This is an optimization exercise on Yosys and OpenROAD, whose aim is small area, not a production implementation. Where RTL was checked, it was by simulation tests only, not by an equivalence proof against the original. The series may have gaps, and a smaller design here may also do less where the tests do not look. No functional check of the RTL was part of runs 2 to 4 and 8. The clock port is modelled as an ideal driver; clocking choices that lean on that would not hold on a real chip.

`flow/flow/run.sh`:
```
#!/bin/bash
# Layout flow: the standard ORFS steps (standard.sh) with
#  - buf_1 port buffers,
#  - a clock tree of clkbuf_4 cells without dummy loads,
#  - high-fanout drivers upsized before placement-time repair (pre_gpl.tcl),
#  - slack-based downsizing after clock tree synthesis (post_cts.tcl).
# Each tool's output goes to a log file in this folder.
set -e
here=$(pwd)
export BUFFER_PORTS_ARGS="-buffer_cell sky130_fd_sc_hd__buf_1"
export CTS_ARGS="-sink_clustering_enable -dont_use_dummy_load -buf_list {sky130_fd_sc_hd__clkbuf_4} -sink_clustering_size 8 -sink_clustering_max_diameter 50"
export PRE_GLOBAL_PLACE_TCL=$here/flow/pre_gpl.tcl
export POST_CTS_TCL=$here/flow/post_cts.tcl
bash standard.sh > standard.log 2>&1
```
`flow/flow/post_cts.tcl`:
```
# After clock tree synthesis: downsize gates whose paths have slack to spare.
estimate_parasitics -placement
puts "post_cts: area before recovery [rsz::design_area]"
repair_timing -recover_power 100 -setup_margin 0.15 -verbose
puts "post_cts: area after recovery [rsz::design_area]"
```
`flow/flow/pre_gpl.tcl`:
```
# Before placement-time repair: give each gate that drives 12 or more pins the
# next drive strength, so one stronger gate replaces a buffer tree.
set n_up 0
foreach inst [[ord::get_db_block] getInsts] {
  set m [[$inst getMaster] getName]
  if {![regexp {^(sky130_fd_sc_hd__[a-z0-9]+)_1$} $m -> base]} continue
  if {[string match "*df*" $m]} continue
  foreach it [$inst getITerms] {
    if {![$it isOutputSignal]} continue
    set net [$it getNet]
    if {$net == "NULL" || $net == ""} continue
    set fo [expr {[llength [$net getITerms]] - 1}]
    if {$fo >= 12} {
      set new "${base}_2"
      if {[[ord::get_db] findMaster $new] != "NULL"} {
        replace_cell [$inst getName] $new
        incr n_up
      }
    }
  }
}
puts "pre_gpl: upsized $n_up high-fanout drivers"
```
`flow/standard.sh`:
```
#!/bin/bash
# synth_recipe.tcl (not shown) runs the flow's synth.tcl, then flattens the netlist and writes it again
# the make line also repeats each setting of config.mk as NAME=value (left out here)
make -C /OpenROAD-flow-scripts/flow DESIGN_CONFIG=/design/flow/config.mk WORK_HOME=/design/flow/orfs CLKGATE_MAP_FILE= SYNTH_SCRIPT=/design/flow/synth_recipe.tcl "${@:-finish}"
```
`flow/config.mk`:
```
export PLATFORM = sky130hd
export DESIGN_NAME = processor
export DESIGN_NICKNAME = processor
export VERILOG_FILES = /design/flow/design.v
export SDC_FILE = /design/flow/constraint.sdc
export NUM_CORES = 8
export LEC_CHECK = 0
export CAP_MARGIN = 20
export CORE_MARGIN = 2
export CORE_UTILIZATION = 55
export SETUP_SLACK_MARGIN = 0.1
export SLEW_MARGIN = 20
export SYNTH_HIERARCHICAL = 1
export SYNTH_MINIMUM_KEEP_SIZE = 0
```
`flow/constraint.sdc`:
```
create_clock -name core_clock -period 12.0 [get_ports {clk}]
set_input_delay 2.4000 -clock core_clock [delete_from_list [all_inputs] [get_ports {clk}]]
set_output_delay 2.4000 -clock core_clock [all_outputs]
set_load 0.01 [all_outputs]
```
`flow/design.v`:
```
module processor(
    input clk, reset,
    output [31:0] pc,
    input [31:0] instruction,
    output write_enable,
    output [31:0] address_to_mem, data_to_mem,
    input [31:0] data_from_mem
);
    wire [31:0] I = instruction;
    integer i;
    genvar b, r;
    wire [6:0] op = I[6:0];
    wire [2:0] f3 = I[14:12];
    wire [6:0] f7 = I[31:25];
    wire [4:0] rd = I[11:7];
    wire [4:0] ra = I[19:15];
    wire [4:0] rb = I[24:20];
    wire is_r    = op == 7'b0110011;
    wire is_i    = op == 7'b0010011;
    wire is_ld   = op == 7'b0000011;
    wire is_st   = op == 7'b0100011;
    wire is_br   = op == 7'b1100011;
    wire is_lui  = op == 7'b0110111;
    wire is_jal  = op == 7'b1101111;
    wire is_jalr = op == 7'b1100111;
    wire is_cu   = op == 7'b0001011;
    wire lw    = is_ld & (f3 == 3'b010);
    wire sw    = is_st & (f3 == 3'b010);
    wire beq   = is_br & (f3 == 3'b000);
    wire blt   = is_br & (f3 == 3'b100);
    wire f7z   = f7 == 7'b0000000;
    wire expo  = is_cu & f7z & (f3 == 3'b000);
    wire r_sub = is_r & (f7 == 7'b0100000) & (f3 == 3'b000);
    wire r_and = is_r & f7z & (f3 == 3'b111);
    wire r_srl = is_r & f7z & (f3 == 3'b101);
    wire r_etd = is_r & f7z & (f3 == 3'b110);
    wire link  = is_jal | is_jalr;
    wire reg_write = is_r | is_i | lw | is_lui | link | expo;
    wire use_b = is_r | is_br;       
    wire sub   = r_sub | is_br;
    reg  [31:0] pc_r;
    reg  [31:0] rf [1:31];
    assign pc = pc_r;
    wire [3:0] ahi, bhi, whi;
    wire [7:0] alo, blo, wlo;
    genvar h;
    generate for (h = 0; h < 4; h = h + 1) begin : pdh
        assign ahi[h] = ra[4:3] == h;
        assign bhi[h] = rb[4:3] == h;
        assign whi[h] = reset | (reg_write & (rd[4:3] == h));    
    end endgenerate
    generate for (h = 0; h < 8; h = h + 1) begin : pdl
        assign alo[h] = ra[2:0] == h;
        assign blo[h] = rb[2:0] == h;
        assign wlo[h] = reset | (rd[2:0] == h);
    end endgenerate
    wire [31:0] sa [0:1];
    wire [31:0] sb [0:1];
    wire [31:0] wr, nwr;
    assign wr[0] = 1'b0;
    assign nwr[0] = 1'b1;
    generate for (r = 1; r < 32; r = r + 1) begin : dw
        c_and2  uw(.a(whi[r/8]), .b(wlo[r%8]), .y(wr[r]));
        c_nand2 un(.a(whi[r/8]), .b(wlo[r%8]), .y(nwr[r]));
    end endgenerate
    generate for (h = 0; h < 2; h = h + 1) begin : dec
        assign sa[h][0] = 1'b0;
        assign sb[h][0] = 1'b0;
        for (r = 1; r < 32; r = r + 1) begin : d
            c_and2 ua(.a(ahi[r/8]), .b(alo[r%8]), .y(sa[h][r]));
            c_and2 ub(.a(bhi[r/8]), .b(blo[r%8]), .y(sb[h][r]));
        end
    end endgenerate
    wire [31:0] A, B;                
    generate for (b = 0; b < 32; b = b + 1) begin : rd_g
        wire [31:0] col;
        assign col[0] = 1'b0;
        for (r = 1; r < 32; r = r + 1) begin : c
            assign col[r] = rf[r][b];
        end
        rdmux ma(.s(sa[b/16]), .d(col), .y(A[b]));
        rdmux mb(.s(sb[b/16]), .d(col), .y(B[b]));
    end endgenerate
    wire [31:0] wd;
    reg  [31:0] nxt [1:31];
    generate for (r = 1; r < 32; r = r + 1) begin : wr_g
        for (b = 0; b < 32; b = b + 1) begin : c
            wire y;
            c_ao22 m(.a(wr[r]), .b(wd[b]), .c(nwr[r]), .d(rf[r][b]), .y(y));
            always @(*) nxt[r][b] = y;
        end
    end endgenerate
    reg [31:0] imm, k0, k1;
    always @(*) begin
        for (i = 0; i < 32; i = i + 1) begin
            if (i < 5)       imm[i] = is_st ? I[7 + i] : I[20 + i];
            else if (i < 11) imm[i] = I[20 + i];
            else             imm[i] = I[31];
            k0[i] = use_b ? sub : imm[i];
            k1[i] = use_b ? ~sub : imm[i];
        end
    end
    wire [31:0] xv;                  
    generate for (b = 0; b < 32; b = b + 1) begin : x_g
        if (b % 2 == 0) begin : e
            c_mux2i m(.s(B[b]), .a(~k0[b]), .b(~k1[b]), .y(xv[b]));
        end else begin : o
            c_mux2i m(.s(B[b]), .a(k0[b]), .b(k1[b]), .y(xv[b]));
        end
    end endgenerate
    localparam B1 = 10, B2 = 22;
    wire [32:0] c1, cz, co;         
    wire [31:0] p1, S;
    wire c22n;                      
    assign c1[0] = sub;
    generate for (b = 0; b < 32; b = b + 1) begin : a1_g
        if (b % 2 == 0) begin : e
            c_xor2  x(.a(A[b]), .b(xv[b]), .y(p1[b]));
        end else begin : o
            c_xnor2 x(.a(A[b]), .b(xv[b]), .y(p1[b]));
        end
        if (b < B1) begin : lo
            c_mux2i k(.s(p1[b]), .a(xv[b]), .b(c1[b]), .y(c1[b+1]));
        end else if (b == B1 || b == B2) begin : first
            c_nand2 k0(.a(A[b]), .b(xv[b]), .y(cz[b+1]));
            c_nor2  k1(.a(A[b]), .b(xv[b]), .y(co[b+1]));
        end else if (b < 31) begin : hi
            c_mux2i k0(.s(p1[b]), .a(xv[b]), .b(cz[b]), .y(cz[b+1]));
            c_mux2i k1(.s(p1[b]), .a(xv[b]), .b(co[b]), .y(co[b+1]));
        end
        if (b <= B1) begin : s0
            if (b % 2 == 0) begin : e
                c_xor2  s(.a(p1[b]), .b(c1[b]), .y(S[b]));
            end else begin : o
                c_xnor2 s(.a(p1[b]), .b(c1[b]), .y(S[b]));
            end
        end else if (b < B2) begin : s1
            wire cs;
            c_mux2i m(.s(c1[B1]), .a(cz[b]), .b(co[b]), .y(cs));
            if (b % 2 == 0) begin : e
                c_xnor2 s(.a(p1[b]), .b(cs), .y(S[b]));
            end else begin : o
                c_xor2  s(.a(p1[b]), .b(cs), .y(S[b]));
            end
        end else if (b == B2) begin : s2
            c_mux2i m(.s(c1[B1]), .a(cz[b]), .b(co[b]), .y(c22n));
            c_xnor2 s(.a(p1[b]), .b(c22n), .y(S[b]));
        end else begin : s3
            wire cs;
            c_mux2i m(.s(c22n), .a(co[b]), .b(cz[b]), .y(cs));
            if (b % 2 == 0) begin : e
                c_xnor2 s(.a(p1[b]), .b(cs), .y(S[b]));
            end else begin : o
                c_xor2  s(.a(p1[b]), .b(cs), .y(S[b]));
            end
        end
    end endgenerate
    wire eq = &p1;                                   
    wire lt = (A[31] ^ B[31]) ? A[31] : S[31];
    wire big = |B[31:5];
    wire [31:0] l0n, l1, l2n, l3;
    wire e0 = ~reset & r_srl & ~big & ~B[4];
    wire e1 = ~reset & r_srl & ~big & B[4];
    generate for (b = 0; b < 32; b = b + 1) begin : sh_g
        if (b < 31) begin : s0
            c_mux2i m(.s(B[0]), .a(A[b]), .b(A[b+1]), .y(l0n[b]));
        end else begin : z0
            c_nand2 m(.a(~B[0]), .b(A[b]), .y(l0n[b]));
        end
        if (b < 30) begin : s1
            c_mux2i m(.s(B[1]), .a(l0n[b]), .b(l0n[b+2]), .y(l1[b]));
        end else begin : z1
            c_nor2 m(.a(B[1]), .b(l0n[b]), .y(l1[b]));
        end
        if (b < 28) begin : s2
            c_mux2i m(.s(B[2]), .a(l1[b]), .b(l1[b+4]), .y(l2n[b]));
        end else begin : z2
            c_nand2 m(.a(~B[2]), .b(l1[b]), .y(l2n[b]));
        end
        if (b < 24) begin : s3
            c_mux2i m(.s(B[3]), .a(l2n[b]), .b(l2n[b+8]), .y(l3[b]));
        end else begin : z3
            c_nor2 m(.a(B[3]), .b(l2n[b]), .y(l3[b]));
        end
    end endgenerate
    wire [7:0] ex = A[30:23];
    wire [7:0] exr = (ex + 8'd1) ^ 8'h80;
    wire exhi = ~reset & expo & (ex != 8'd127);       
    wire [31:0] pc4;
    wire [32:0] ci;
    assign pc4[1:0] = pc_r[1:0];
    assign pc4[2] = ~pc_r[2];
    assign ci[3] = pc_r[2];
    generate for (b = 3; b < 32; b = b + 1) begin : inc_g
        c_ha h(.a(pc_r[b]), .b(ci[b]), .s(pc4[b]), .c(ci[b+1]));
    end endgenerate
    reg [31:0] im2;
    always @(*) begin
        im2 = 32'd0;
        for (i = 1; i < 32; i = i + 1) begin
            if (i < 5)       im2[i] = is_jal ? I[20 + i] : I[7 + i];
            else if (i < 11) im2[i] = I[20 + i];
            else if (i == 11) im2[i] = is_jal ? I[20] : I[7];
            else if (i < 20) im2[i] = is_jal ? I[i] : I[31];
            else             im2[i] = I[31];
        end
    end
    wire [31:0] tgt;
    wire [32:0] c2;
    wire [31:0] p2;
    assign tgt[0] = pc_r[0];
    assign c2[2] = pc_r[1] & im2[1];
    assign tgt[1] = pc_r[1] ^ im2[1];
    generate for (b = 2; b < 32; b = b + 1) begin : a2_g
        if (b % 2 == 0) begin : e
            c_xor2  x(.a(pc_r[b]), .b(im2[b]), .y(p2[b]));
            c_mux2i k(.s(p2[b]), .a(im2[b]), .b(c2[b]), .y(c2[b+1]));
            c_xor2  s(.a(p2[b]), .b(c2[b]), .y(tgt[b]));
        end else begin : o
            c_xor2  x(.a(pc_r[b]), .b(im2[b]), .y(p2[b]));
            c_mux2i k(.s(p2[b]), .a(~im2[b]), .b(c2[b]), .y(c2[b+1]));
            c_xnor2 s(.a(p2[b]), .b(c2[b]), .y(tgt[b]));
        end
    end endgenerate
    wire taken = is_jal | (beq & eq) | (blt & lt);
    wire nS = ~reset & is_jalr;
    wire nT = ~reset & ~is_jalr & taken;
    wire n4 = ~reset & ~is_jalr & ~taken;
    wire [31:0] npcn;
    generate for (b = 0; b < 32; b = b + 1) begin : np_g
        c_aoi222 m(.a(nS), .b(S[b]), .c(nT), .d(tgt[b]), .e(n4), .f(pc4[b]), .y(npcn[b]));
    end endgenerate
    wire nrst = ~reset;
    wire selM = nrst & lw;
    wire selL = nrst & link;
    wire selS = nrst & ~(lw | link | r_and | r_srl | expo | is_lui | r_etd);
    wire selB = nrst & r_etd;
    wire selA = nrst & r_and;
    wire selE = nrst & expo;
    wire selU = nrst & is_lui;
    generate for (b = 0; b < 32; b = b + 1) begin : wd_g
        wdbit #(.K(b < 8 ? 0 : b < 12 ? 1 : b < 16 ? 2 : 3)) m(
            .selS(selS), .S(S[b]), .selM(selM), .M(data_from_mem[b]), .selL(selL), .L(pc4[b]),
            .selA(selA), .a(A[b]), .selB(selB), .b(B[b]),
            .e0(e0), .e1(e1), .h0(l3[b]), .h1(b < 16 ? l3[(b + 16) % 32] : 1'b0),
            .selE(selE), .x(b < 8 ? exr[b % 8] : 1'b0), .selU(selU), .u(I[b]), .exhi(exhi),
            .y(wd[b]));
    end endgenerate
    always @(posedge clk) begin
        pc_r  <= ~npcn;
        for (i = 1; i < 32; i = i + 1)
            rf[i] <= nxt[i];
    end
    assign write_enable   = sw;
    assign address_to_mem = S;
    assign data_to_mem    = B;
endmodule
module rdmux(input [31:0] s, input [31:0] d, output y);
    wire [10:0] t;
    wire [2:0] u;
    genvar k;
    generate for (k = 0; k < 10; k = k + 1) begin : a
        c_aoi222 m(.a(s[3*k+1]), .b(d[3*k+1]), .c(s[3*k+2]), .d(d[3*k+2]),
                   .e(s[3*k+3]), .f(d[3*k+3]), .y(t[k]));
    end endgenerate
    c_nand2 m31(.a(s[31]), .b(d[31]), .y(t[10]));
    c_nand4 n0(.a(t[0]), .b(t[1]), .c(t[2]), .d(t[3]), .y(u[0]));
    c_nand4 n1(.a(t[4]), .b(t[5]), .c(t[6]), .d(t[7]), .y(u[1]));
    c_nand3 n2(.a(t[8]), .b(t[9]), .c(t[10]), .y(u[2]));
    c_or3   o(.a(u[0]), .b(u[1]), .c(u[2]), .y(y));
endmodule
module wdbit #(parameter K = 0) (
    input selS, S, selM, M, selL, L, selA, a, selB, b, e0, e1, h0, h1,
    input selE, x, selU, u, exhi,
    output y
);
    wire t1 = ~((selS & S) | (selM & M) | (selL & L));
    wire t2 = ~(b & (selB | (selA & a)));
    wire t3 = K < 3 ? ~((e0 & h0) | (e1 & h1)) : ~(e0 & h0);
    wire t4 = K == 0 ? ~(selE & x) : K == 1 ? ~exhi : ~((selU & u) | exhi);
    assign y = ~(t1 & t2 & t3 & t4);
endmodule
module c_and2(input a, b, output y); assign y = a & b; endmodule
module c_nand2(input a, b, output y); assign y = ~(a & b); endmodule
module c_nand3(input a, b, c, output y); assign y = ~(a & b & c); endmodule
module c_nand4(input a, b, c, d, output y); assign y = ~(a & b & c & d); endmodule
module c_nor2(input a, b, output y); assign y = ~(a | b); endmodule
module c_or3(input a, b, c, output y); assign y = a | b | c; endmodule
module c_xor2(input a, b, output y); assign y = a ^ b; endmodule
module c_xnor2(input a, b, output y); assign y = ~(a ^ b); endmodule
module c_ao22(input a, b, c, d, output y); assign y = (a & b) | (c & d); endmodule
module c_aoi21(input a, b, c, output y); assign y = ~((a & b) | c); endmodule
module c_aoi22(input a, b, c, d, output y); assign y = ~((a & b) | (c & d)); endmodule
module c_aoi222(input a, b, c, d, e, f, output y); assign y = ~((a & b) | (c & d) | (e & f)); endmodule
module c_mux2i(input s, a, b, output y); assign y = ~(s ? b : a); endmodule
module c_ha(input a, b, output s, c); assign s = a ^ b; assign c = a & b; endmodule
```
==> flow_results.org, run 1 <==
** Logic synthesis
- Syn nets :: 4165
- During synthesis, Yosys emitted a total of 11 warnings.
- Syn_area_per_cell :: 11.2 µm²
- Total standard cell area after synthesis :: 45600 µm²

** Timing
- On the final layout, the worst clock skew is 0.0822 ns.
- The total count of max-transition violations in the final report came to 0.
- Headroom to the max-slew limit came out at 17.0%.
- Final count of negative-setup-slack endpoints :: 0
- Timing would allow up to 85.3 MHz.
- RSZ-0062 raised after global routing :: false
- Subtracting the final worst setup slack from the clock period gives 11.73 ns.
- Final count of hold timing violations :: 0
- For the pin with the worst max-slew slack, the measured transition is 1.24 ns.
- Final-layout setup total negative slack :: 0 ns

** Drt
- The final layout contains routed wiring with a total length of 221000 µm.
- For this run, design rule violations remaining after detail routing come to 0.
- Number of violations reported at the end of detailed-routing iteration 0 :: 13600
- Dividing the detail-routed via count by the number of cells gives 8.52.
- Per-cell routed wire length :: 39.7 µm
- The detail route stage leaves a number of antenna-violating nets equal to 0.
- Count of TritonRoute iterations in the first routing pass :: 22

** Placed design
- Routability-driven placement finished with a final weighted congestion of 1.06.
- Number of port buffers :: 162
- The HPWL after detailed placement is 140000 µm.
- The number of placed instances, taps included, is 5363.

** Floorplan
- The die is 292 µm wide.
- Die boundary height :: 292 µm
- The die covers 85200 µm².

** Clock tree
- Clock insertion delay at the later pin of the skew report :: 1.19 ns
- Counting every sink on the clock net gives 1024.
- TritonCTS clock tree :: built

** Setup path
- STA puts the critical path data required time at 9.60 ns.
- Startpoint Class :: input port
- Along the worst path, the maximum fanout reaches 12.
- Data on the critical path arrives at its endpoint at 9.33 ns.
- Critical path capture point type :: primary output

** Layout
- The filler cells instantiated in the layout total 6967.
- Area used by multi-input combinational logic :: 25300 µm²
- Fraction of final layout cells sized beyond drive strength 1 :: 11.6%
- Leaving out filler cells and counting taps, the final layout contains 5564.
- Summing all flip-flop and latch instances after layout gives 20500 µm².
- Commonest non-fill, non-tap cell in the layout :: sky130_fd_sc_hd__dfxtp_1
- In the layout the commonest cells are sky130_fd_sc_hd__dfxtp_1, sky130_fd_sc_hd__a22o_1, sky130_fd_sc_hd__a222oi_1.

** Flow run
- Reported max-cap violation count :: 0

** Hold path
- The worst hold path belongs to the class flop to flop.

** Global routing
- Global-route wire length before repair :: 308000 µm
- Global routing finished with a remaining overflow of 0.

** Outcome
- Outcome :: complete, no violations
==> run 1: layer usage <==
metal  wire length, µm  vias up  global-route usage, %  share of wire [%]
met1             80200    22500                   64.8                 36
met3             36300      972                   16.8                 16
li1                  -    18900                      -                  -
met2             85500     4928                   67.1                 39
met4             19100        6                   33.5                8.6
met5                40        -                  0.397              0.018
==> run 1: path summary, 6_finish.rpt <==
kind,endpoint,slack [ns],cells after the start,start
setup / recovery,address_to_mem[23],0.27,25,instruction[22]
setup reg to reg,pc_r[9],3.78,28,rf[16][11]
hold reg to reg,rf[17][9],0.51,1,rf[17][9]
hold / removal,rf[17][9],0.51,1,rf[17][9]
==> run 1: stage by stage <==
step                      instance area, µm²  util (%)  setup WS, ns  hold WS, ns
after global placement                 48700      59.3         0.754        0.472
final                                  50300      61.2         0.272        0.506
after floorplan                        45600         -         0.382        0.460
after global routing                   50200      61.2         0.103        0.519
after detailed placement               48700      59.4         0.565        0.478
==> run 1: critical path, stage by stage <==
cell                       delay, ns
sky130_fd_sc_hd__clkbuf_2       0.31
sky130_fd_sc_hd__and3b_1        0.43
sky130_fd_sc_hd__and2_0         0.38
sky130_fd_sc_hd__buf_6          0.24
sky130_fd_sc_hd__a222oi_1       0.37
sky130_fd_sc_hd__nand4_1        0.40
sky130_fd_sc_hd__or3_1          0.60
sky130_fd_sc_hd__mux2i_1        0.20
sky130_fd_sc_hd__xnor2_1        0.46
sky130_fd_sc_hd__mux2i_1        0.18
sky130_fd_sc_hd__mux2i_1        0.22
sky130_fd_sc_hd__mux2i_1        0.13
sky130_fd_sc_hd__mux2i_1        0.32
sky130_fd_sc_hd__mux2i_1        0.23
sky130_fd_sc_hd__mux2i_1        0.24
sky130_fd_sc_hd__mux2i_1        0.14
sky130_fd_sc_hd__mux2i_1        0.24
sky130_fd_sc_hd__mux2i_1        0.13
sky130_fd_sc_hd__mux2i_1        0.22
sky130_fd_sc_hd__mux2i_1        0.11
sky130_fd_sc_hd__mux2i_1        0.31
sky130_fd_sc_hd__buf_4          0.30
sky130_fd_sc_hd__mux2i_1        0.25
sky130_fd_sc_hd__xor2_1         0.30
sky130_fd_sc_hd__buf_1          0.21
==> run 1: layout make-up <==
| type | instances | area share, % |
|---|---|---|
| Clock buffer | 150 | 2.24 |
| Sequential cell | 1024 | 40.8 |
| Timing Repair Buffer | 274 | 3.25 |
| Multi-Input combinational cell | 2955 | 50.4 |
| Inverter | 71 | 0.530 |
| Tap cell | 1070 | 2.66 |
| Antenna cell | 20 | 0.0996 |
==> run 1: registers in the layout, indices dropped and copies added, names as in the netlist <==
signal	count
rf	992
pc_r	32
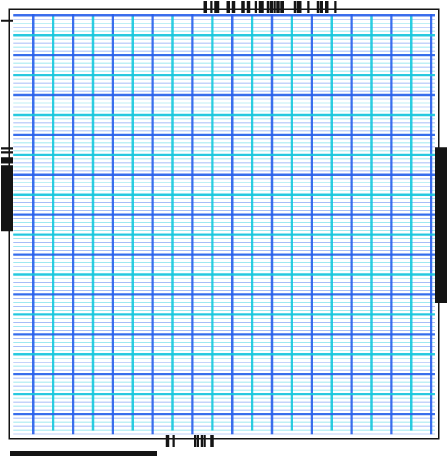
**Above:** run 1 (power grid).
Scale bar: 100 µm. Pins as bars on the die edge.
color	net
cyan	VDD
blue	VSS
signal pins	163
rows	105
met1 rails	106
met5 straps	21

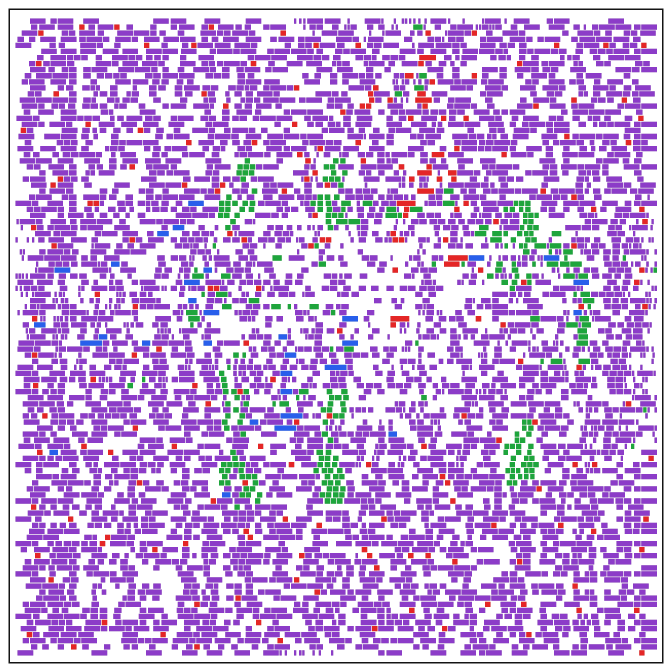
**Above:** run 1 (cells by drive strength).
color	size	cells
green	x2	281
blue	x6 and larger	31
red	x3 and x4	209
purple	x1 and smaller	3953
count of plain and timing-repair buffers: 274
Post-Layout Inst Area: 50300 µm²
final worst slack: 0.272 ns
signed area change from the synthesized netlist to the final layout: 10.2%

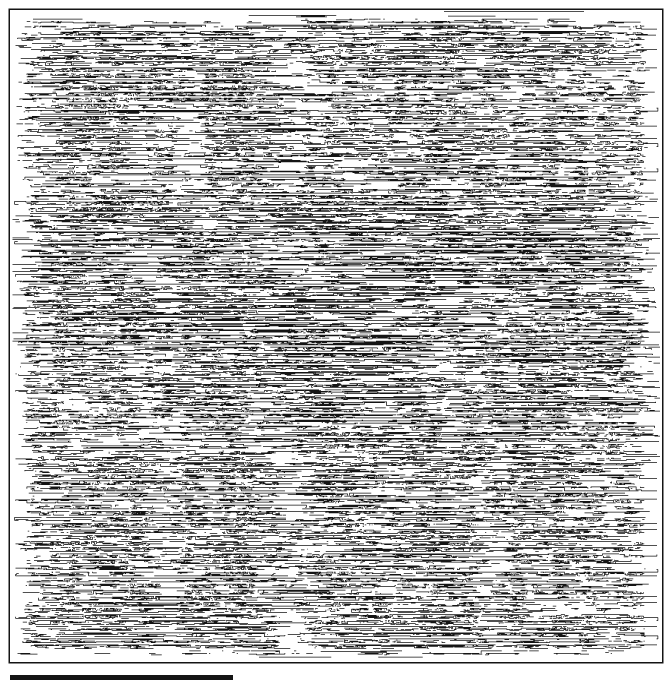
**Above:** run 1 (metal 1).
Scale bar: 100 µm.
nets with wire on the layer	4402
share of all routed wire	36%

==> run 2: changes to the inputs <==
--- a/flow/design.v
+++ b/flow/design.v
@@ -41,36 +41,16 @@
     reg  [31:0] pc_r;
     reg  [31:0] rf [1:31];
     assign pc = pc_r;
-    wire [3:0] ahi, bhi, whi;
-    wire [7:0] alo, blo, wlo;
-    genvar h;
-    generate for (h = 0; h < 4; h = h + 1) begin : pdh
-        assign ahi[h] = ra[4:3] == h;
-        assign bhi[h] = rb[4:3] == h;
-        assign whi[h] = reset | (reg_write & (rd[4:3] == h));    
-    end endgenerate
-    generate for (h = 0; h < 8; h = h + 1) begin : pdl
-        assign alo[h] = ra[2:0] == h;
-        assign blo[h] = rb[2:0] == h;
-        assign wlo[h] = reset | (rd[2:0] == h);
-    end endgenerate
-    wire [31:0] sa [0:1];
-    wire [31:0] sb [0:1];
-    wire [31:0] wr, nwr;
-    assign wr[0] = 1'b0;
-    assign nwr[0] = 1'b1;
-    generate for (r = 1; r < 32; r = r + 1) begin : dw
-        c_and2  uw(.a(whi[r/8]), .b(wlo[r%8]), .y(wr[r]));
-        c_nand2 un(.a(whi[r/8]), .b(wlo[r%8]), .y(nwr[r]));
-    end endgenerate
-    generate for (h = 0; h < 2; h = h + 1) begin : dec
-        assign sa[h][0] = 1'b0;
-        assign sb[h][0] = 1'b0;
-        for (r = 1; r < 32; r = r + 1) begin : d
-            c_and2 ua(.a(ahi[r/8]), .b(alo[r%8]), .y(sa[h][r]));
-            c_and2 ub(.a(bhi[r/8]), .b(blo[r%8]), .y(sb[h][r]));
-        end
-    end endgenerate
+    reg [31:0] sa, sb, wr, nwr;
+    always @(*) begin
+        sa = 32'd0; sb = 32'd0; wr = 32'd0; nwr = 32'd0;
+        for (i = 1; i < 32; i = i + 1) begin
+            sa[i]  = (ra == i);
+            sb[i]  = (rb == i);
+            wr[i]  = reset | (reg_write & (rd == i));
+            nwr[i] = ~(reset | (reg_write & (rd == i)));
+        end
+    end
     wire [31:0] A, B;                
     generate for (b = 0; b < 32; b = b + 1) begin : rd_g
         wire [31:0] col;
@@ -78,8 +58,8 @@
         for (r = 1; r < 32; r = r + 1) begin : c
             assign col[r] = rf[r][b];
         end
-        rdmux ma(.s(sa[b/16]), .d(col), .y(A[b]));
-        rdmux mb(.s(sb[b/16]), .d(col), .y(B[b]));
+        rdmux ma(.s(sa), .d(col), .y(A[b]));
+        rdmux mb(.s(sb), .d(col), .y(B[b]));
     end endgenerate
     wire [31:0] wd;
     reg  [31:0] nxt [1:31];
@@ -280,7 +260,6 @@
     wire t4 = K == 0 ? ~(selE & x) : K == 1 ? ~exhi : ~((selU & u) | exhi);
     assign y = ~(t1 & t2 & t3 & t4);
 endmodule
-module c_and2(input a, b, output y); assign y = a & b; endmodule
 module c_nand2(input a, b, output y); assign y = ~(a & b); endmodule
 module c_nand3(input a, b, c, output y); assign y = ~(a & b & c); endmodule
 module c_nand4(input a, b, c, d, output y); assign y = ~(a & b & c & d); endmodule
==> flow/flow/run.sh (replaced) <==
#!/bin/bash
# Layout flow: the standard ORFS steps, with buf_1 port buffers and a
# clock tree built from small clock buffers without dummy loads.
# Each tool's output goes to a log in this folder.
set -e
export BUFFER_PORTS_ARGS="-buffer_cell sky130_fd_sc_hd__buf_1"
export CTS_ARGS="-sink_clustering_enable -repair_clock_nets -dont_use_dummy_load -buf_list {sky130_fd_sc_hd__clkbuf_4 sky130_fd_sc_hd__clkbuf_8}"
bash standard.sh > standard.log 2>&1
--- a/flow/config.mk
+++ b/flow/config.mk
@@ -7,8 +7,8 @@
 export LEC_CHECK = 0
 export CAP_MARGIN = 20
 export CORE_MARGIN = 2
-export CORE_UTILIZATION = 55
-export SETUP_SLACK_MARGIN = 0.1
+export CORE_UTILIZATION = 45
+export SETUP_SLACK_MARGIN = 0.3
 export SLEW_MARGIN = 20
 export SYNTH_HIERARCHICAL = 1
 export SYNTH_MINIMUM_KEEP_SIZE = 0
removed: flow/flow/post_cts.tcl
removed: flow/flow/pre_gpl.tcl
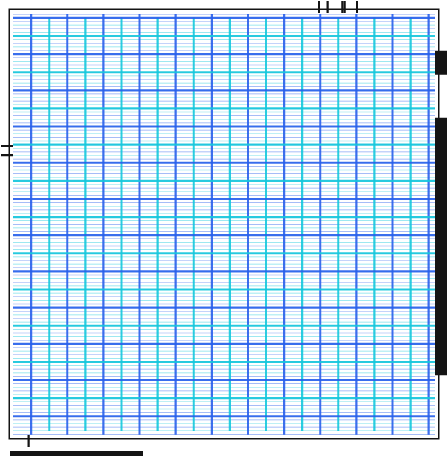
**Above:** run 2 (power grid).
Scale bar: 100 µm. Pins as bars on the die edge.
color	net
cyan	VDD
blue	VSS
met1 rails	117
rows	116
met4 straps	23

==> run 2 against run 1 <==
Compared with the run above: still clean; sequential share of layout area fell by 2.1 points; register-to-register slack gained 0.03 ns; wire length is 9.1% higher; via count rose by 2.3%; worst hold slack lost 0.0068 ns; final cell count up 5.7%; synthesized area down 0.54%; utilization decreased by 8.2 points; die area rose by 21%; critical path depth fell by 8; critical path type unchanged; largest cell class unchanged.
==> flow_results.org, run 2 <==
** Layout
- Largest register by flop count :: rf
- Signed area change from the synthesized netlist to the final layout :: 16.9%
- Commonest non-fill, non-tap cell in the layout :: sky130_fd_sc_hd__dfxtp_1
- Fraction of final layout cells sized beyond drive strength 1 :: 12.8% (+1.1 points)
- Number of flip-flops in the largest register :: 992 (unchanged)
- The fill cell total of the finished layout was 8861 (+27%).
- Largest registers :: rf x992, pc_r x32
- Most used cells in the layout excluding fill and tap cells :: sky130_fd_sc_hd__dfxtp_1, sky130_fd_sc_hd__a22o_1, sky130_fd_sc_hd__a222oi_1

** Setup path
- Reg-to-reg critical path startpoint :: pc_r[2]
- STA classifies the critical path startpoint as an input port.
- Cell type group with the largest total delay on the critical path :: simple AND/OR/NAND/NOR gates
- WP data required :: 9.60 ns (about the same)
- The largest driver fanout on the critical path is 18 (+6).
- Top cell by count, worst path :: sky130_fd_sc_hd__mux2i_1
- Cells on worst reg2reg path :: 33 (+18%)
- Crit path DAT :: 9.27 ns (-0.06 ns)
- Critical path capture point type :: primary output
- Critical path depth :: 17 (-32%)
- In this run the worst setup path begins at instruction[18].
- Endpoint of the lowest-slack register-to-register path :: pc_r[31]

** Placed design
- Half-perimeter wire length of the detailed placement result :: 155000 µm (+10%)
- The global placer's final weighted congestion is 1.12 (+6.6%).
- Number of port buffers :: 162 (unchanged)

** Timing
- Worst slew margin :: 15.6% (-1.4 points)
- Final count of negative-setup-slack endpoints :: 0 (unchanged)
- Final-layout setup total negative slack :: 0 ns (unchanged)
- Minimum period implied by the final worst setup slack :: 11.67 ns (-0.0617 ns)
- The total count of max-transition violations in the final report came to 0 (unchanged).
- Final count of hold timing violations :: 0 (unchanged)
- Fin Clk Skew :: 0.0911 ns (+0.00899 ns)
- The maximum clock frequency came to 85.7 MHz (+0.53%).
- Setup repair after global routing left no endpoint under its margin.

** Global routing
- Overflow left after global routing :: 0 (unchanged)
- The global-route track usage on met2 was 61.8% (-5.3 points).
- GR Layer Usage met3 :: 18.8% (+2.0 points)
- Met1 Resource Use GR :: 55.9% (-9.0 points)

** Flow run
- Reported max-cap violation count :: 0 (unchanged)

** Floorplan
- The die area was 103000 µm² (+21%).
- The overall die width was 321 µm (+10%).
- The height of the die came to 321 µm (+10%).

** Logic synthesis
- The netlist area before placement was 45300 µm² (-0.54%).
- Number of warnings issued by yosys :: 11 (unchanged)
- Syn nets :: 4145 (-0.48%)

** Drt
- Count of TritonRoute iterations in the first routing pass :: 16 (-27%)
- The total detailed-routing wirelength came to 241000 µm (+9.1%).
- The mean routed wirelength per cell came to 41.0 µm (+3.2%).
- The number of violations reported at the end of detailed-routing iteration 0 is 13500 (-1.3%).
- Post-detailed-route DRC marker count :: 0 (unchanged)

** Clock tree
- The insertion delay to the later sink of the worst-skew pair came to 0.88 ns (-0.31 ns).
- TritonCTS clock tree :: built

** Outcome
- The flow ran to the end and the layout has no timing, DRC or antenna violations.

** Hold path
- The path class of the tightest hold or removal check is flop to flop.
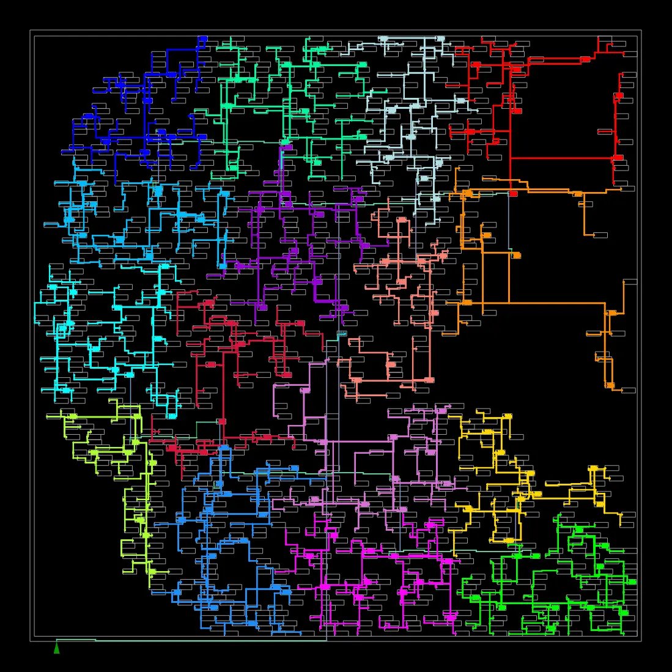
**Above:** run 2 (the clock tree on the layout).
htree depth: 4
clock tree root driver cell: sky130_fd_sc_hd__clkbuf_8
sequential cells: 1024
number of clock sinks seen by CTS: 1024

-- run 2: worst min path at each step --
stage	startpoint	endpoint	slack, ns	cells past startpoint
floorplan	rf[10][0]	rf[10][0]	0.46	1
global placement	rf[25][17]	rf[25][17]	0.47	1
detailed placement	rf[20][23]	rf[20][23]	0.48	1
CTS	rf[19][6]	rf[19][6]	0.49	1
global route	rf[5][11]	rf[5][11]	0.50	1
finish	rf[27][9]	rf[27][9]	0.50	1
-- run 2: area by class of cell --
type	count	area, µm²	area share (%)
Antenna cell	15	37.5	0.0708
Clock buffer	171	2350	4.44
Inverter	68	255	0.482
Multi-Input combinational cell	2907	25600	48.4
Sequential cell	1024	20500	38.7
Tap cell	1298	1620	3.06
Timing Repair Buffer	398	2570	4.85
-- run 2: what timing repair did --
item                                   4_1_cts  5_1_grt
pin swaps                                    1        9
endpoints found under the hold margin        0        0
gates resized for setup                      0        9
setup endpoints to repair                    1       22
hold buffers                                 0        0
setup buffers                                0       10
cloned                                       0        5
-- run 2: routing by layer --
metal	wire [µm]	part of all wire [%]	vias up
met5	172	0.071	-
met2	95400	40	4755
met3	38500	16	1068
met1	86700	36	23500
met4	20200	8.4	28
li1	-	-	19200
-- run 2: metrics by stage --
stage	utilization (%)	cell area (µm²)	instances	setup slack, ns	hold WS [ns]
after floorplan	-	45400	4048	0.435	0.460
after global placement	50.2	50200	5668	0.394	0.473
after detailed placement	50.3	50300	5673	0.324	0.477
after CTS	52.6	52600	5844	0.336	0.495
after global routing	53.0	53000	5870	0.291	0.503
final	53.0	53000	5881	0.333	0.499
==> run 3: changes to the inputs <==
--- a/flow/config.mk
+++ b/flow/config.mk
@@ -7,7 +7,7 @@
 export LEC_CHECK = 0
 export CAP_MARGIN = 20
 export CORE_MARGIN = 2
-export CORE_UTILIZATION = 45
+export CORE_UTILIZATION = 55
 export SETUP_SLACK_MARGIN = 0.3
 export SLEW_MARGIN = 20
 export SYNTH_HIERARCHICAL = 1
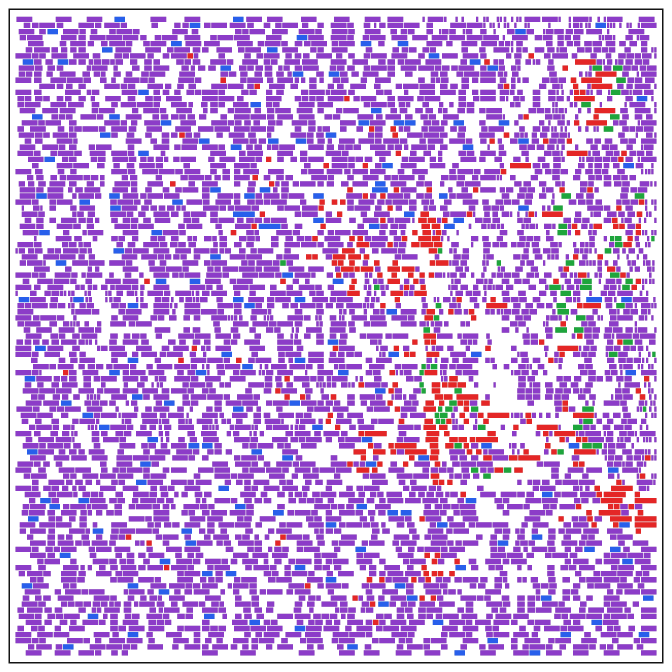
**Above:** run 3 (cells by drive strength).
color	size	cells
green	x2	67
red	x3 and x4	329
purple	x1 and smaller	3992
blue	x6 and larger	171

==> run 3 against run 2 <==
Compared with the run above: utilization grew 11 points; synthesized area is the same; sequential share of layout area grew 0.36 points; maximum frequency grew 2.0%; final cell count shrank 4.1%; first-iteration DRC count grew 3.7%; wire length shrank 5.0%; synthesized cell count is the same; critical path type unchanged; largest cell class unchanged.
==> flow_results.org, run 3 <==
** Floorplan
- Die area :: 84800 µm² (-18%)
- The height of the die is 291 µm (-9.4%).

** Timing
- Peak Freq :: 87.5 MHz (+2.0%)
- The number of hold violations in the final report was 0 (unchanged).
- Worst slew margin :: 17.1% (+1.5 points)
- Final-layout setup total negative slack :: 0 ns (unchanged)
- Minimum period implied by the final worst setup slack :: 11.43 ns (-0.232 ns)

** Clock tree
- TritonCTS built the clock tree.
- The cell sitting at the root of the clock tree is a sky130_fd_sc_hd__clkbuf_8.
- Clock insertion delay at the later pin of the skew report :: 0.87 ns (about the same)

** Logic synthesis
- Number of warnings issued by yosys :: 11 (unchanged)
- Total standard cell area after synthesis :: 45300 µm² (unchanged)

** Layout
- Number of flip-flops in the largest register :: 992 (unchanged)
- The utilization after layout is 64.1% (+11 points).
- Fraction of final layout cells sized beyond drive strength 1 :: 12.4% (-0.35 points)
- Largest register by flop count :: rf
- Area used by multi-input combinational logic :: 25600 µm² (about the same)

** Placed design
- Placer congestion estimate :: 1.11 (-1.0%)
- Number of port buffers :: 162 (unchanged)

** Setup path
- The required arrival time at the worst endpoint came to 9.60 ns (about the same).
- The largest driver fanout on the critical path was 22 (+4).
- On the critical path the largest part of the delay comes from simple AND/OR/NAND/NOR gates.
- STA classifies the critical path endpoint as a primary output.
- Startpoint Class :: input port

** Drt
- The total detailed-routing wirelength was 229000 µm (-5.0%).
- The total iterations of the first detailed-routing run came to 17 (+1).

** Hold path
- The worst hold path belongs to the class flop to flop.

** Outcome
- The flow ran to the end and the layout has no timing, DRC or antenna violations.

** Flow run
- The number of violations of the max-capacitance limit is 0 (unchanged).

** Global routing
- The aggregate global routing overflow is 0 (unchanged).
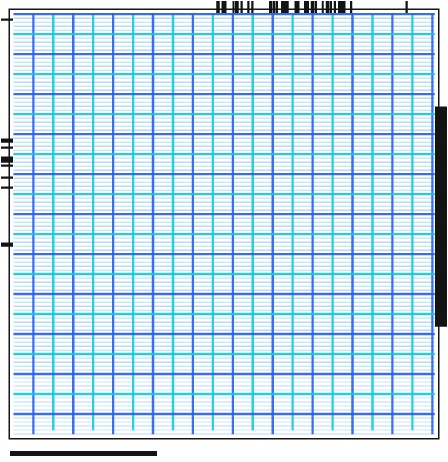
**Above:** run 3 (power grid).
Scale bar: 100 µm. Pins as bars on the die edge.
color	net
cyan	VDD
blue	VSS
rows	105
met4 straps	21
met5 straps	21
signal pins	163
met1 rails	106

run 3: metrics by stage:
stage | setup slack [ns] | instance area (µm²) | cells
2_1_floorplan | 0.435 | 45400 | 4048
3_5_place_dp | 0.421 | 50100 | 5460
3_3_place_gp | 0.472 | 50100 | 5457
5_1_grt | 0.414 | 52500 | 5632
6_report | 0.565 | 52500 | 5640
4_1_cts | 0.396 | 52400 | 5626
run 3: layout make-up:
type / instances / area share (%)
antenna: 11 / 0.0524
clock buffer: 166 / 4.35
inverter: 68 / 0.486
multi-input combinational: 2902 / 48.8
sequential: 1024 / 39.0
tap: 1070 / 2.55
timing repair buffer: 399 / 4.69
run 3: what timing repair did:
action,4_1_cts,5_1_grt
endpoints found under the setup margin,0,10
gates resized for setup,0,6
buffers inserted,0,3
run 3: worst paths after layout:
path | start | end | slack (ns) | cells after the start
max reg2reg | pc_r[2] | pc_r[31] | 4.12 | 33
min reg2reg | rf[2][24] | rf[2][24] | 0.50 | 1
max | instruction[21] | address_to_mem[30] | 0.57 | 19
min | rf[2][24] | rf[2][24] | 0.50 | 1
run 3: routing by layer:
layer  global-route usage, %  vias to the layer above  routed length [µm]
met5                       0                        -                  99
met4                    34.9                       12               19100
met3                    21.7                     1011               40300
met2                    69.0                     4962               88300
met1                    65.8                    23200               81400
li1                        -                    19100                   -
==> run 4: changes to the inputs <==
--- a/flow/design.v
+++ b/flow/design.v
@@ -40,15 +40,16 @@
     wire sub   = r_sub | is_br;
     reg  [31:0] pc_r;
     reg  [31:0] rf [1:31];
+    reg  [31:1] valid;               
     assign pc = pc_r;
     reg [31:0] sa, sb, wr, nwr;
     always @(*) begin
         sa = 32'd0; sb = 32'd0; wr = 32'd0; nwr = 32'd0;
         for (i = 1; i < 32; i = i + 1) begin
-            sa[i]  = (ra == i);
-            sb[i]  = (rb == i);
-            wr[i]  = reset | (reg_write & (rd == i));
-            nwr[i] = ~(reset | (reg_write & (rd == i)));
+            sa[i]  = (ra == i) & valid[i] & ~r_etd;    
+            sb[i]  = (rb == i) & valid[i];
+            wr[i]  = reg_write & (rd == i);
+            nwr[i] = ~(reg_write & (rd == i));
         end
     end
     wire [31:0] A, B;                
@@ -88,10 +89,9 @@
             c_mux2i m(.s(B[b]), .a(k0[b]), .b(k1[b]), .y(xv[b]));
         end
     end endgenerate
-    localparam B1 = 10, B2 = 22;
+    localparam SPL = 18;
     wire [32:0] c1, cz, co;         
     wire [31:0] p1, S;
-    wire c22n;                      
     assign c1[0] = sub;
     generate for (b = 0; b < 32; b = b + 1) begin : a1_g
         if (b % 2 == 0) begin : e
@@ -99,48 +99,37 @@
         end else begin : o
             c_xnor2 x(.a(A[b]), .b(xv[b]), .y(p1[b]));
         end
-        if (b < B1) begin : lo
+        if (b < SPL) begin : lo
             c_mux2i k(.s(p1[b]), .a(xv[b]), .b(c1[b]), .y(c1[b+1]));
-        end else if (b == B1 || b == B2) begin : first
+        end else if (b == SPL) begin : first
             c_nand2 k0(.a(A[b]), .b(xv[b]), .y(cz[b+1]));
             c_nor2  k1(.a(A[b]), .b(xv[b]), .y(co[b+1]));
         end else if (b < 31) begin : hi
             c_mux2i k0(.s(p1[b]), .a(xv[b]), .b(cz[b]), .y(cz[b+1]));
             c_mux2i k1(.s(p1[b]), .a(xv[b]), .b(co[b]), .y(co[b+1]));
         end
-        if (b <= B1) begin : s0
+        if (b <= SPL) begin : sl
             if (b % 2 == 0) begin : e
                 c_xor2  s(.a(p1[b]), .b(c1[b]), .y(S[b]));
             end else begin : o
                 c_xnor2 s(.a(p1[b]), .b(c1[b]), .y(S[b]));
             end
-        end else if (b < B2) begin : s1
+        end else begin : sh
             wire cs;
-            c_mux2i m(.s(c1[B1]), .a(cz[b]), .b(co[b]), .y(cs));
+            c_mux2i m(.s(c1[SPL]), .a(cz[b]), .b(co[b]), .y(cs));
             if (b % 2 == 0) begin : e
                 c_xnor2 s(.a(p1[b]), .b(cs), .y(S[b]));
             end else begin : o
                 c_xor2  s(.a(p1[b]), .b(cs), .y(S[b]));
             end
-        end else if (b == B2) begin : s2
-            c_mux2i m(.s(c1[B1]), .a(cz[b]), .b(co[b]), .y(c22n));
-            c_xnor2 s(.a(p1[b]), .b(c22n), .y(S[b]));
-        end else begin : s3
-            wire cs;
-            c_mux2i m(.s(c22n), .a(co[b]), .b(cz[b]), .y(cs));
-            if (b % 2 == 0) begin : e
-                c_xnor2 s(.a(p1[b]), .b(cs), .y(S[b]));
-            end else begin : o
-                c_xor2  s(.a(p1[b]), .b(cs), .y(S[b]));
-            end
         end
     end endgenerate
     wire eq = &p1;                                   
     wire lt = (A[31] ^ B[31]) ? A[31] : S[31];
     wire big = |B[31:5];
     wire [31:0] l0n, l1, l2n, l3;
-    wire e0 = ~reset & r_srl & ~big & ~B[4];
-    wire e1 = ~reset & r_srl & ~big & B[4];
+    wire e0 = r_srl & ~big & ~B[4];
+    wire e1 = r_srl & ~big & B[4];
     generate for (b = 0; b < 32; b = b + 1) begin : sh_g
         if (b < 31) begin : s0
             c_mux2i m(.s(B[0]), .a(A[b]), .b(A[b+1]), .y(l0n[b]));
@@ -165,7 +154,7 @@
     end endgenerate
     wire [7:0] ex = A[30:23];
     wire [7:0] exr = (ex + 8'd1) ^ 8'h80;
-    wire exhi = ~reset & expo & (ex != 8'd127);       
+    wire exhi = expo & (ex != 8'd127);       
     wire [31:0] pc4;
     wire [32:0] ci;
     assign pc4[1:0] = pc_r[1:0];
@@ -210,24 +199,21 @@
     generate for (b = 0; b < 32; b = b + 1) begin : np_g
         c_aoi222 m(.a(nS), .b(S[b]), .c(nT), .d(tgt[b]), .e(n4), .f(pc4[b]), .y(npcn[b]));
     end endgenerate
-    wire nrst = ~reset;
-    wire selM = nrst & lw;
-    wire selL = nrst & link;
-    wire selS = nrst & ~(lw | link | r_and | r_srl | expo | is_lui | r_etd);
-    wire selB = nrst & r_etd;
-    wire selA = nrst & r_and;
-    wire selE = nrst & expo;
-    wire selU = nrst & is_lui;
+    wire selM = lw;
+    wire selL = link;
+    wire selS = ~(lw | link | r_and | r_srl | expo | is_lui);
     generate for (b = 0; b < 32; b = b + 1) begin : wd_g
         wdbit #(.K(b < 8 ? 0 : b < 12 ? 1 : b < 16 ? 2 : 3)) m(
             .selS(selS), .S(S[b]), .selM(selM), .M(data_from_mem[b]), .selL(selL), .L(pc4[b]),
-            .selA(selA), .a(A[b]), .selB(selB), .b(B[b]),
+            .selA(r_and), .a(A[b]), .b(B[b]),
             .e0(e0), .e1(e1), .h0(l3[b]), .h1(b < 16 ? l3[(b + 16) % 32] : 1'b0),
-            .selE(selE), .x(b < 8 ? exr[b % 8] : 1'b0), .selU(selU), .u(I[b]), .exhi(exhi),
+            .selE(expo), .x(b < 8 ? exr[b % 8] : 1'b0), .selU(is_lui), .u(I[b]), .exhi(exhi),
             .y(wd[b]));
     end endgenerate
+    wire [31:1] vnext = {31{~reset}} & (valid | wr[31:1]);
     always @(posedge clk) begin
         pc_r  <= ~npcn;
+        valid <= vnext;
         for (i = 1; i < 32; i = i + 1)
             rf[i] <= nxt[i];
     end
@@ -250,12 +236,12 @@
     c_or3   o(.a(u[0]), .b(u[1]), .c(u[2]), .y(y));
 endmodule
 module wdbit #(parameter K = 0) (
-    input selS, S, selM, M, selL, L, selA, a, selB, b, e0, e1, h0, h1,
+    input selS, S, selM, M, selL, L, selA, a, b, e0, e1, h0, h1,
     input selE, x, selU, u, exhi,
     output y
 );
     wire t1 = ~((selS & S) | (selM & M) | (selL & L));
-    wire t2 = ~(b & (selB | (selA & a)));
+    wire t2 = ~(selA & a & b);
     wire t3 = K < 3 ? ~((e0 & h0) | (e1 & h1)) : ~(e0 & h0);
     wire t4 = K == 0 ? ~(selE & x) : K == 1 ? ~exhi : ~((selU & u) | exhi);
     assign y = ~(t1 & t2 & t3 & t4);
==> flow/run.sh (new file) <==
#!/bin/bash
# synth_recipe.tcl (not shown) runs the flow's synth.tcl, then flattens the netlist and writes it again
# the make line also repeats each setting of config.mk as NAME=value (left out here)
make -C /OpenROAD-flow-scripts/flow DESIGN_CONFIG=/design/flow/config.mk WORK_HOME=/design/flow/orfs CLKGATE_MAP_FILE= SYNTH_SCRIPT=/design/flow/synth_recipe.tcl finish
--- a/flow/config.mk
+++ b/flow/config.mk
@@ -7,8 +7,8 @@
 export LEC_CHECK = 0
 export CAP_MARGIN = 20
 export CORE_MARGIN = 2
-export CORE_UTILIZATION = 55
-export SETUP_SLACK_MARGIN = 0.3
+export CORE_UTILIZATION = 60
+export SETUP_SLACK_MARGIN = 0.1
 export SLEW_MARGIN = 20
 export SYNTH_HIERARCHICAL = 1
 export SYNTH_MINIMUM_KEEP_SIZE = 0
removed: flow/flow/run.sh
removed: flow/standard.sh
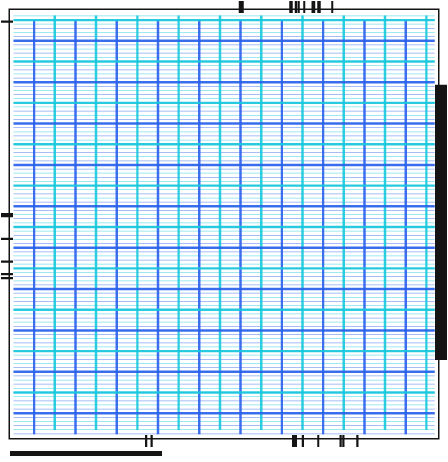
**Above:** run 4 (power grid).
Scale bar: 100 µm. Pins as bars on the die edge.
color	net
cyan	VDD
blue	VSS
met4 straps	20
signal pins	163
met1 rails	102
rows	101
met5 straps	20

==> run 4 against run 3 <==
Compared with the run above: the layout now fails its checks (negative setup slack); worst hold slack gained 0.0021 ns; utilization is 12 points higher; synthesized area rose by 1.8%; cell area increased by 11%; via count is 7.4% higher; synthesized cell count up 2.1%; sequential share of layout area shrank 2.7 points; maximum frequency fell by 6.4%.
==> flow_results.org, run 4 <==
** Outcome
- The run finished, with violations left.
- Failed layout checks :: negative setup slack

** Timing
- Final worst slack :: -0.214 ns (-0.780 ns)
- RSZ-0062 raised after global routing :: true
- Worst slew margin :: 14.0% (-3.1 points)
- The number of hold violations in the final report came to 0 (unchanged).
- Final count of negative-setup-slack endpoints :: 13
- Peak Freq :: 81.9 MHz (-6.4%)
- The shortest period the worst path allows is 12.21 ns (+0.780 ns).

** Setup path
- The endpoint identified for the worst register-to-register timing path is pc_r[20].
- The worst register-to-register path begins at valid[10].
- Cell type group with the largest total delay on the critical path :: multiplexers
- STA classifies the critical path endpoint as a primary output.
- The required arrival time at the worst endpoint is 9.60 ns (about the same).
- The number of cells traversed by the worst register-to-register path is 34 (+3.0%).
- The largest driver fanout on the critical path is 17 (-23%).
- Startpoint Class :: input port

** Floorplan
- Die area :: 79200 µm² (-6.6%)
- The height of the die was 281 µm (-3.4%).

** Hold path
- Path class of the lowest-slack min-delay path :: flop to flop
- For hold timing, the worst endpoint is rf[17][26].
- Depth of the worst hold-timing path :: 1 (unchanged)

** Placed design
- The post-placement setup slack was -1.02 ns (-1.44 ns).
- Number of port buffers :: 162 (unchanged)
- The global placer's final weighted congestion was 1.09 (-2.0%).

** Layout
- Number of flip-flops in the largest register :: 992 (unchanged)
- The multi-input logic area came to 25700 µm² (+0.30%).
- The fraction of final layout cells with drive strength greater than 1 came to 18.4% (+6.0 points).
- Ranked by flip-flop count, first place goes to rf.

** Clock tree
- Clock insertion delay at the later pin of the skew report :: 0.73 ns (-0.14 ns)
- TritonCTS built the clock tree.
- The root buffer cell chosen for the clock tree is sky130_fd_sc_hd__clkbuf_16.

** Flow run
- The number of violations of the max-capacitance limit is 0 (unchanged).

** Logic synthesis
- Number of warnings issued by yosys :: 11 (unchanged)
- The netlist area before placement was 46200 µm² (+1.8%).

** Global routing
- Global-route wire length before repair :: 337000 µm
- Overflow left after global routing :: 0 (unchanged)

** Drt
- Using the TritonRoute via totals, the vias-per-cell ratio works out to 8.60.
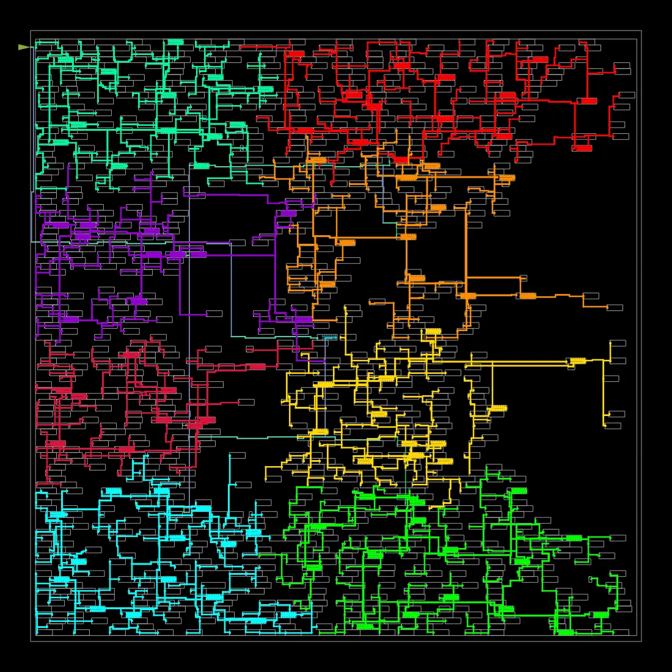
**Above:** run 4 (the clock tree on the layout).
number of clock sinks seen by CTS: 1055
htree depth: 3
number of buffers created by CTS: 103

[run 4: metal layers]
metal  global-route usage [%]  wire, µm  vias to the layer above  share of wire [%]
li1                         -         -                    20000                  -
met3                     27.9     42800                     1761                 18
met4                     47.4     26500                       26                 11
met2                     79.0     91000                     5934                 38
met5                     2.01       477                        -               0.20
met1                     67.8     77300                    24200                 32
[run 4: layout make-up]
cell class | count | share of cell area, %
inverters | 79 | 0.511
diodes | 10 | 0.0431
flip-flops and latches | 1055 | 36.4
multi-input cells | 2964 | 44.3
repair buffers | 711 | 10.4
clock inverters | 46 | 1.18
clock buffers | 142 | 5.05
well taps | 1030 | 2.22
[run 4: metrics by stage]
step	area [µm²]	cells	utilization [%]	setup TNS, ns	hold slack (ns)
floorplan	46500	4132	-	0	0.449
global placement	53400	5770	70.2	-11.36	0.473
finish	58100	6037	76.3	-1.42	0.499
detailed placement	53400	5771	70.2	-14.71	0.475
global route	58000	6028	76.3	-4.04	0.507
CTS	57600	6007	75.8	0	0.496
[run 4: worst max path at each step]
stage	start	to	slack (ns)	cells past startpoint
detailed placement	instruction[26]	address_to_mem[29]	-1.02	34
CTS	instruction[28]	address_to_mem[19]	0.02	38
global route	instruction[25]	address_to_mem[27]	-0.36	38
floorplan	instruction[26]	address_to_mem[31]	0.23	30
global placement	instruction[26]	address_to_mem[29]	-0.80	35
finish	instruction[20]	address_to_mem[31]	-0.21	27
[run 4: what timing repair did]
item	in CTS	in global routing
cloned	3	0
pin swaps	24	32
setup endpoints to repair	18	19
gates resized for setup	118	42
setup buffers	45	16
==> run 5: a larger rewrite; changed files in full <==
removed: flow/run.sh
==> flow/design.v <==
module processor(
    input clk, reset,
    output [31:0] pc,
    input [31:0] instruction,
    output write_enable,
    output [31:0] address_to_mem, data_to_mem,
    input [31:0] data_from_mem
);
    wire [31:0] I = instruction;
    integer i;
    genvar b, r;
    wire [6:0] op = I[6:0];
    wire [2:0] f3 = I[14:12];
    wire [6:0] f7 = I[31:25];
    wire [4:0] rd = I[11:7];
    wire [4:0] ra = I[19:15];
    wire [4:0] rb = I[24:20];
    wire is_r    = op == 7'b0110011;
    wire is_i    = op == 7'b0010011;
    wire is_ld   = op == 7'b0000011;
    wire is_st   = op == 7'b0100011;
    wire is_br   = op == 7'b1100011;
    wire is_lui  = op == 7'b0110111;
    wire is_jal  = op == 7'b1101111;
    wire is_jalr = op == 7'b1100111;
    wire is_cu   = op == 7'b0001011;
    wire lw    = is_ld & (f3 == 3'b010);
    wire sw    = is_st & (f3 == 3'b010);
    wire beq   = is_br & (f3 == 3'b000);
    wire blt   = is_br & (f3 == 3'b100);
    wire f7z   = f7 == 7'b0000000;
    wire expo  = is_cu & f7z & (f3 == 3'b000);
    wire r_sub = is_r & (f7 == 7'b0100000) & (f3 == 3'b000);
    wire r_and = is_r & f7z & (f3 == 3'b111);
    wire r_srl = is_r & f7z & (f3 == 3'b101);
    wire r_etd = is_r & f7z & (f3 == 3'b110);
    wire link  = is_jal | is_jalr;
    wire reg_write = is_r | is_i | lw | is_lui | link | expo;
    wire use_b = is_r | is_br;       
    wire sub   = r_sub | is_br;
    reg  [31:0] pc_r;
    reg  [31:0] rf [1:31];
    assign pc = pc_r;
    wire [3:0] ahi, bhi, whi;
    wire [7:0] alo, blo, wlo;
    genvar h;
    generate for (h = 0; h < 4; h = h + 1) begin : pdh
        assign ahi[h] = ra[4:3] == h;
        assign bhi[h] = rb[4:3] == h;
        assign whi[h] = reset | (reg_write & (rd[4:3] == h));    
    end endgenerate
    generate for (h = 0; h < 8; h = h + 1) begin : pdl
        assign alo[h] = ra[2:0] == h;
        assign blo[h] = rb[2:0] == h;
        assign wlo[h] = reset | (rd[2:0] == h);
    end endgenerate
    wire [31:0] sa [0:1];
    wire [31:0] sb [0:1];
    wire [31:0] wr, nwr;
    assign wr[0] = 1'b0;
    assign nwr[0] = 1'b1;
    generate for (r = 1; r < 32; r = r + 1) begin : dw
        c_and2  uw(.a(whi[r/8]), .b(wlo[r%8]), .y(wr[r]));
        c_nand2 un(.a(whi[r/8]), .b(wlo[r%8]), .y(nwr[r]));
    end endgenerate
    generate for (h = 0; h < 2; h = h + 1) begin : dec
        assign sa[h][0] = 1'b0;
        assign sb[h][0] = 1'b0;
        for (r = 1; r < 32; r = r + 1) begin : d
            c_and2 ua(.a(ahi[r/8]), .b(alo[r%8]), .y(sa[h][r]));
            c_and2 ub(.a(bhi[r/8]), .b(blo[r%8]), .y(sb[h][r]));
        end
    end endgenerate
    wire [31:0] A, B;                
    generate for (b = 0; b < 32; b = b + 1) begin : rd_g
        wire [31:0] col;
        assign col[0] = 1'b0;
        for (r = 1; r < 32; r = r + 1) begin : c
            assign col[r] = rf[r][b];
        end
        rdmux ma(.s(sa[b/16]), .d(col), .y(A[b]));
        rdmux mb(.s(sb[b/16]), .d(col), .y(B[b]));
    end endgenerate
    wire [31:0] wd;
    reg  [31:0] nxt [1:31];
    generate for (r = 1; r < 32; r = r + 1) begin : wr_g
        for (b = 0; b < 32; b = b + 1) begin : c
            wire y;
            c_ao22 m(.a(wr[r]), .b(wd[b]), .c(nwr[r]), .d(rf[r][b]), .y(y));
            always @(*) nxt[r][b] = y;
        end
    end endgenerate
    reg [31:0] imm, k0, k1;
    always @(*) begin
        for (i = 0; i < 32; i = i + 1) begin
            if (i < 5)       imm[i] = is_st ? I[7 + i] : I[20 + i];
            else if (i < 11) imm[i] = I[20 + i];
            else             imm[i] = I[31];
            k0[i] = use_b ? sub : imm[i];
            k1[i] = use_b ? ~sub : imm[i];
        end
    end
    wire [31:0] xv;                  
    generate for (b = 0; b < 32; b = b + 1) begin : x_g
        if (b % 2 == 0) begin : e
            c_mux2i m(.s(B[b]), .a(~k0[b]), .b(~k1[b]), .y(xv[b]));
        end else begin : o
            c_mux2i m(.s(B[b]), .a(k0[b]), .b(k1[b]), .y(xv[b]));
        end
    end endgenerate
    wire [32:0] c1, cz, co;         
    wire [31:0] p1, S;
    wire [3:1] bsel;                
    assign c1[0] = sub;
    assign bsel[1] = c1[8];
    generate for (b = 0; b < 32; b = b + 1) begin : a1_g
        if (b % 2 == 0) begin : e
            c_xor2  x(.a(A[b]), .b(xv[b]), .y(p1[b]));
        end else begin : o
            c_xnor2 x(.a(A[b]), .b(xv[b]), .y(p1[b]));
        end
        if (b < 8) begin : rip
            c_mux2i k(.s(p1[b]), .a(xv[b]), .b(c1[b]), .y(c1[b+1]));
            if (b % 2 == 0) begin : e
                c_xor2  s(.a(p1[b]), .b(c1[b]), .y(S[b]));
            end else begin : o
                c_xnor2 s(.a(p1[b]), .b(c1[b]), .y(S[b]));
            end
        end else begin : blk
            localparam K = b / 8;           
            localparam POS = (K == 1);      
            if (b % 8 == 0) begin : first
                c_nand2 k0(.a(A[b]), .b(xv[b]), .y(cz[b+1]));
                c_nor2  k1(.a(A[b]), .b(xv[b]), .y(co[b+1]));
            end else if (b < 31) begin : chain
                c_mux2i k0(.s(p1[b]), .a(xv[b]), .b(cz[b]), .y(cz[b+1]));
                c_mux2i k1(.s(p1[b]), .a(xv[b]), .b(co[b]), .y(co[b+1]));
            end
            if (b % 8 == 0) begin : s0
                if (POS) begin : p
                    c_xor2  s(.a(p1[b]), .b(bsel[K]), .y(S[b]));
                end else begin : n
                    c_xnor2 s(.a(p1[b]), .b(bsel[K]), .y(S[b]));
                end
            end else begin : sn
                wire cs;
                if (POS) begin : p
                    c_mux2i m(.s(bsel[K]), .a(cz[b]), .b(co[b]), .y(cs));
                end else begin : n
                    c_mux2i m(.s(bsel[K]), .a(co[b]), .b(cz[b]), .y(cs));
                end
                if (b % 2 == 0) begin : e
                    c_xnor2 s(.a(p1[b]), .b(cs), .y(S[b]));
                end else begin : o
                    c_xor2  s(.a(p1[b]), .b(cs), .y(S[b]));
                end
            end
            if (b % 8 == 7 && K < 3) begin : cout
                if (POS) begin : p
                    c_mux2i m(.s(bsel[K]), .a(cz[b+1]), .b(co[b+1]), .y(bsel[K+1]));
                end else begin : n
                    c_mux2i m(.s(bsel[K]), .a(co[b+1]), .b(cz[b+1]), .y(bsel[K+1]));
                end
            end
        end
    end endgenerate
    wire eq = &p1;                                   
    wire lt = (A[31] ^ B[31]) ? A[31] : S[31];
    wire big = |B[31:5];
    wire [31:0] l0n, l1, l2n, l3;
    wire e0 = ~reset & r_srl & ~big & ~B[4];
    wire e1 = ~reset & r_srl & ~big & B[4];
    generate for (b = 0; b < 32; b = b + 1) begin : sh_g
        if (b < 31) begin : s0
            c_mux2i m(.s(B[0]), .a(A[b]), .b(A[b+1]), .y(l0n[b]));
        end else begin : z0
            c_nand2 m(.a(~B[0]), .b(A[b]), .y(l0n[b]));
        end
        if (b < 30) begin : s1
            c_mux2i m(.s(B[1]), .a(l0n[b]), .b(l0n[b+2]), .y(l1[b]));
        end else begin : z1
            c_nor2 m(.a(B[1]), .b(l0n[b]), .y(l1[b]));
        end
        if (b < 28) begin : s2
            c_mux2i m(.s(B[2]), .a(l1[b]), .b(l1[b+4]), .y(l2n[b]));
        end else begin : z2
            c_nand2 m(.a(~B[2]), .b(l1[b]), .y(l2n[b]));
        end
        if (b < 24) begin : s3
            c_mux2i m(.s(B[3]), .a(l2n[b]), .b(l2n[b+8]), .y(l3[b]));
        end else begin : z3
            c_nor2 m(.a(B[3]), .b(l2n[b]), .y(l3[b]));
        end
    end endgenerate
    wire [7:0] ex = A[30:23];
    wire [7:0] exr = (ex + 8'd1) ^ 8'h80;
    wire exhi = ~reset & expo & (ex != 8'd127);       
    wire [31:0] pc4;
    wire [32:0] ci;
    assign pc4[1:0] = pc_r[1:0];
    assign pc4[2] = ~pc_r[2];
    assign ci[3] = pc_r[2];
    generate for (b = 3; b < 32; b = b + 1) begin : inc_g
        c_ha h(.a(pc_r[b]), .b(ci[b]), .s(pc4[b]), .c(ci[b+1]));
    end endgenerate
    reg [31:0] im2;
    always @(*) begin
        im2 = 32'd0;
        for (i = 1; i < 32; i = i + 1) begin
            if (i < 5)       im2[i] = is_jal ? I[20 + i] : I[7 + i];
            else if (i < 11) im2[i] = I[20 + i];
            else if (i == 11) im2[i] = is_jal ? I[20] : I[7];
            else if (i < 20) im2[i] = is_jal ? I[i] : I[31];
            else             im2[i] = I[31];
        end
    end
    wire [31:0] tgt;
    wire [32:0] c2;
    wire [31:0] p2;
    assign tgt[0] = pc_r[0];
    assign c2[2] = pc_r[1] & im2[1];
    assign tgt[1] = pc_r[1] ^ im2[1];
    generate for (b = 2; b < 32; b = b + 1) begin : a2_g
        if (b % 2 == 0) begin : e
            c_xor2  x(.a(pc_r[b]), .b(im2[b]), .y(p2[b]));
            c_mux2i k(.s(p2[b]), .a(im2[b]), .b(c2[b]), .y(c2[b+1]));
            c_xor2  s(.a(p2[b]), .b(c2[b]), .y(tgt[b]));
        end else begin : o
            c_xor2  x(.a(pc_r[b]), .b(im2[b]), .y(p2[b]));
            c_mux2i k(.s(p2[b]), .a(~im2[b]), .b(c2[b]), .y(c2[b+1]));
            c_xnor2 s(.a(p2[b]), .b(c2[b]), .y(tgt[b]));
        end
    end endgenerate
    wire taken = is_jal | (beq & eq) | (blt & lt);
    wire nS = ~reset & is_jalr;
    wire nT = ~reset & ~is_jalr & taken;
    wire n4 = ~reset & ~is_jalr & ~taken;
    wire [31:0] npcn;
    generate for (b = 0; b < 32; b = b + 1) begin : np_g
        c_aoi222 m(.a(nS), .b(S[b]), .c(nT), .d(tgt[b]), .e(n4), .f(pc4[b]), .y(npcn[b]));
    end endgenerate
    wire nrst = ~reset;
    wire selM = nrst & lw;
    wire selL = nrst & link;
    wire selS = nrst & ~(lw | link | r_and | r_srl | expo | is_lui | r_etd);
    wire selB = nrst & r_etd;
    wire selA = nrst & r_and;
    wire selE = nrst & expo;
    wire selU = nrst & is_lui;
    generate for (b = 0; b < 32; b = b + 1) begin : wd_g
        wdbit #(.K(b < 8 ? 0 : b < 12 ? 1 : b < 16 ? 2 : 3)) m(
            .selS(selS), .S(S[b]), .selM(selM), .M(data_from_mem[b]), .selL(selL), .L(pc4[b]),
            .selA(selA), .a(A[b]), .selB(selB), .b(B[b]),
            .e0(e0), .e1(e1), .h0(l3[b]), .h1(b < 16 ? l3[(b + 16) % 32] : 1'b0),
            .selE(selE), .x(b < 8 ? exr[b % 8] : 1'b0), .selU(selU), .u(I[b]), .exhi(exhi),
            .y(wd[b]));
    end endgenerate
    always @(posedge clk) begin
        pc_r  <= ~npcn;
        for (i = 1; i < 32; i = i + 1)
            rf[i] <= nxt[i];
    end
    assign write_enable   = sw;
    assign address_to_mem = S;
    assign data_to_mem    = B;
endmodule
module rdmux(input [31:0] s, input [31:0] d, output y);
    wire [10:0] t;
    wire [2:0] u;
    genvar k;
    generate for (k = 0; k < 10; k = k + 1) begin : a
        c_aoi222 m(.a(s[3*k+1]), .b(d[3*k+1]), .c(s[3*k+2]), .d(d[3*k+2]),
                   .e(s[3*k+3]), .f(d[3*k+3]), .y(t[k]));
    end endgenerate
    c_nand2 m31(.a(s[31]), .b(d[31]), .y(t[10]));
    c_nand4 n0(.a(t[0]), .b(t[1]), .c(t[2]), .d(t[3]), .y(u[0]));
    c_nand4 n1(.a(t[4]), .b(t[5]), .c(t[6]), .d(t[7]), .y(u[1]));
    c_nand3 n2(.a(t[8]), .b(t[9]), .c(t[10]), .y(u[2]));
    c_or3   o(.a(u[0]), .b(u[1]), .c(u[2]), .y(y));
endmodule
module wdbit #(parameter K = 0) (
    input selS, S, selM, M, selL, L, selA, a, selB, b, e0, e1, h0, h1,
    input selE, x, selU, u, exhi,
    output y
);
    wire t1 = ~((selS & S) | (selM & M) | (selL & L));
    wire t2 = ~(b & (selB | (selA & a)));
    wire t3 = K < 3 ? ~((e0 & h0) | (e1 & h1)) : ~(e0 & h0);
    wire t4 = K == 0 ? ~(selE & x) : K == 1 ? ~exhi : ~((selU & u) | exhi);
    assign y = ~(t1 & t2 & t3 & t4);
endmodule
module c_and2(input a, b, output y); assign y = a & b; endmodule
module c_nand2(input a, b, output y); assign y = ~(a & b); endmodule
module c_nand3(input a, b, c, output y); assign y = ~(a & b & c); endmodule
module c_nand4(input a, b, c, d, output y); assign y = ~(a & b & c & d); endmodule
module c_nor2(input a, b, output y); assign y = ~(a | b); endmodule
module c_or3(input a, b, c, output y); assign y = a | b | c; endmodule
module c_xor2(input a, b, output y); assign y = a ^ b; endmodule
module c_xnor2(input a, b, output y); assign y = ~(a ^ b); endmodule
module c_ao22(input a, b, c, d, output y); assign y = (a & b) | (c & d); endmodule
module c_aoi21(input a, b, c, output y); assign y = ~((a & b) | c); endmodule
module c_aoi22(input a, b, c, d, output y); assign y = ~((a & b) | (c & d)); endmodule
module c_aoi222(input a, b, c, d, e, f, output y); assign y = ~((a & b) | (c & d) | (e & f)); endmodule
module c_mux2i(input s, a, b, output y); assign y = ~(s ? b : a); endmodule
module c_ha(input a, b, output s, c); assign s = a ^ b; assign c = a & b; endmodule
==> flow/flow/run.sh <==
#!/bin/bash
# Layout flow: the standard ORFS steps (standard.sh) with
#  - buf_1 port buffers,
#  - a clock tree of clkbuf_4 cells without dummy loads,
#  - high-fanout drivers upsized before placement-time repair (pre_gpl.tcl).
# Each tool's output goes to a log file in this folder.
set -e
here=$(pwd)
export BUFFER_PORTS_ARGS="-buffer_cell sky130_fd_sc_hd__buf_1"
export CTS_ARGS="-sink_clustering_enable -dont_use_dummy_load -buf_list {sky130_fd_sc_hd__clkbuf_4} -sink_clustering_size 8 -sink_clustering_max_diameter 50"
export PRE_GLOBAL_PLACE_TCL=$here/flow/pre_gpl.tcl
bash standard.sh > standard.log 2>&1
==> flow/flow/pre_gpl.tcl <==
# Before placement-time repair: give each gate that drives 12 or more pins the
# next drive strength, so one stronger gate replaces a buffer tree.
set n_up 0
foreach inst [[ord::get_db_block] getInsts] {
  set m [[$inst getMaster] getName]
  if {![regexp {^(sky130_fd_sc_hd__[a-z0-9]+)_1$} $m -> base]} continue
  if {[string match "*df*" $m]} continue
  foreach it [$inst getITerms] {
    if {![$it isOutputSignal]} continue
    set net [$it getNet]
    if {$net == "NULL" || $net == ""} continue
    set fo [expr {[llength [$net getITerms]] - 1}]
    if {$fo >= 12} {
      set new "${base}_2"
      if {[[ord::get_db] findMaster $new] != "NULL"} {
        replace_cell [$inst getName] $new
        incr n_up
      }
    }
  }
}
puts "pre_gpl: upsized $n_up high-fanout drivers"
==> flow/standard.sh <==
#!/bin/bash
# synth_recipe.tcl (not shown) runs the flow's synth.tcl, then flattens the netlist and writes it again
# the make line also repeats each setting of config.mk as NAME=value (left out here)
make -C /OpenROAD-flow-scripts/flow DESIGN_CONFIG=/design/flow/config.mk WORK_HOME=/design/flow/orfs CLKGATE_MAP_FILE= SYNTH_SCRIPT=/design/flow/synth_recipe.tcl "${@:-finish}"
==> flow/config.mk <==
export PLATFORM = sky130hd
export DESIGN_NAME = processor
export DESIGN_NICKNAME = processor
export VERILOG_FILES = /design/flow/design.v
export SDC_FILE = /design/flow/constraint.sdc
export NUM_CORES = 8
export LEC_CHECK = 0
export CAP_MARGIN = 20
export CORE_MARGIN = 2
export CORE_UTILIZATION = 58
export SETUP_SLACK_MARGIN = 0.2
export SLEW_MARGIN = 20
export SYNTH_HIERARCHICAL = 1
export SYNTH_MINIMUM_KEEP_SIZE = 0
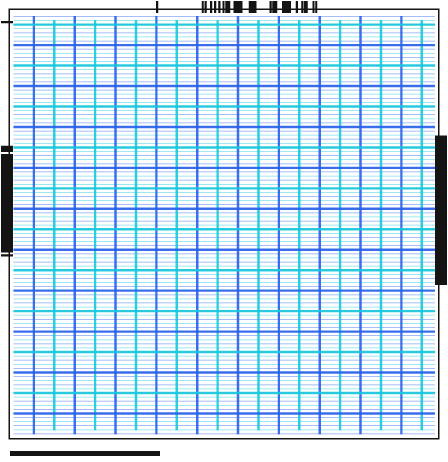
**Above:** run 5 (power grid).
Scale bar: 100 µm. Pins as bars on the die edge.
color	net
cyan	VDD
blue	VSS
met5 straps	20
signal pins	163
rows	102
met1 rails	103
die extent in x: 284 µm
die boundary height: 284 µm

==> run 5 against run 4 <==
Compared with the run above: first-iteration DRC count shrank 6.5%; die area grew 2.2%; maximum frequency grew 5.6%; now clean on timing, DRC and antenna; highest routed layer unchanged.
==> flow_results.org, run 5 <==
** Hold path
- Path class of the lowest-slack min-delay path :: flop to flop

** Global routing
- Overflow left after global routing :: 0 (unchanged)
- The global-route wire length before repair came to 310000 µm (-7.9%).
- GRT Util Overall :: 51.8%
- met2 is the most crowded layer.
- The global-route track usage on met2 was 69.4% (-9.6 points).
- The met1 layer usage reported by global route is 67.5% (-0.31 points).
- GR Layer Usage met3 :: 20.4% (-7.5 points)
- Initial antenna violation count :: 21

** Layout
- Final core occ :: 64.4% (-12 points)
- Number of flip-flops in the largest register :: 992 (unchanged)
- Fraction of final layout cells sized beyond drive strength 1 :: 11.7% (-6.8 points)
- The cell area after layout was 50100 µm² (-14%).

** Timing
- The total negative slack came to 0 ns (+1.42 ns).
- Worst slew margin :: 9.14% (-4.9 points)
- The number of hold violations in the final report is 0 (unchanged).
- RSZ-0062 raised after global routing :: false
- Peak Freq :: 86.5 MHz (+5.6%)

** Drt
- Average vias per placed instance :: 8.76 (+1.9%)
- Once detail routing completed, the nets flagged for antenna violations numbered 0.

** Clock tree
- Clock tree synthesis selected as its root buffer the cell sky130_fd_sc_hd__clkbuf_4.
- The number of buffers inserted by post-CTS setup repair was 0 (-100%).
- The insertion delay to the later sink of the worst-skew pair came to 1.10 ns (+0.37 ns).
- Buffer levels on the longest clock path :: 3
- The total CTS buffers came to 150 (+46%).
- TritonCTS built the clock tree.
- The clock sink count was 1024 (-2.9%).

** Setup path
- STA classifies the critical path startpoint as an input port.
- Critical path capture point type :: primary output
- The worst setup path is of the input port to primary output kind.
- The required arrival time at the worst endpoint came to 9.60 ns (about the same).

** Logic synthesis
- Gate count of the mapped netlist :: 4072
- Number of warnings issued by yosys :: 11 (unchanged)
- Total standard cell area after synthesis :: 45600 µm² (-1.2%)
- In this run the mean area of a mapped cell was 11.2 µm².

** Floorplan
- The die area came to 80900 µm² (+2.2%).

** Placed design
- The global placer's final weighted congestion came to 1.10 (+1.0%).
- The total of buffers placed on input and output ports is 162 (unchanged).
- The placed standard-cell area is 48800 µm² (-8.8%).

** Flow run
- The number of violations of the max-capacitance limit is 0 (unchanged).

** Outcome
- Outcome :: complete, no violations
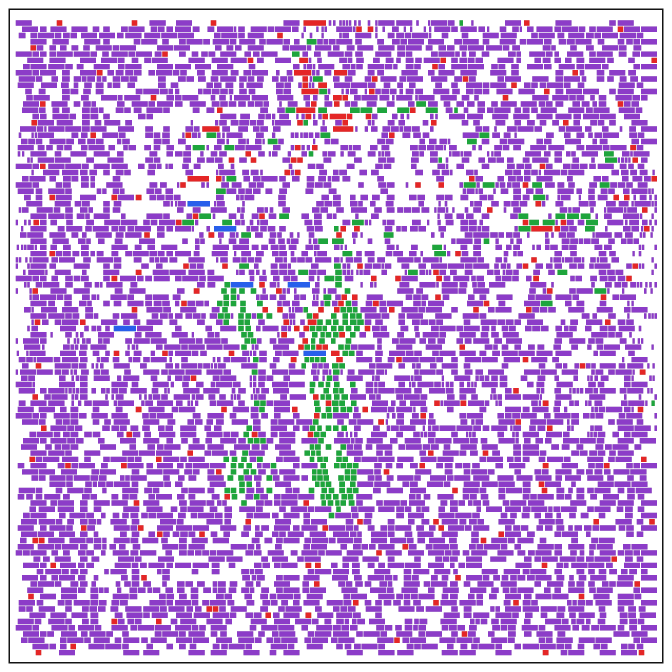
**Above:** run 5 (cells by drive strength).
color	size	cells
purple	x1 and smaller	3933
blue	x6 and larger	6
red	x3 and x4	246
green	x2	267

run 5: cell count changes in the layout (fill, tap and decap cells not counted), moves of 40 or more:
cell,previous run,this run
sky130_fd_sc_hd__mux2i_1,209,249
sky130_fd_sc_hd__nand3_1,135,70
sky130_fd_sc_hd__clkdlybuf4s50_1,135,0
sky130_fd_sc_hd__clkbuf_16,104,0
sky130_fd_sc_hd__clkbuf_4,0,150
sky130_fd_sc_hd__buf_4,520,80
sky130_fd_sc_hd__and2_2,0,157
sky130_fd_sc_hd__buf_1,0,158
sky130_fd_sc_hd__nand2_1,173,93
run 5: worst paths after layout:
kind	depth (start not counted)	from	slack [ns]	end
worst max register to register	28	rf[13][0]	3.87	pc_r[4]
worst min-delay path	1	rf[17][15]	0.50	rf[17][15]
worst min register to register	1	rf[17][15]	0.50	rf[17][15]
worst max-delay path	24	instruction[15]	0.44	address_to_mem[31]
run 5: timing repair:
action | CTS | global route
setup endpoints to repair | 0 | 7
endpoints found under the hold margin | 0 | 0
resized for setup | 0 | 6
run 5: routing by layer:
layer / share of wire, % / up-vias / routed length (µm)
li1: - / 18900 / -
met1: 35 / 22700 / 78400
met2: 38 / 5470 / 84900
met3: 18 / 1253 / 39100
met4: 8.8 / 12 / 19600
met5: 0.083 / - / 184
run 5: final cells by class:
type | count | area, µm² | area share [%]
well taps | 1040 | 1300 | 2.60
flip-flops and latches | 1024 | 20500 | 41.0
repair buffers | 248 | 1380 | 2.75
multi-input cells | 2959 | 25400 | 50.8
clock buffers | 150 | 1130 | 2.25
diodes | 16 | 40.0 | 0.0800
inverters | 71 | 267 | 0.532
run 5: through the flow:
stage | hold WS [ns] | std cells | setup slack [ns]
6_report | 0.502 | 5508 | 0.437
5_1_grt | 0.518 | 5497 | 0.260
4_1_cts | 0.502 | 5488 | 0.613
3_5_place_dp | 0.477 | 5338 | 0.655
3_3_place_gp | 0.472 | 5336 | 0.818
2_1_floorplan | 0.460 | 4072 | 0.311
run 5: worst max-delay path, cell delays in order:
cell                       delay [ns]
sky130_fd_sc_hd__buf_1           0.49
sky130_fd_sc_hd__and3b_1         0.44
sky130_fd_sc_hd__and2_2          0.41
sky130_fd_sc_hd__a222oi_1        0.47
sky130_fd_sc_hd__nand4_1         0.35
sky130_fd_sc_hd__or3_1           0.55
sky130_fd_sc_hd__xor2_1          0.38
sky130_fd_sc_hd__mux2i_1         0.19
sky130_fd_sc_hd__mux2i_1         0.27
sky130_fd_sc_hd__mux2i_1         0.18
sky130_fd_sc_hd__mux2i_1         0.27
sky130_fd_sc_hd__mux2i_1         0.16
sky130_fd_sc_hd__mux2i_1         0.25
sky130_fd_sc_hd__mux2i_1         0.15
sky130_fd_sc_hd__mux2i_1         0.15
sky130_fd_sc_hd__buf_4           0.24
sky130_fd_sc_hd__mux2i_1         0.21
sky130_fd_sc_hd__buf_4           0.27
sky130_fd_sc_hd__mux2i_1         0.29
sky130_fd_sc_hd__buf_4           0.24
sky130_fd_sc_hd__mux2i_1         0.24
sky130_fd_sc_hd__xor2_1          0.18
sky130_fd_sc_hd__buf_4           0.17
sky130_fd_sc_hd__buf_1           0.16
==> run 6: changes to the inputs <==
--- a/flow/config.mk
+++ b/flow/config.mk
@@ -5,10 +5,10 @@
 export SDC_FILE = /design/flow/constraint.sdc
 export NUM_CORES = 8
 export LEC_CHECK = 0
-export CAP_MARGIN = 20
+export CAP_MARGIN = 5
 export CORE_MARGIN = 2
 export CORE_UTILIZATION = 58
 export SETUP_SLACK_MARGIN = 0.2
-export SLEW_MARGIN = 20
+export SLEW_MARGIN = 5
 export SYNTH_HIERARCHICAL = 1
 export SYNTH_MINIMUM_KEEP_SIZE = 0
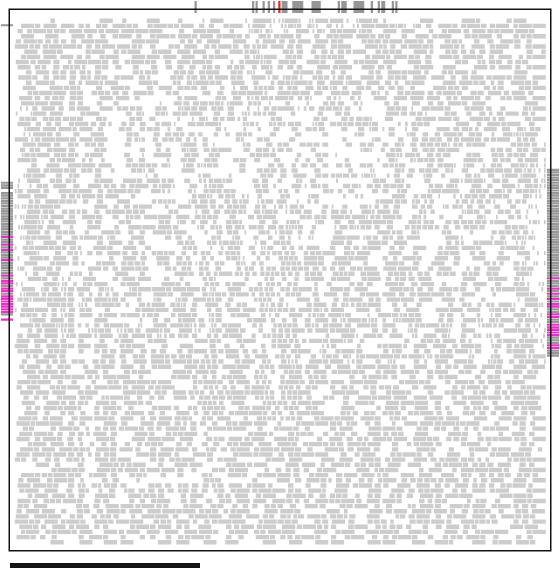
**Above:** run 6 (pin placement).
Scale bar: 100 µm. Pins as bars across the die edge, other pins in gray.
color	port	pins	direction	edge
red	write_enable	1	output	top
magenta	data_to_mem	32	output	17 left, 15 right
all pins by edge	73 right, 53 left, 37 top

==> run 6 against run 5 <==
Compared with the run above: still clean on timing, DRC and antenna; via count down 0.65%; worst setup slack better by 0.18 ns; largest cell class unchanged; highest routed layer unchanged.
==> flow_results.org, run 6 <==
** Clock tree
- Buffer levels on the longest clock path :: 3 (unchanged)
- Post-CTS sizing :: 0 (unchanged)
- Number of buffers inserted to repair setup after CTS :: 0 (unchanged)
- The clock sink count was 1024 (unchanged).
- TritonCTS clock tree :: built
- The total CTS buffers is 150 (unchanged).

** Setup path
- Cell type of the slowest stage on the worst timing path :: sky130_fd_sc_hd__nor2_1
- Chain of cells forming the critical path :: buf_1 > nand2_1 > nor2_1 > and2_2 > a222oi_1 > nand4_1 > or3_1 > xor2_1 > mux2i_1 > mux2i_1 > mux2i_1 > mux2i_1 > mux2i_1 > mux2i_1 > mux2i_1 > mux2i_1 > buf_4 > mux2i_1 > buf_4 > mux2i_1 > buf_4 > mux2i_1 > xor2_1 > buf_1
- The cell family contributing the most delay on the critical path is multiplexers.
- The worst setup path is captured at a primary output.
- Startpoint Class :: input port
- By instance count, the cell type seen most on the critical path is sky130_fd_sc_hd__mux2i_1.
- The maximum cell stage delay along the critical path was 0.78 ns (+0.23 ns).
- The critical path in this run is classified as input port to primary output.

** Hold path
- Path class of the lowest-slack min-delay path :: flop to flop

** Layout
- The fraction of final layout cells with drive strength greater than 1 was 11.6% (-0.097 points).
- The number of flip-flops under the largest register name was 992 (unchanged).
- The utilization after layout was 64.2% (-0.22 points).

** Global routing
- Overflow left after global routing :: 0 (unchanged)
- Met2 demand-to-capacity share in global routing :: 69.2% (-0.23 points)
- The routing usage on met3 was 23.8% (+3.3 points).
- Most Crowded Layer GR :: met2
- The met1 layer usage reported by global route came to 66.5% (-1.0 points).
- GRT Util Overall :: 52.1% (+0.24 points)
- Initial antenna violation count :: 27 (+29%)

** Drt
- Remaining antenna violation count after routing :: 0 (unchanged)

** Timing
- Peak Freq :: 87.9 MHz (+1.6%)
- The total negative slack was 0 ns (unchanged).
- Final count of hold timing violations :: 0 (unchanged)

** Flow run
- Reported max-cap violation count :: 0 (unchanged)

** Logic synthesis
- Total standard cell area after synthesis :: 45600 µm² (unchanged)
- The total of warnings raised by yosys came to 11 (unchanged).
- The cell count after synthesis is 4072 (unchanged).
- The mean area per synthesized cell is 11.2 µm² (unchanged).

** Placed design
- The total of buffers placed on input and output ports came to 162 (unchanged).

** Floorplan
- Die area :: 80900 µm² (unchanged)
- Die boundary height :: 284 µm (unchanged)
- The overall die width was 284 µm (unchanged).

** Outcome
- The run finished with no timing, DRC or antenna violations.
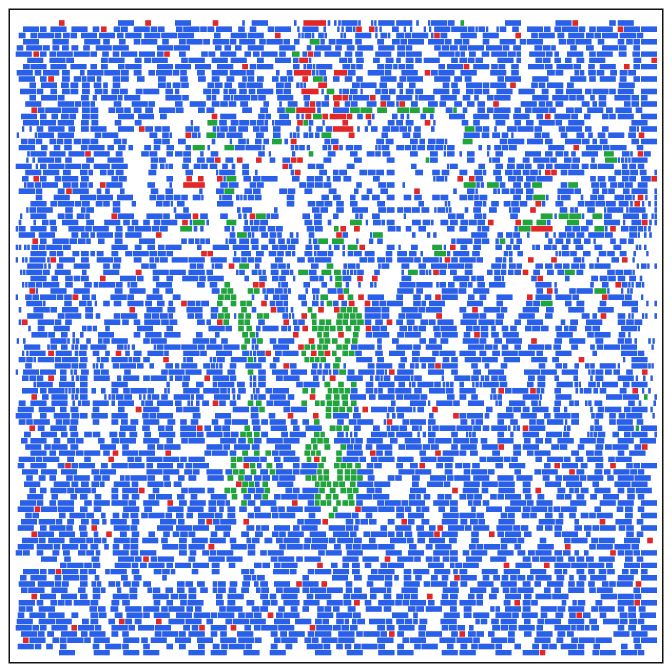
**Above:** run 6 (cells by drive strength).
color	size	cells
red	x3 and x4	242
blue	x1 and smaller	3932
green	x2	272

run 6: through the flow:
stage | worst slack (ns) | std cells | hold WS [ns] | area [µm²]
2_1_floorplan | 0.311 | 4072 | 0.460 | 45600
3_3_place_gp | 0.818 | 5336 | 0.472 | 48700
3_5_place_dp | 0.625 | 5336 | 0.475 | 48700
4_1_cts | 0.602 | 5486 | 0.501 | 49800
5_1_grt | 0.325 | 5500 | 0.518 | 49900
6_report | 0.619 | 5506 | 0.504 | 49900
run 6: worst paths after layout:
path,start,endpoint,slack (ns),cells past startpoint
max,instruction[17],address_to_mem[25],0.62,24
min,rf[26][1],rf[26][1],0.50,1
max reg2reg,rf[22][0],pc_r[9],4.10,28
min reg2reg,rf[26][1],rf[26][1],0.50,1
run 6: area by class of cell:
cell class,instances,area (µm²)
fill,6444,27800
antenna,20,50.0
clock buffer,150,1130
tap,1040,1300
inverter,71,267
sequential,1024,20500
multi-input combinational,2959,25400
timing repair buffer,242,1210
run 6: layer usage:
layer  routed length [µm]  part of all wire (%)
met5                  370                  0.17
met4                20000                   9.0
met3                39800                    18
met2                84400                    38
met1                77600                    35
==> run 7: changes to the inputs <==
==> flow/flow/run.sh (replaced) <==
#!/bin/bash
# Layout flow: the standard ORFS steps (standard.sh) with
#  - buf_1 port buffers,
#  - a clock tree of clkbuf_4 cells without dummy loads,
#  - high-fanout drivers upsized before placement-time repair (pre_gpl.tcl),
#  - clock buffers with slow flip-flop clock edges upsized after CTS (post_cts.tcl).
# Each tool's output goes to a log file in this folder.
set -e
here=$(pwd)
export BUFFER_PORTS_ARGS="-buffer_cell sky130_fd_sc_hd__buf_1"
export CTS_ARGS="-sink_clustering_enable -dont_use_dummy_load -buf_list {sky130_fd_sc_hd__clkbuf_4} -sink_clustering_size 8 -sink_clustering_max_diameter 50"
export PRE_GLOBAL_PLACE_TCL=$here/flow/pre_gpl.tcl
export POST_CTS_TCL=$here/flow/post_cts.tcl
bash standard.sh > standard.log 2>&1
==> flow/flow/post_cts.tcl (new file) <==
# After clock tree synthesis: give a clkbuf_8 to every clock buffer whose
# flip-flop clock pins see a slow edge, then re-legalize placement.
estimate_parasitics -placement
set limit 0.100
set fixed 0
foreach inst [[ord::get_db_block] getInsts] {
  set m [[$inst getMaster] getName]
  if {$m ne "sky130_fd_sc_hd__clkbuf_4"} continue
  set worst 0
  foreach it [$inst getITerms] {
    if {![$it isOutputSignal]} continue
    set net [$it getNet]
    foreach s [$net getITerms] {
      if {[$s isOutputSignal]} continue
      set pin [get_pins [$s getName]]
      set sl [get_property $pin slew_max]
      if {$sl > $worst} { set worst $sl }
    }
  }
  if {$worst > $limit} {
    replace_cell [$inst getName] sky130_fd_sc_hd__clkbuf_8
    incr fixed
  }
}
puts "post_cts_clk: upsized $fixed clock buffers"
if {$fixed > 0} {
  detailed_placement
  check_placement -verbose
  estimate_parasitics -placement
}
set mx 0
foreach pin [get_pins -hierarchical */CLK] {
  set s [get_property $pin slew_max]
  if {$s > $mx} { set mx $s }
}
puts "post_cts_clk: worst clock pin slew $mx"
--- a/flow/config.mk
+++ b/flow/config.mk
@@ -5,10 +5,10 @@
 export SDC_FILE = /design/flow/constraint.sdc
 export NUM_CORES = 8
 export LEC_CHECK = 0
-export CAP_MARGIN = 5
+export CAP_MARGIN = 10
 export CORE_MARGIN = 2
 export CORE_UTILIZATION = 58
 export SETUP_SLACK_MARGIN = 0.2
-export SLEW_MARGIN = 5
+export SLEW_MARGIN = 10
 export SYNTH_HIERARCHICAL = 1
 export SYNTH_MINIMUM_KEEP_SIZE = 0
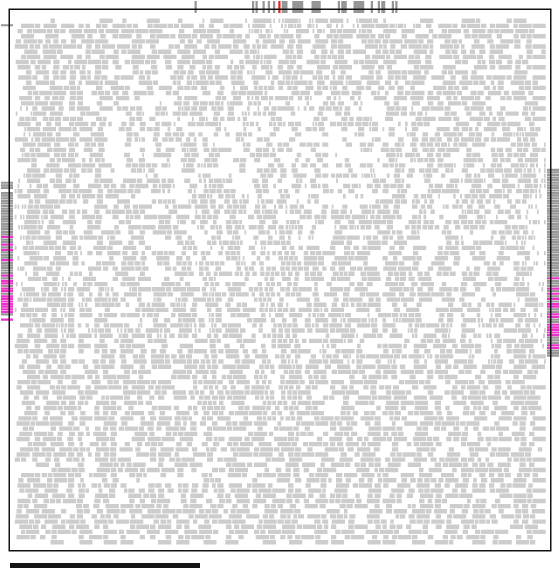
**Above:** run 7 (pin placement).
Scale bar: 100 µm. Pins as bars across the die edge, other pins in gray.
color	port	pins	direction	edge
magenta	data_to_mem	32	output	17 left, 15 right
red	write_enable	1	output	top
all pins by edge	73 right, 53 left, 37 top
number of port buffers: 162

==> run 7 against run 6 <==
Compared with the run above: still clean on timing, DRC and antenna; synthesized cell count unchanged; wire length increased by 0.17%; final cell count decreased by 0.15%; non-clock buffer count unchanged; utilization increased by 0.11 points; global-route usage about the same; first-iteration DRC count increased by 2.7%; die area unchanged; synthesized area unchanged; highest routed layer unchanged.
==> flow_results.org, run 7 <==
** Drt
- In the routed design, unresolved DRC markers number 0.
- The count of antenna-violating nets left after detailed routing is 0 (unchanged).

** Clock tree
- Number of clock sinks seen by CTS :: 1024 (unchanged)
- TritonCTS built the clock tree.

** Hold path
- Path class of the lowest-slack min-delay path :: flop to flop

** Timing
- Final count of hold timing violations :: 0 (unchanged)
- For the pin with the worst max-slew slack, the measured transition is 1.42 ns.
- The setup slack after layout is 0.398 ns (-0.221 ns).
- The total negative slack was 0 ns (unchanged).
- Dividing the final minimum period by the clock period gives 96.7%.
- Peak Freq :: 86.2 MHz (-1.9%)
- The hold slack came to 0.503 ns (-0.000693 ns).

** Layout
- The cell area after layout came to 50000 µm² (+0.17%).
- In the final design database the tool counted 4545 nets.
- Number of flip-flops in the largest register :: 992 (unchanged)
- Fill cell total of the finished layout :: 6426 (-0.28%)
- Fraction of final layout cells sized beyond drive strength 1 :: 11.5% (-0.067 points)

** Global routing
- Initial antenna violation count :: 20 (-26%)
- GRT Util Overall :: 52.1% (about the same)
- The aggregate global routing overflow was 0 (unchanged).

** Floorplan
- Die boundary height :: 284 µm (unchanged)
- The die area is 80900 µm² (unchanged).
- Die extent in x :: 284 µm (unchanged)
- Row generation in the floorplan step produced 102 rows.

** Logic synthesis
- The cell count after synthesis came to 4072 (unchanged).
- Number of warnings issued by yosys :: 11 (unchanged)
- Total standard cell area after synthesis :: 45600 µm² (unchanged)
- The mean area per synthesized cell is 11.2 µm² (unchanged).

** Outcome
- Outcome :: complete, no violations

** Setup path
- STA classifies the critical path startpoint as an input port.
- Crit path DAT :: 9.20 ns
- Type of the setup path with the least slack :: input port to primary output
- Critical path capture point type :: primary output

** Placed design
- The post-placement setup slack is 0.625 ns (unchanged).
- The placed standard-cell area is 48700 µm² (unchanged).

** Flow run
- The number of violations of the max-capacitance limit came to 0 (unchanged).
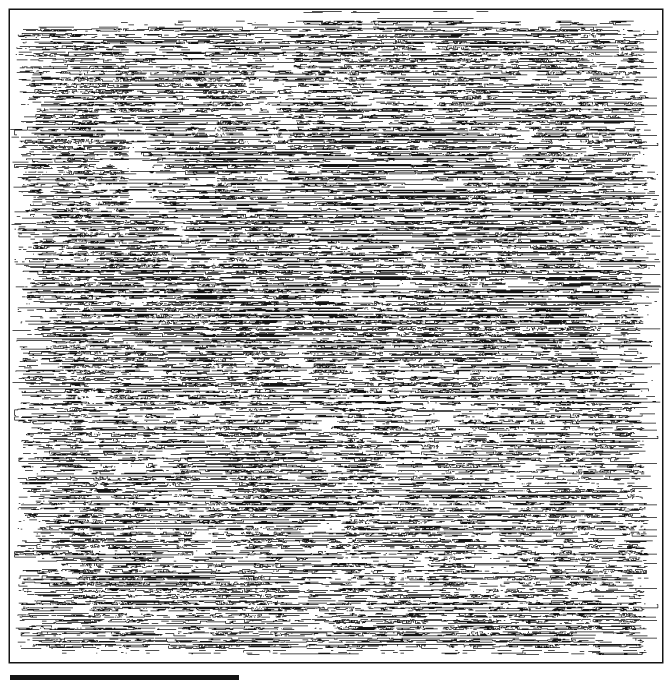
**Above:** run 7 (metal 1).
Scale bar: 100 µm.
share of all routed wire	35%
nets with wire on the layer	4380
longest straight run	86.5 µm
wire length on this layer	77.8 mm
main direction	horizontal
routed via count: 48100
met1 Resource Use GR: 67.1%

run 7: cell types whose count changed in the layout (fill, tap and decap cells not counted), sizes merged:
cell    change
buf         +1
clkbuf      -1
diode       -8
run 7: worst paths after layout:
kind / from / end / slack (ns) / cells after the start
worst max-delay path: instruction[20] / address_to_mem[25] / 0.40 / 24
worst min-delay path: rf[4][27] / rf[4][27] / 0.50 / 1
worst max register to register: rf[13][0] / pc_r[9] / 3.88 / 28
worst min register to register: rf[4][27] / rf[4][27] / 0.50 / 1
run 7: final cells by class:
class                           count  area, µm²  area share [%]
Antenna cell                       12       30.0          0.0601
Clock buffer                      150       1230            2.47
Inverter                           71        267           0.533
Multi-Input combinational cell   2959      25400            50.9
Sequential cell                  1024      20500            41.0
Tap cell                         1040       1300            2.60
Timing Repair Buffer              242       1210            2.43
run 7: per-layer routing:
metal / GRT usage, % / part of all wire (%) / up-vias
li1: - / - / 18900
met1: 67.1 / 35 / 22700
met2: 69.4 / 38 / 5365
met3: 23.3 / 18 / 1216
met4: 34.5 / 8.7 / 16
met5: 0.595 / 0.070 / -
run 7: per-stage QoR:
step	instances	utilization (%)
2_1_floorplan	4072	-
3_3_place_gp	5336	62.7
3_5_place_dp	5336	62.7
5_1_grt	5493	64.3
6_report	5498	64.3
run 7: worst max-delay path, stage by stage:
cell	delay (ns)
sky130_fd_sc_hd__clkbuf_2	0.27
sky130_fd_sc_hd__and3b_1	0.48
sky130_fd_sc_hd__and2_2	0.41
sky130_fd_sc_hd__a222oi_1	0.40
sky130_fd_sc_hd__nand4_1	0.32
sky130_fd_sc_hd__or3_2	0.60
sky130_fd_sc_hd__mux2i_1	0.27
sky130_fd_sc_hd__xor2_1	0.35
sky130_fd_sc_hd__mux2i_1	0.39
sky130_fd_sc_hd__mux2i_1	0.18
sky130_fd_sc_hd__mux2i_1	0.26
sky130_fd_sc_hd__mux2i_1	0.16
sky130_fd_sc_hd__mux2i_1	0.24
sky130_fd_sc_hd__mux2i_1	0.15
sky130_fd_sc_hd__mux2i_1	0.26
sky130_fd_sc_hd__mux2i_1	0.13
sky130_fd_sc_hd__buf_4	0.22
sky130_fd_sc_hd__mux2i_1	0.17
sky130_fd_sc_hd__buf_4	0.27
sky130_fd_sc_hd__mux2i_1	0.23
sky130_fd_sc_hd__buf_4	0.23
sky130_fd_sc_hd__mux2i_1	0.24
sky130_fd_sc_hd__xor2_1	0.35
sky130_fd_sc_hd__buf_1	0.19
==> run 8: a larger rewrite; changed files in full <==
removed: flow/flow/run.sh
removed: flow/flow/post_cts.tcl
removed: flow/flow/pre_gpl.tcl
removed: flow/standard.sh
==> flow/design.v <==
module processor(
    input clk, reset,
    output [31:0] pc,
    input [31:0] instruction,
    output write_enable,
    output [31:0] address_to_mem, data_to_mem,
    input [31:0] data_from_mem
);
    wire branch_blt, branch_beq, branch_jal, branch_jalr, reg_write, mem_to_reg, mem_write, alu_src;
    wire [2:0] alu_control;
    wire [2:0] imm_control;
    wire [31:0] PCPLus4, ALUOut;
    wire BranchJalx = branch_jal | branch_jalr;
    wire [31:0] BranchTarget;
    wire lt, Zero;
    wire MuxPCSelect = (branch_blt & lt) | (branch_beq & Zero) | BranchJalx;
    wire [31:0] WD3;
    wire [31:0] PCNext;
    wire [31:0] SrcA, rd2;
    wire [31:0] ImmOp;
    wire [31:0] SrcB;
    control_unit ctrl(
        instruction, 
        branch_blt, branch_beq, branch_jal, branch_jalr, 
        reg_write, mem_to_reg, mem_write, alu_src, 
        alu_control, imm_control
    );
    ALU AlUModule(alu_control, SrcA, SrcB, lt, Zero, ALUOut);
    registers Regs(
        instruction[19:15], instruction[24:20], instruction[11:7],
        WD3, reg_write, reset, clk, SrcA, rd2
    );
    ImmDecoder immdec(instruction[31:7], imm_control, ImmOp);
    PC MyPC(PCNext, pc, clk, reset); 
    Plus4 alu4(pc, PCPLus4);
    assign SrcB = (alu_src) ? ImmOp : rd2;
    assign address_to_mem = ALUOut;
    assign data_to_mem = rd2;
    assign write_enable = mem_write;
    assign WD3 = (mem_to_reg) ? data_from_mem 
                            : (BranchJalx ? PCPLus4 : ALUOut);
    assign BranchTarget = (branch_jalr) ? ALUOut : (pc + ImmOp);
    assign PCNext = (MuxPCSelect) ? BranchTarget : reset ? 0 : PCPLus4;
endmodule
module Plus4(input [31:0] pcin, output [31:0] out);
    assign out = pcin + 4;
endmodule    
module control_unit(
        input [31:0] inst,
        output reg branch_blt, branch_beq, branch_jal, branch_jalr,
        output reg reg_write, mem_to_reg, mem_write, alu_src,
        output reg [2:0] alu_control,
        output reg [2:0] imm_control
    );
    localparam OPCODE_RTYPE   = 7'b0110011;
    localparam OPCODE_ITYPE   = 7'b0010011;
    localparam OPCODE_LOAD    = 7'b0000011;
    localparam OPCODE_STORE   = 7'b0100011;
    localparam OPCODE_BRANCH  = 7'b1100011;
    localparam OPCODE_LUI     = 7'b0110111;
    localparam OPCODE_JAL     = 7'b1101111;
    localparam OPCODE_JALR    = 7'b1100111;
    localparam OPCODE_EXP     = 7'b0001011; 
    localparam ALU_AND       = 3'b000;
    localparam ALU_SRL       = 3'b001;
    localparam ALU_ADD       = 3'b010;
    localparam ALU_SUB       = 3'b011;
    localparam ALU_EXPONENT  = 3'b100;
    localparam ALU_LUI       = 3'b101;
    localparam ALU_ETD       = 3'b111;
    always @(*) begin
        branch_blt   = 0;
        branch_beq   = 0;
        branch_jal   = 0;
        branch_jalr  = 0;
        reg_write    = 0;
        mem_to_reg   = 0;
        mem_write    = 0;
        alu_src      = 0;
        alu_control  = ALU_ADD;  
        imm_control  = 3'b000;   
        case (inst[6:0])
            OPCODE_RTYPE: begin  
                reg_write = 1;
                case ({inst[31:25], inst[14:12]})
                    {7'b0000000, 3'b000}: alu_control = ALU_ADD;  
                    {7'b0100000, 3'b000}: alu_control = ALU_SUB;  
                    {7'b0000000, 3'b111}: alu_control = ALU_AND;  
                    {7'b0000000, 3'b101}: alu_control = ALU_SRL;  
                    {7'b0000000, 3'b110}: alu_control = ALU_ETD;  
                endcase
            end
            OPCODE_ITYPE: begin  
                reg_write   = 1;
                alu_src     = 1;
                imm_control = 3'b001;  
                case (inst[14:12])
                    3'b000: alu_control = ALU_ADD;  
                endcase
            end
            OPCODE_LOAD: begin  
                if (inst[14:12] == 3'b010) begin  
                    reg_write   = 1;
                    mem_to_reg  = 1;
                    alu_src     = 1;
                    imm_control = 3'b001;  
                end
            end
            OPCODE_STORE: begin  
                if (inst[14:12] == 3'b010) begin  
                    mem_write   = 1;
                    alu_src     = 1;
                    imm_control = 3'b010;  
                end
            end
            OPCODE_BRANCH: begin  
                imm_control = 3'b011;  
                alu_control = ALU_SUB;  
                case (inst[14:12])
                    3'b000: branch_beq = 1;  
                    3'b100: branch_blt = 1;  
                    default: ;
                endcase
            end
            OPCODE_LUI: begin  
                reg_write   = 1;
                alu_src     = 1;
                imm_control = 3'b100;  
                alu_control = ALU_LUI;  
            end
            OPCODE_JAL: begin  
                branch_jal  = 1;
                reg_write   = 1;
                imm_control = 3'b101;  
            end
            OPCODE_JALR: begin  
                branch_jalr = 1;
                reg_write   = 1;
                alu_src     = 1;
                imm_control = 3'b001;  
            end
            OPCODE_EXP: begin  
                if (inst[14:12] == 3'b000 && inst[31:25] == 7'b0000000) begin
                    reg_write   = 1;
                    alu_control = ALU_EXPONENT;  
                end
            end
        endcase
    end
endmodule
module registers(
        input [4:0] a1, a2, a3,
        input [31:0] wd3,
        input we, reset, clk,
        output reg [31:0] rd1, rd2
    );
    integer i;
    reg [31:0] data [31:0];
    always @(*) begin
        rd1 = data[a1];
        rd2 = data[a2];
    end
    always @(posedge clk or posedge reset) begin
        if (reset) begin
            for(i = 0; i < 32; i = i + 1)
                data[i] <= 0;
        end else begin
            if (we == 1 && a3 != 0) begin
                data[a3] <= wd3;
            end
        end
    end
endmodule
module ALU (
        input [2:0] ALUControl,  
        input [31:0] SrcA, SrcB,
        output reg lt, Zero,
        output reg [31:0] ALUOut
    );
    integer i;
    always @(*) begin
        Zero = 0;
        lt = 0;
        case (ALUControl)
            3'b000: ALUOut = SrcA & SrcB;             
            3'b001: ALUOut = SrcA >> SrcB;            
            3'b010: ALUOut = SrcA + SrcB;             
            3'b011: ALUOut = SrcA - SrcB;             
            3'b100: ALUOut = $signed (SrcA[30:23]) - 127;
            default: ALUOut = SrcB;  
        endcase
        Zero = (ALUOut == 0);
        lt = ($signed(SrcA) < $signed(SrcB));
    end
endmodule
module ImmDecoder(
        input [31:7] inst,
        input [2:0] imm_control,
        output reg [31:0] ImmOp
    );
    always @(*) begin
        ImmOp = 0;
        case (imm_control)
            3'b000: ImmOp = 0; 
            3'b001: begin  
                ImmOp[11:0] = inst[31:20];
                ImmOp[31:12] = {20{inst[31]}};
            end
            3'b010: begin  
                ImmOp[11:5] = inst[31:25];
                ImmOp[4:0] = inst[11:7];
                ImmOp[31:12] = {20{inst[31]}};
            end
            3'b011: begin  
                ImmOp[31:13] = {19{inst[31]}};
                ImmOp[12]    = inst[31];
                ImmOp[11]    = inst[7];
                ImmOp[10:5]  = inst[30:25];
                ImmOp[4:1]   = inst[11:8];
                ImmOp[0]     = 0; 
            end
            3'b100: begin  
                ImmOp[31:12] = inst[31:12];
                ImmOp[11:0] = 12'b0;
            end
            3'b101: begin  
                ImmOp[31:21] = {11{inst[31]}};
                ImmOp[20]    = inst[31];
                ImmOp[19:12] = inst[19:12];
                ImmOp[11]    = inst[20];
                ImmOp[10:1]  = inst[30:21];
                ImmOp[0]     = 0; 
            end
            default: ImmOp = 0;
        endcase
    end
endmodule
module PC(input [31:0] PCnext, output [31:0] out, input clk, reset );
    reg [31:0] data;
    assign out = data;
    always @(posedge clk or posedge reset) begin
        if (reset)
            data <= 0;
        else
            data <= PCnext;
    end
endmodule
==> flow/run.sh <==
#!/bin/bash
# synth_recipe.tcl (not shown) runs the flow's synth.tcl, then flattens the netlist and writes it again
# the make line also repeats each setting of config.mk as NAME=value (left out here)
make -C /OpenROAD-flow-scripts/flow DESIGN_CONFIG=/design/flow/config.mk WORK_HOME=/design/flow/orfs CLKGATE_MAP_FILE= SYNTH_SCRIPT=/design/flow/synth_recipe.tcl finish
==> flow/config.mk <==
export PLATFORM = sky130hd
export DESIGN_NAME = processor
export DESIGN_NICKNAME = processor
export VERILOG_FILES = /design/flow/design.v
export SDC_FILE = /design/flow/constraint.sdc
export NUM_CORES = 8
export LEC_CHECK = 0
export CAP_MARGIN = 20
export CORE_MARGIN = 2
export CORE_UTILIZATION = 35
export SETUP_SLACK_MARGIN = 0.4
export SLEW_MARGIN = 20
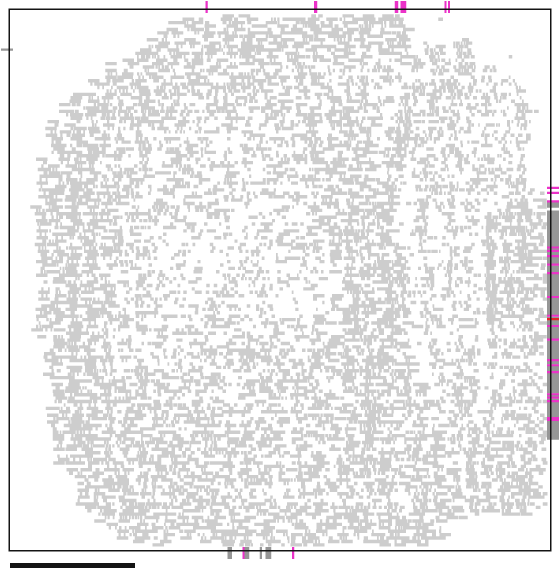
**Above:** run 8 (pin placement).
Scale bar: 100 µm. Pins as bars across the die edge, other pins in gray.
color	port	pins	direction	edge
magenta	data_to_mem	32	output	20 right, 10 top, 2 bottom
red	write_enable	1	output	right
all pins by edge	140 right, 12 bottom, 10 top, 1 left

==> run 8 against run 7 <==
Compared with the run above: register-to-register slack worse by 0.10 ns; clock skew down 0.099 ns; maximum frequency down 0.69%; worst hold slack worse by 0.098 ns; cell area up 51%; critical path type unchanged; critical endpoint is now address_to_mem[27].
==> flow_results.org, run 8 <==
** Logic synthesis
- Number of warnings issued by yosys :: 6 (-5)
- Total standard cell area after synthesis :: 63600 µm² (+39%)
- The mean area per synthesized cell came to 8.22 µm² (-27%).

** Clock tree
- TritonCTS clock tree :: built
- Number of clock sinks seen by CTS :: 1056 (+3.1%)

** Global routing
- Overflow left after global routing :: 0 (unchanged)
- The aggregate global-route resource usage was 43.8% (-8.3 points).

** Outcome
- Outcome :: complete, no violations

** Timing
- The post-route clock period utilization was 97.4% (+0.67 points).
- The number of hold violations in the final report came to 0 (unchanged).

** Layout
- The fill cell total of the finished layout is 18100 (+180%).
- Nets :: 8064 (+77%)
- Final core occ :: 41.8% (-23 points)
- The fraction of final layout cells with drive strength greater than 1 was 14.2% (+2.7 points).

** Setup path
- Tracing the worst setup path back leads to its startpoint at instruction[15].
- The slack of the worst reg-to-reg path was 3.78 ns (-0.10 ns).
- STA classifies the critical path startpoint as an input port.
- Crit path DAT :: 9.28 ns (+0.08 ns)
- The number of cells traversed by the worst register-to-register path came to 30 (+7.1%).
- Type of the setup path with the least slack :: input port to primary output

** Drt
- The count of unresolved DRC violations after routing was 0 (unchanged).
- Routed via count :: 71000 (+48%)

** Flow run
- Reported max-cap violation count :: 0 (unchanged)

** Floorplan
- The floorplan row count came to 156 (+53%).
- Die extent in x :: 430 µm (+51%)

** Placed design
- Minimum setup slack after placement :: -0.0842 ns (-0.710 ns)

** Hold path
- Path class of the lowest-slack min-delay path :: flop to flop
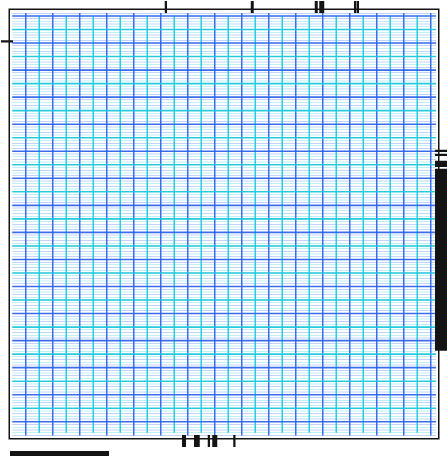
**Above:** run 8 (power grid).
Scale bar: 100 µm. Pins as bars on the die edge.
color	net
blue	VSS
cyan	VDD
rows	156
met4 straps	31

[run 8: cell types whose count changed in the layout (fill, tap and decap cells not counted), moves of 157 or more]
cell | before | now
sky130_fd_sc_hd__a222oi_1 | 676 | 21
sky130_fd_sc_hd__a22o_1 | 992 | 52
sky130_fd_sc_hd__a22oi_1 | 48 | 310
sky130_fd_sc_hd__and2_2 | 158 | 1
sky130_fd_sc_hd__and3_1 | 4 | 345
sky130_fd_sc_hd__buf_1 | 158 | 0
sky130_fd_sc_hd__buf_4 | 80 | 596
sky130_fd_sc_hd__dfrtp_1 | 0 | 1056
sky130_fd_sc_hd__dfxtp_1 | 1024 | 0
sky130_fd_sc_hd__mux2i_1 | 249 | 67
sky130_fd_sc_hd__nand2_1 | 93 | 1186
sky130_fd_sc_hd__nand3_1 | 70 | 731
sky130_fd_sc_hd__nor2_1 | 29 | 291
sky130_fd_sc_hd__o21ai_0 | 4 | 1113
[run 8: logic make-up after synthesis]
kind of cell | after synthesis
AO/OA/AOI/OAI | 2222
flip-flops | 1056
adder cells (fa/ha/maj) | 100
multiplexers | 113
buffers and inverters | 865
XOR/XNOR | 95
AND/OR/NAND/NOR | 3289
[run 8: repair_timing]
item / in CTS / in global routing
endpoints found under the setup margin: 9 / 12
resized for setup: 12 / 48
buffers inserted: 3 / 1
pin swaps: 0 / 3
[run 8: final cells by class]
cell class | instances | area share (%)
multi-input combinational | 5819 | 45.6
clock inverter | 66 | 1.33
antenna | 31 | 0.103
sequential | 1056 | 35.0
tap | 2370 | 3.93
clock buffer | 155 | 4.35
timing repair buffer | 803 | 9.13
inverter | 100 | 0.502
[run 8: per-layer routing]
layer / track usage [%] / part of all wire [%] / up-vias
li1: - / - / 28600
met1: 53.4 / 36 / 34300
met2: 61.0 / 40 / 6156
met3: 17.4 / 14 / 1899
met4: 35.0 / 10 / 26
met5: 0 / 0.041 / -
[run 8: how the worst min path moves through the flow]
stage	slack, ns	end	from	depth (start not counted)
after floorplan	0.44	Regs.data[0][14]	Regs.data[0][14]	1
after global placement	0.39	Regs.data[0][20]	Regs.data[0][20]	0
after detailed placement	0.39	Regs.data[0][9]	Regs.data[0][9]	0
after CTS	0.40	Regs.data[0][9]	Regs.data[0][9]	0
after global routing	0.41	Regs.data[0][16]	Regs.data[0][16]	0
final	0.41	Regs.data[0][19]	Regs.data[0][19]	0
[run 8: metrics by stage]
step                      std cells  cell area [µm²]  setup TNS, ns
after floorplan                7740            63600       -5570.76
after global placement        10100            70800        -0.0525
after detailed placement      10100            70800         -0.113
after CTS                     10400            75200              0
after global routing          10400            75400              0
final                         10400            75500              0
[run 8: worst max-delay path, cell delays in order]
cell and delay, ns:
sky130_fd_sc_hd__buf_2 0.22, sky130_fd_sc_hd__buf_4 0.29, sky130_fd_sc_hd__nor3_1 0.98, sky130_fd_sc_hd__o21ai_1 0.39
sky130_fd_sc_hd__buf_4 0.27, sky130_fd_sc_hd__nand4_1 0.07, sky130_fd_sc_hd__or4_1 0.15, sky130_fd_sc_hd__o32a_1 0.66
sky130_fd_sc_hd__ha_1 0.40, sky130_fd_sc_hd__or3_1 0.38, sky130_fd_sc_hd__o211ai_1 0.30, sky130_fd_sc_hd__o221ai_1 0.20
sky130_fd_sc_hd__a31o_2 0.35, sky130_fd_sc_hd__o2111ai_2 0.26, sky130_fd_sc_hd__a31oi_2 0.20, sky130_fd_sc_hd__or2_2 0.33
sky130_fd_sc_hd__a31oi_1 0.26, sky130_fd_sc_hd__nand3_1 0.17, sky130_fd_sc_hd__a32oi_4 0.38, sky130_fd_sc_hd__clkdlybuf4s50_1 0.60

==> port drivers added, routing unchanged <==
Ports are ideal in the flow. The routed layouts listed here were re-timed in OpenROAD.
Step 1 assumes that a clkbuf_16 drives the clock port and a buf_2 every other input.
Step 2 also shifts input and output timing later by t, the mid clock arrival at the registers, as if the neighbouring blocks saw the same clock.
Three values: ideal, step 1, step 2; two values: the first two.
run | shift t [ns] | setup WS [ns] | hold slack, ns | worst setup path at the end | latest minus earliest clock arrival (ns)
run 1 | 1.213 | 0.272 / 0.247 / 0.247 | 0.506 / 0.506 / 0.506 | input to output | 0.083 / 0.082
run 2 | 0.901 | 0.333 / 0.308 / 0.113 | 0.499 / 0.499 / 0.499 | input to register | 0.091 / 0.091
run 3 | 0.899 | 0.565 / 0.493 / 0.493 | 0.497 / 0.497 / 0.497 | input to output | 0.080 / 0.080
run 4 | 0.770 | -0.214 / -0.247 / -0.247 | 0.499 / 0.499 / 0.499 | input to output | 0.067 / 0.067
run 5 | 1.101 | 0.437 / 0.407 / 0.407 | 0.502 / 0.502 / 0.502 | input to output | 0.132 / 0.132
run 6 | 1.131 | 0.619 / 0.594 / 0.594 | 0.504 / 0.504 / 0.504 | input to output | 0.119 / 0.119
run 7 | 0.919 | 0.398 / 0.376 / 0.376 | 0.503 / 0.503 / 0.503 | input to output | 0.191 / 0.191
run 8 | 0.888 | 0.318 / 0.238 / 0.238 | 0.405 / 0.405 / 0.405 | input to output | 0.092 / 0.092
For run 2, which loses most, drivers alone change the setup slack by -0.025 ns; drivers and shift together by -0.220 ns.
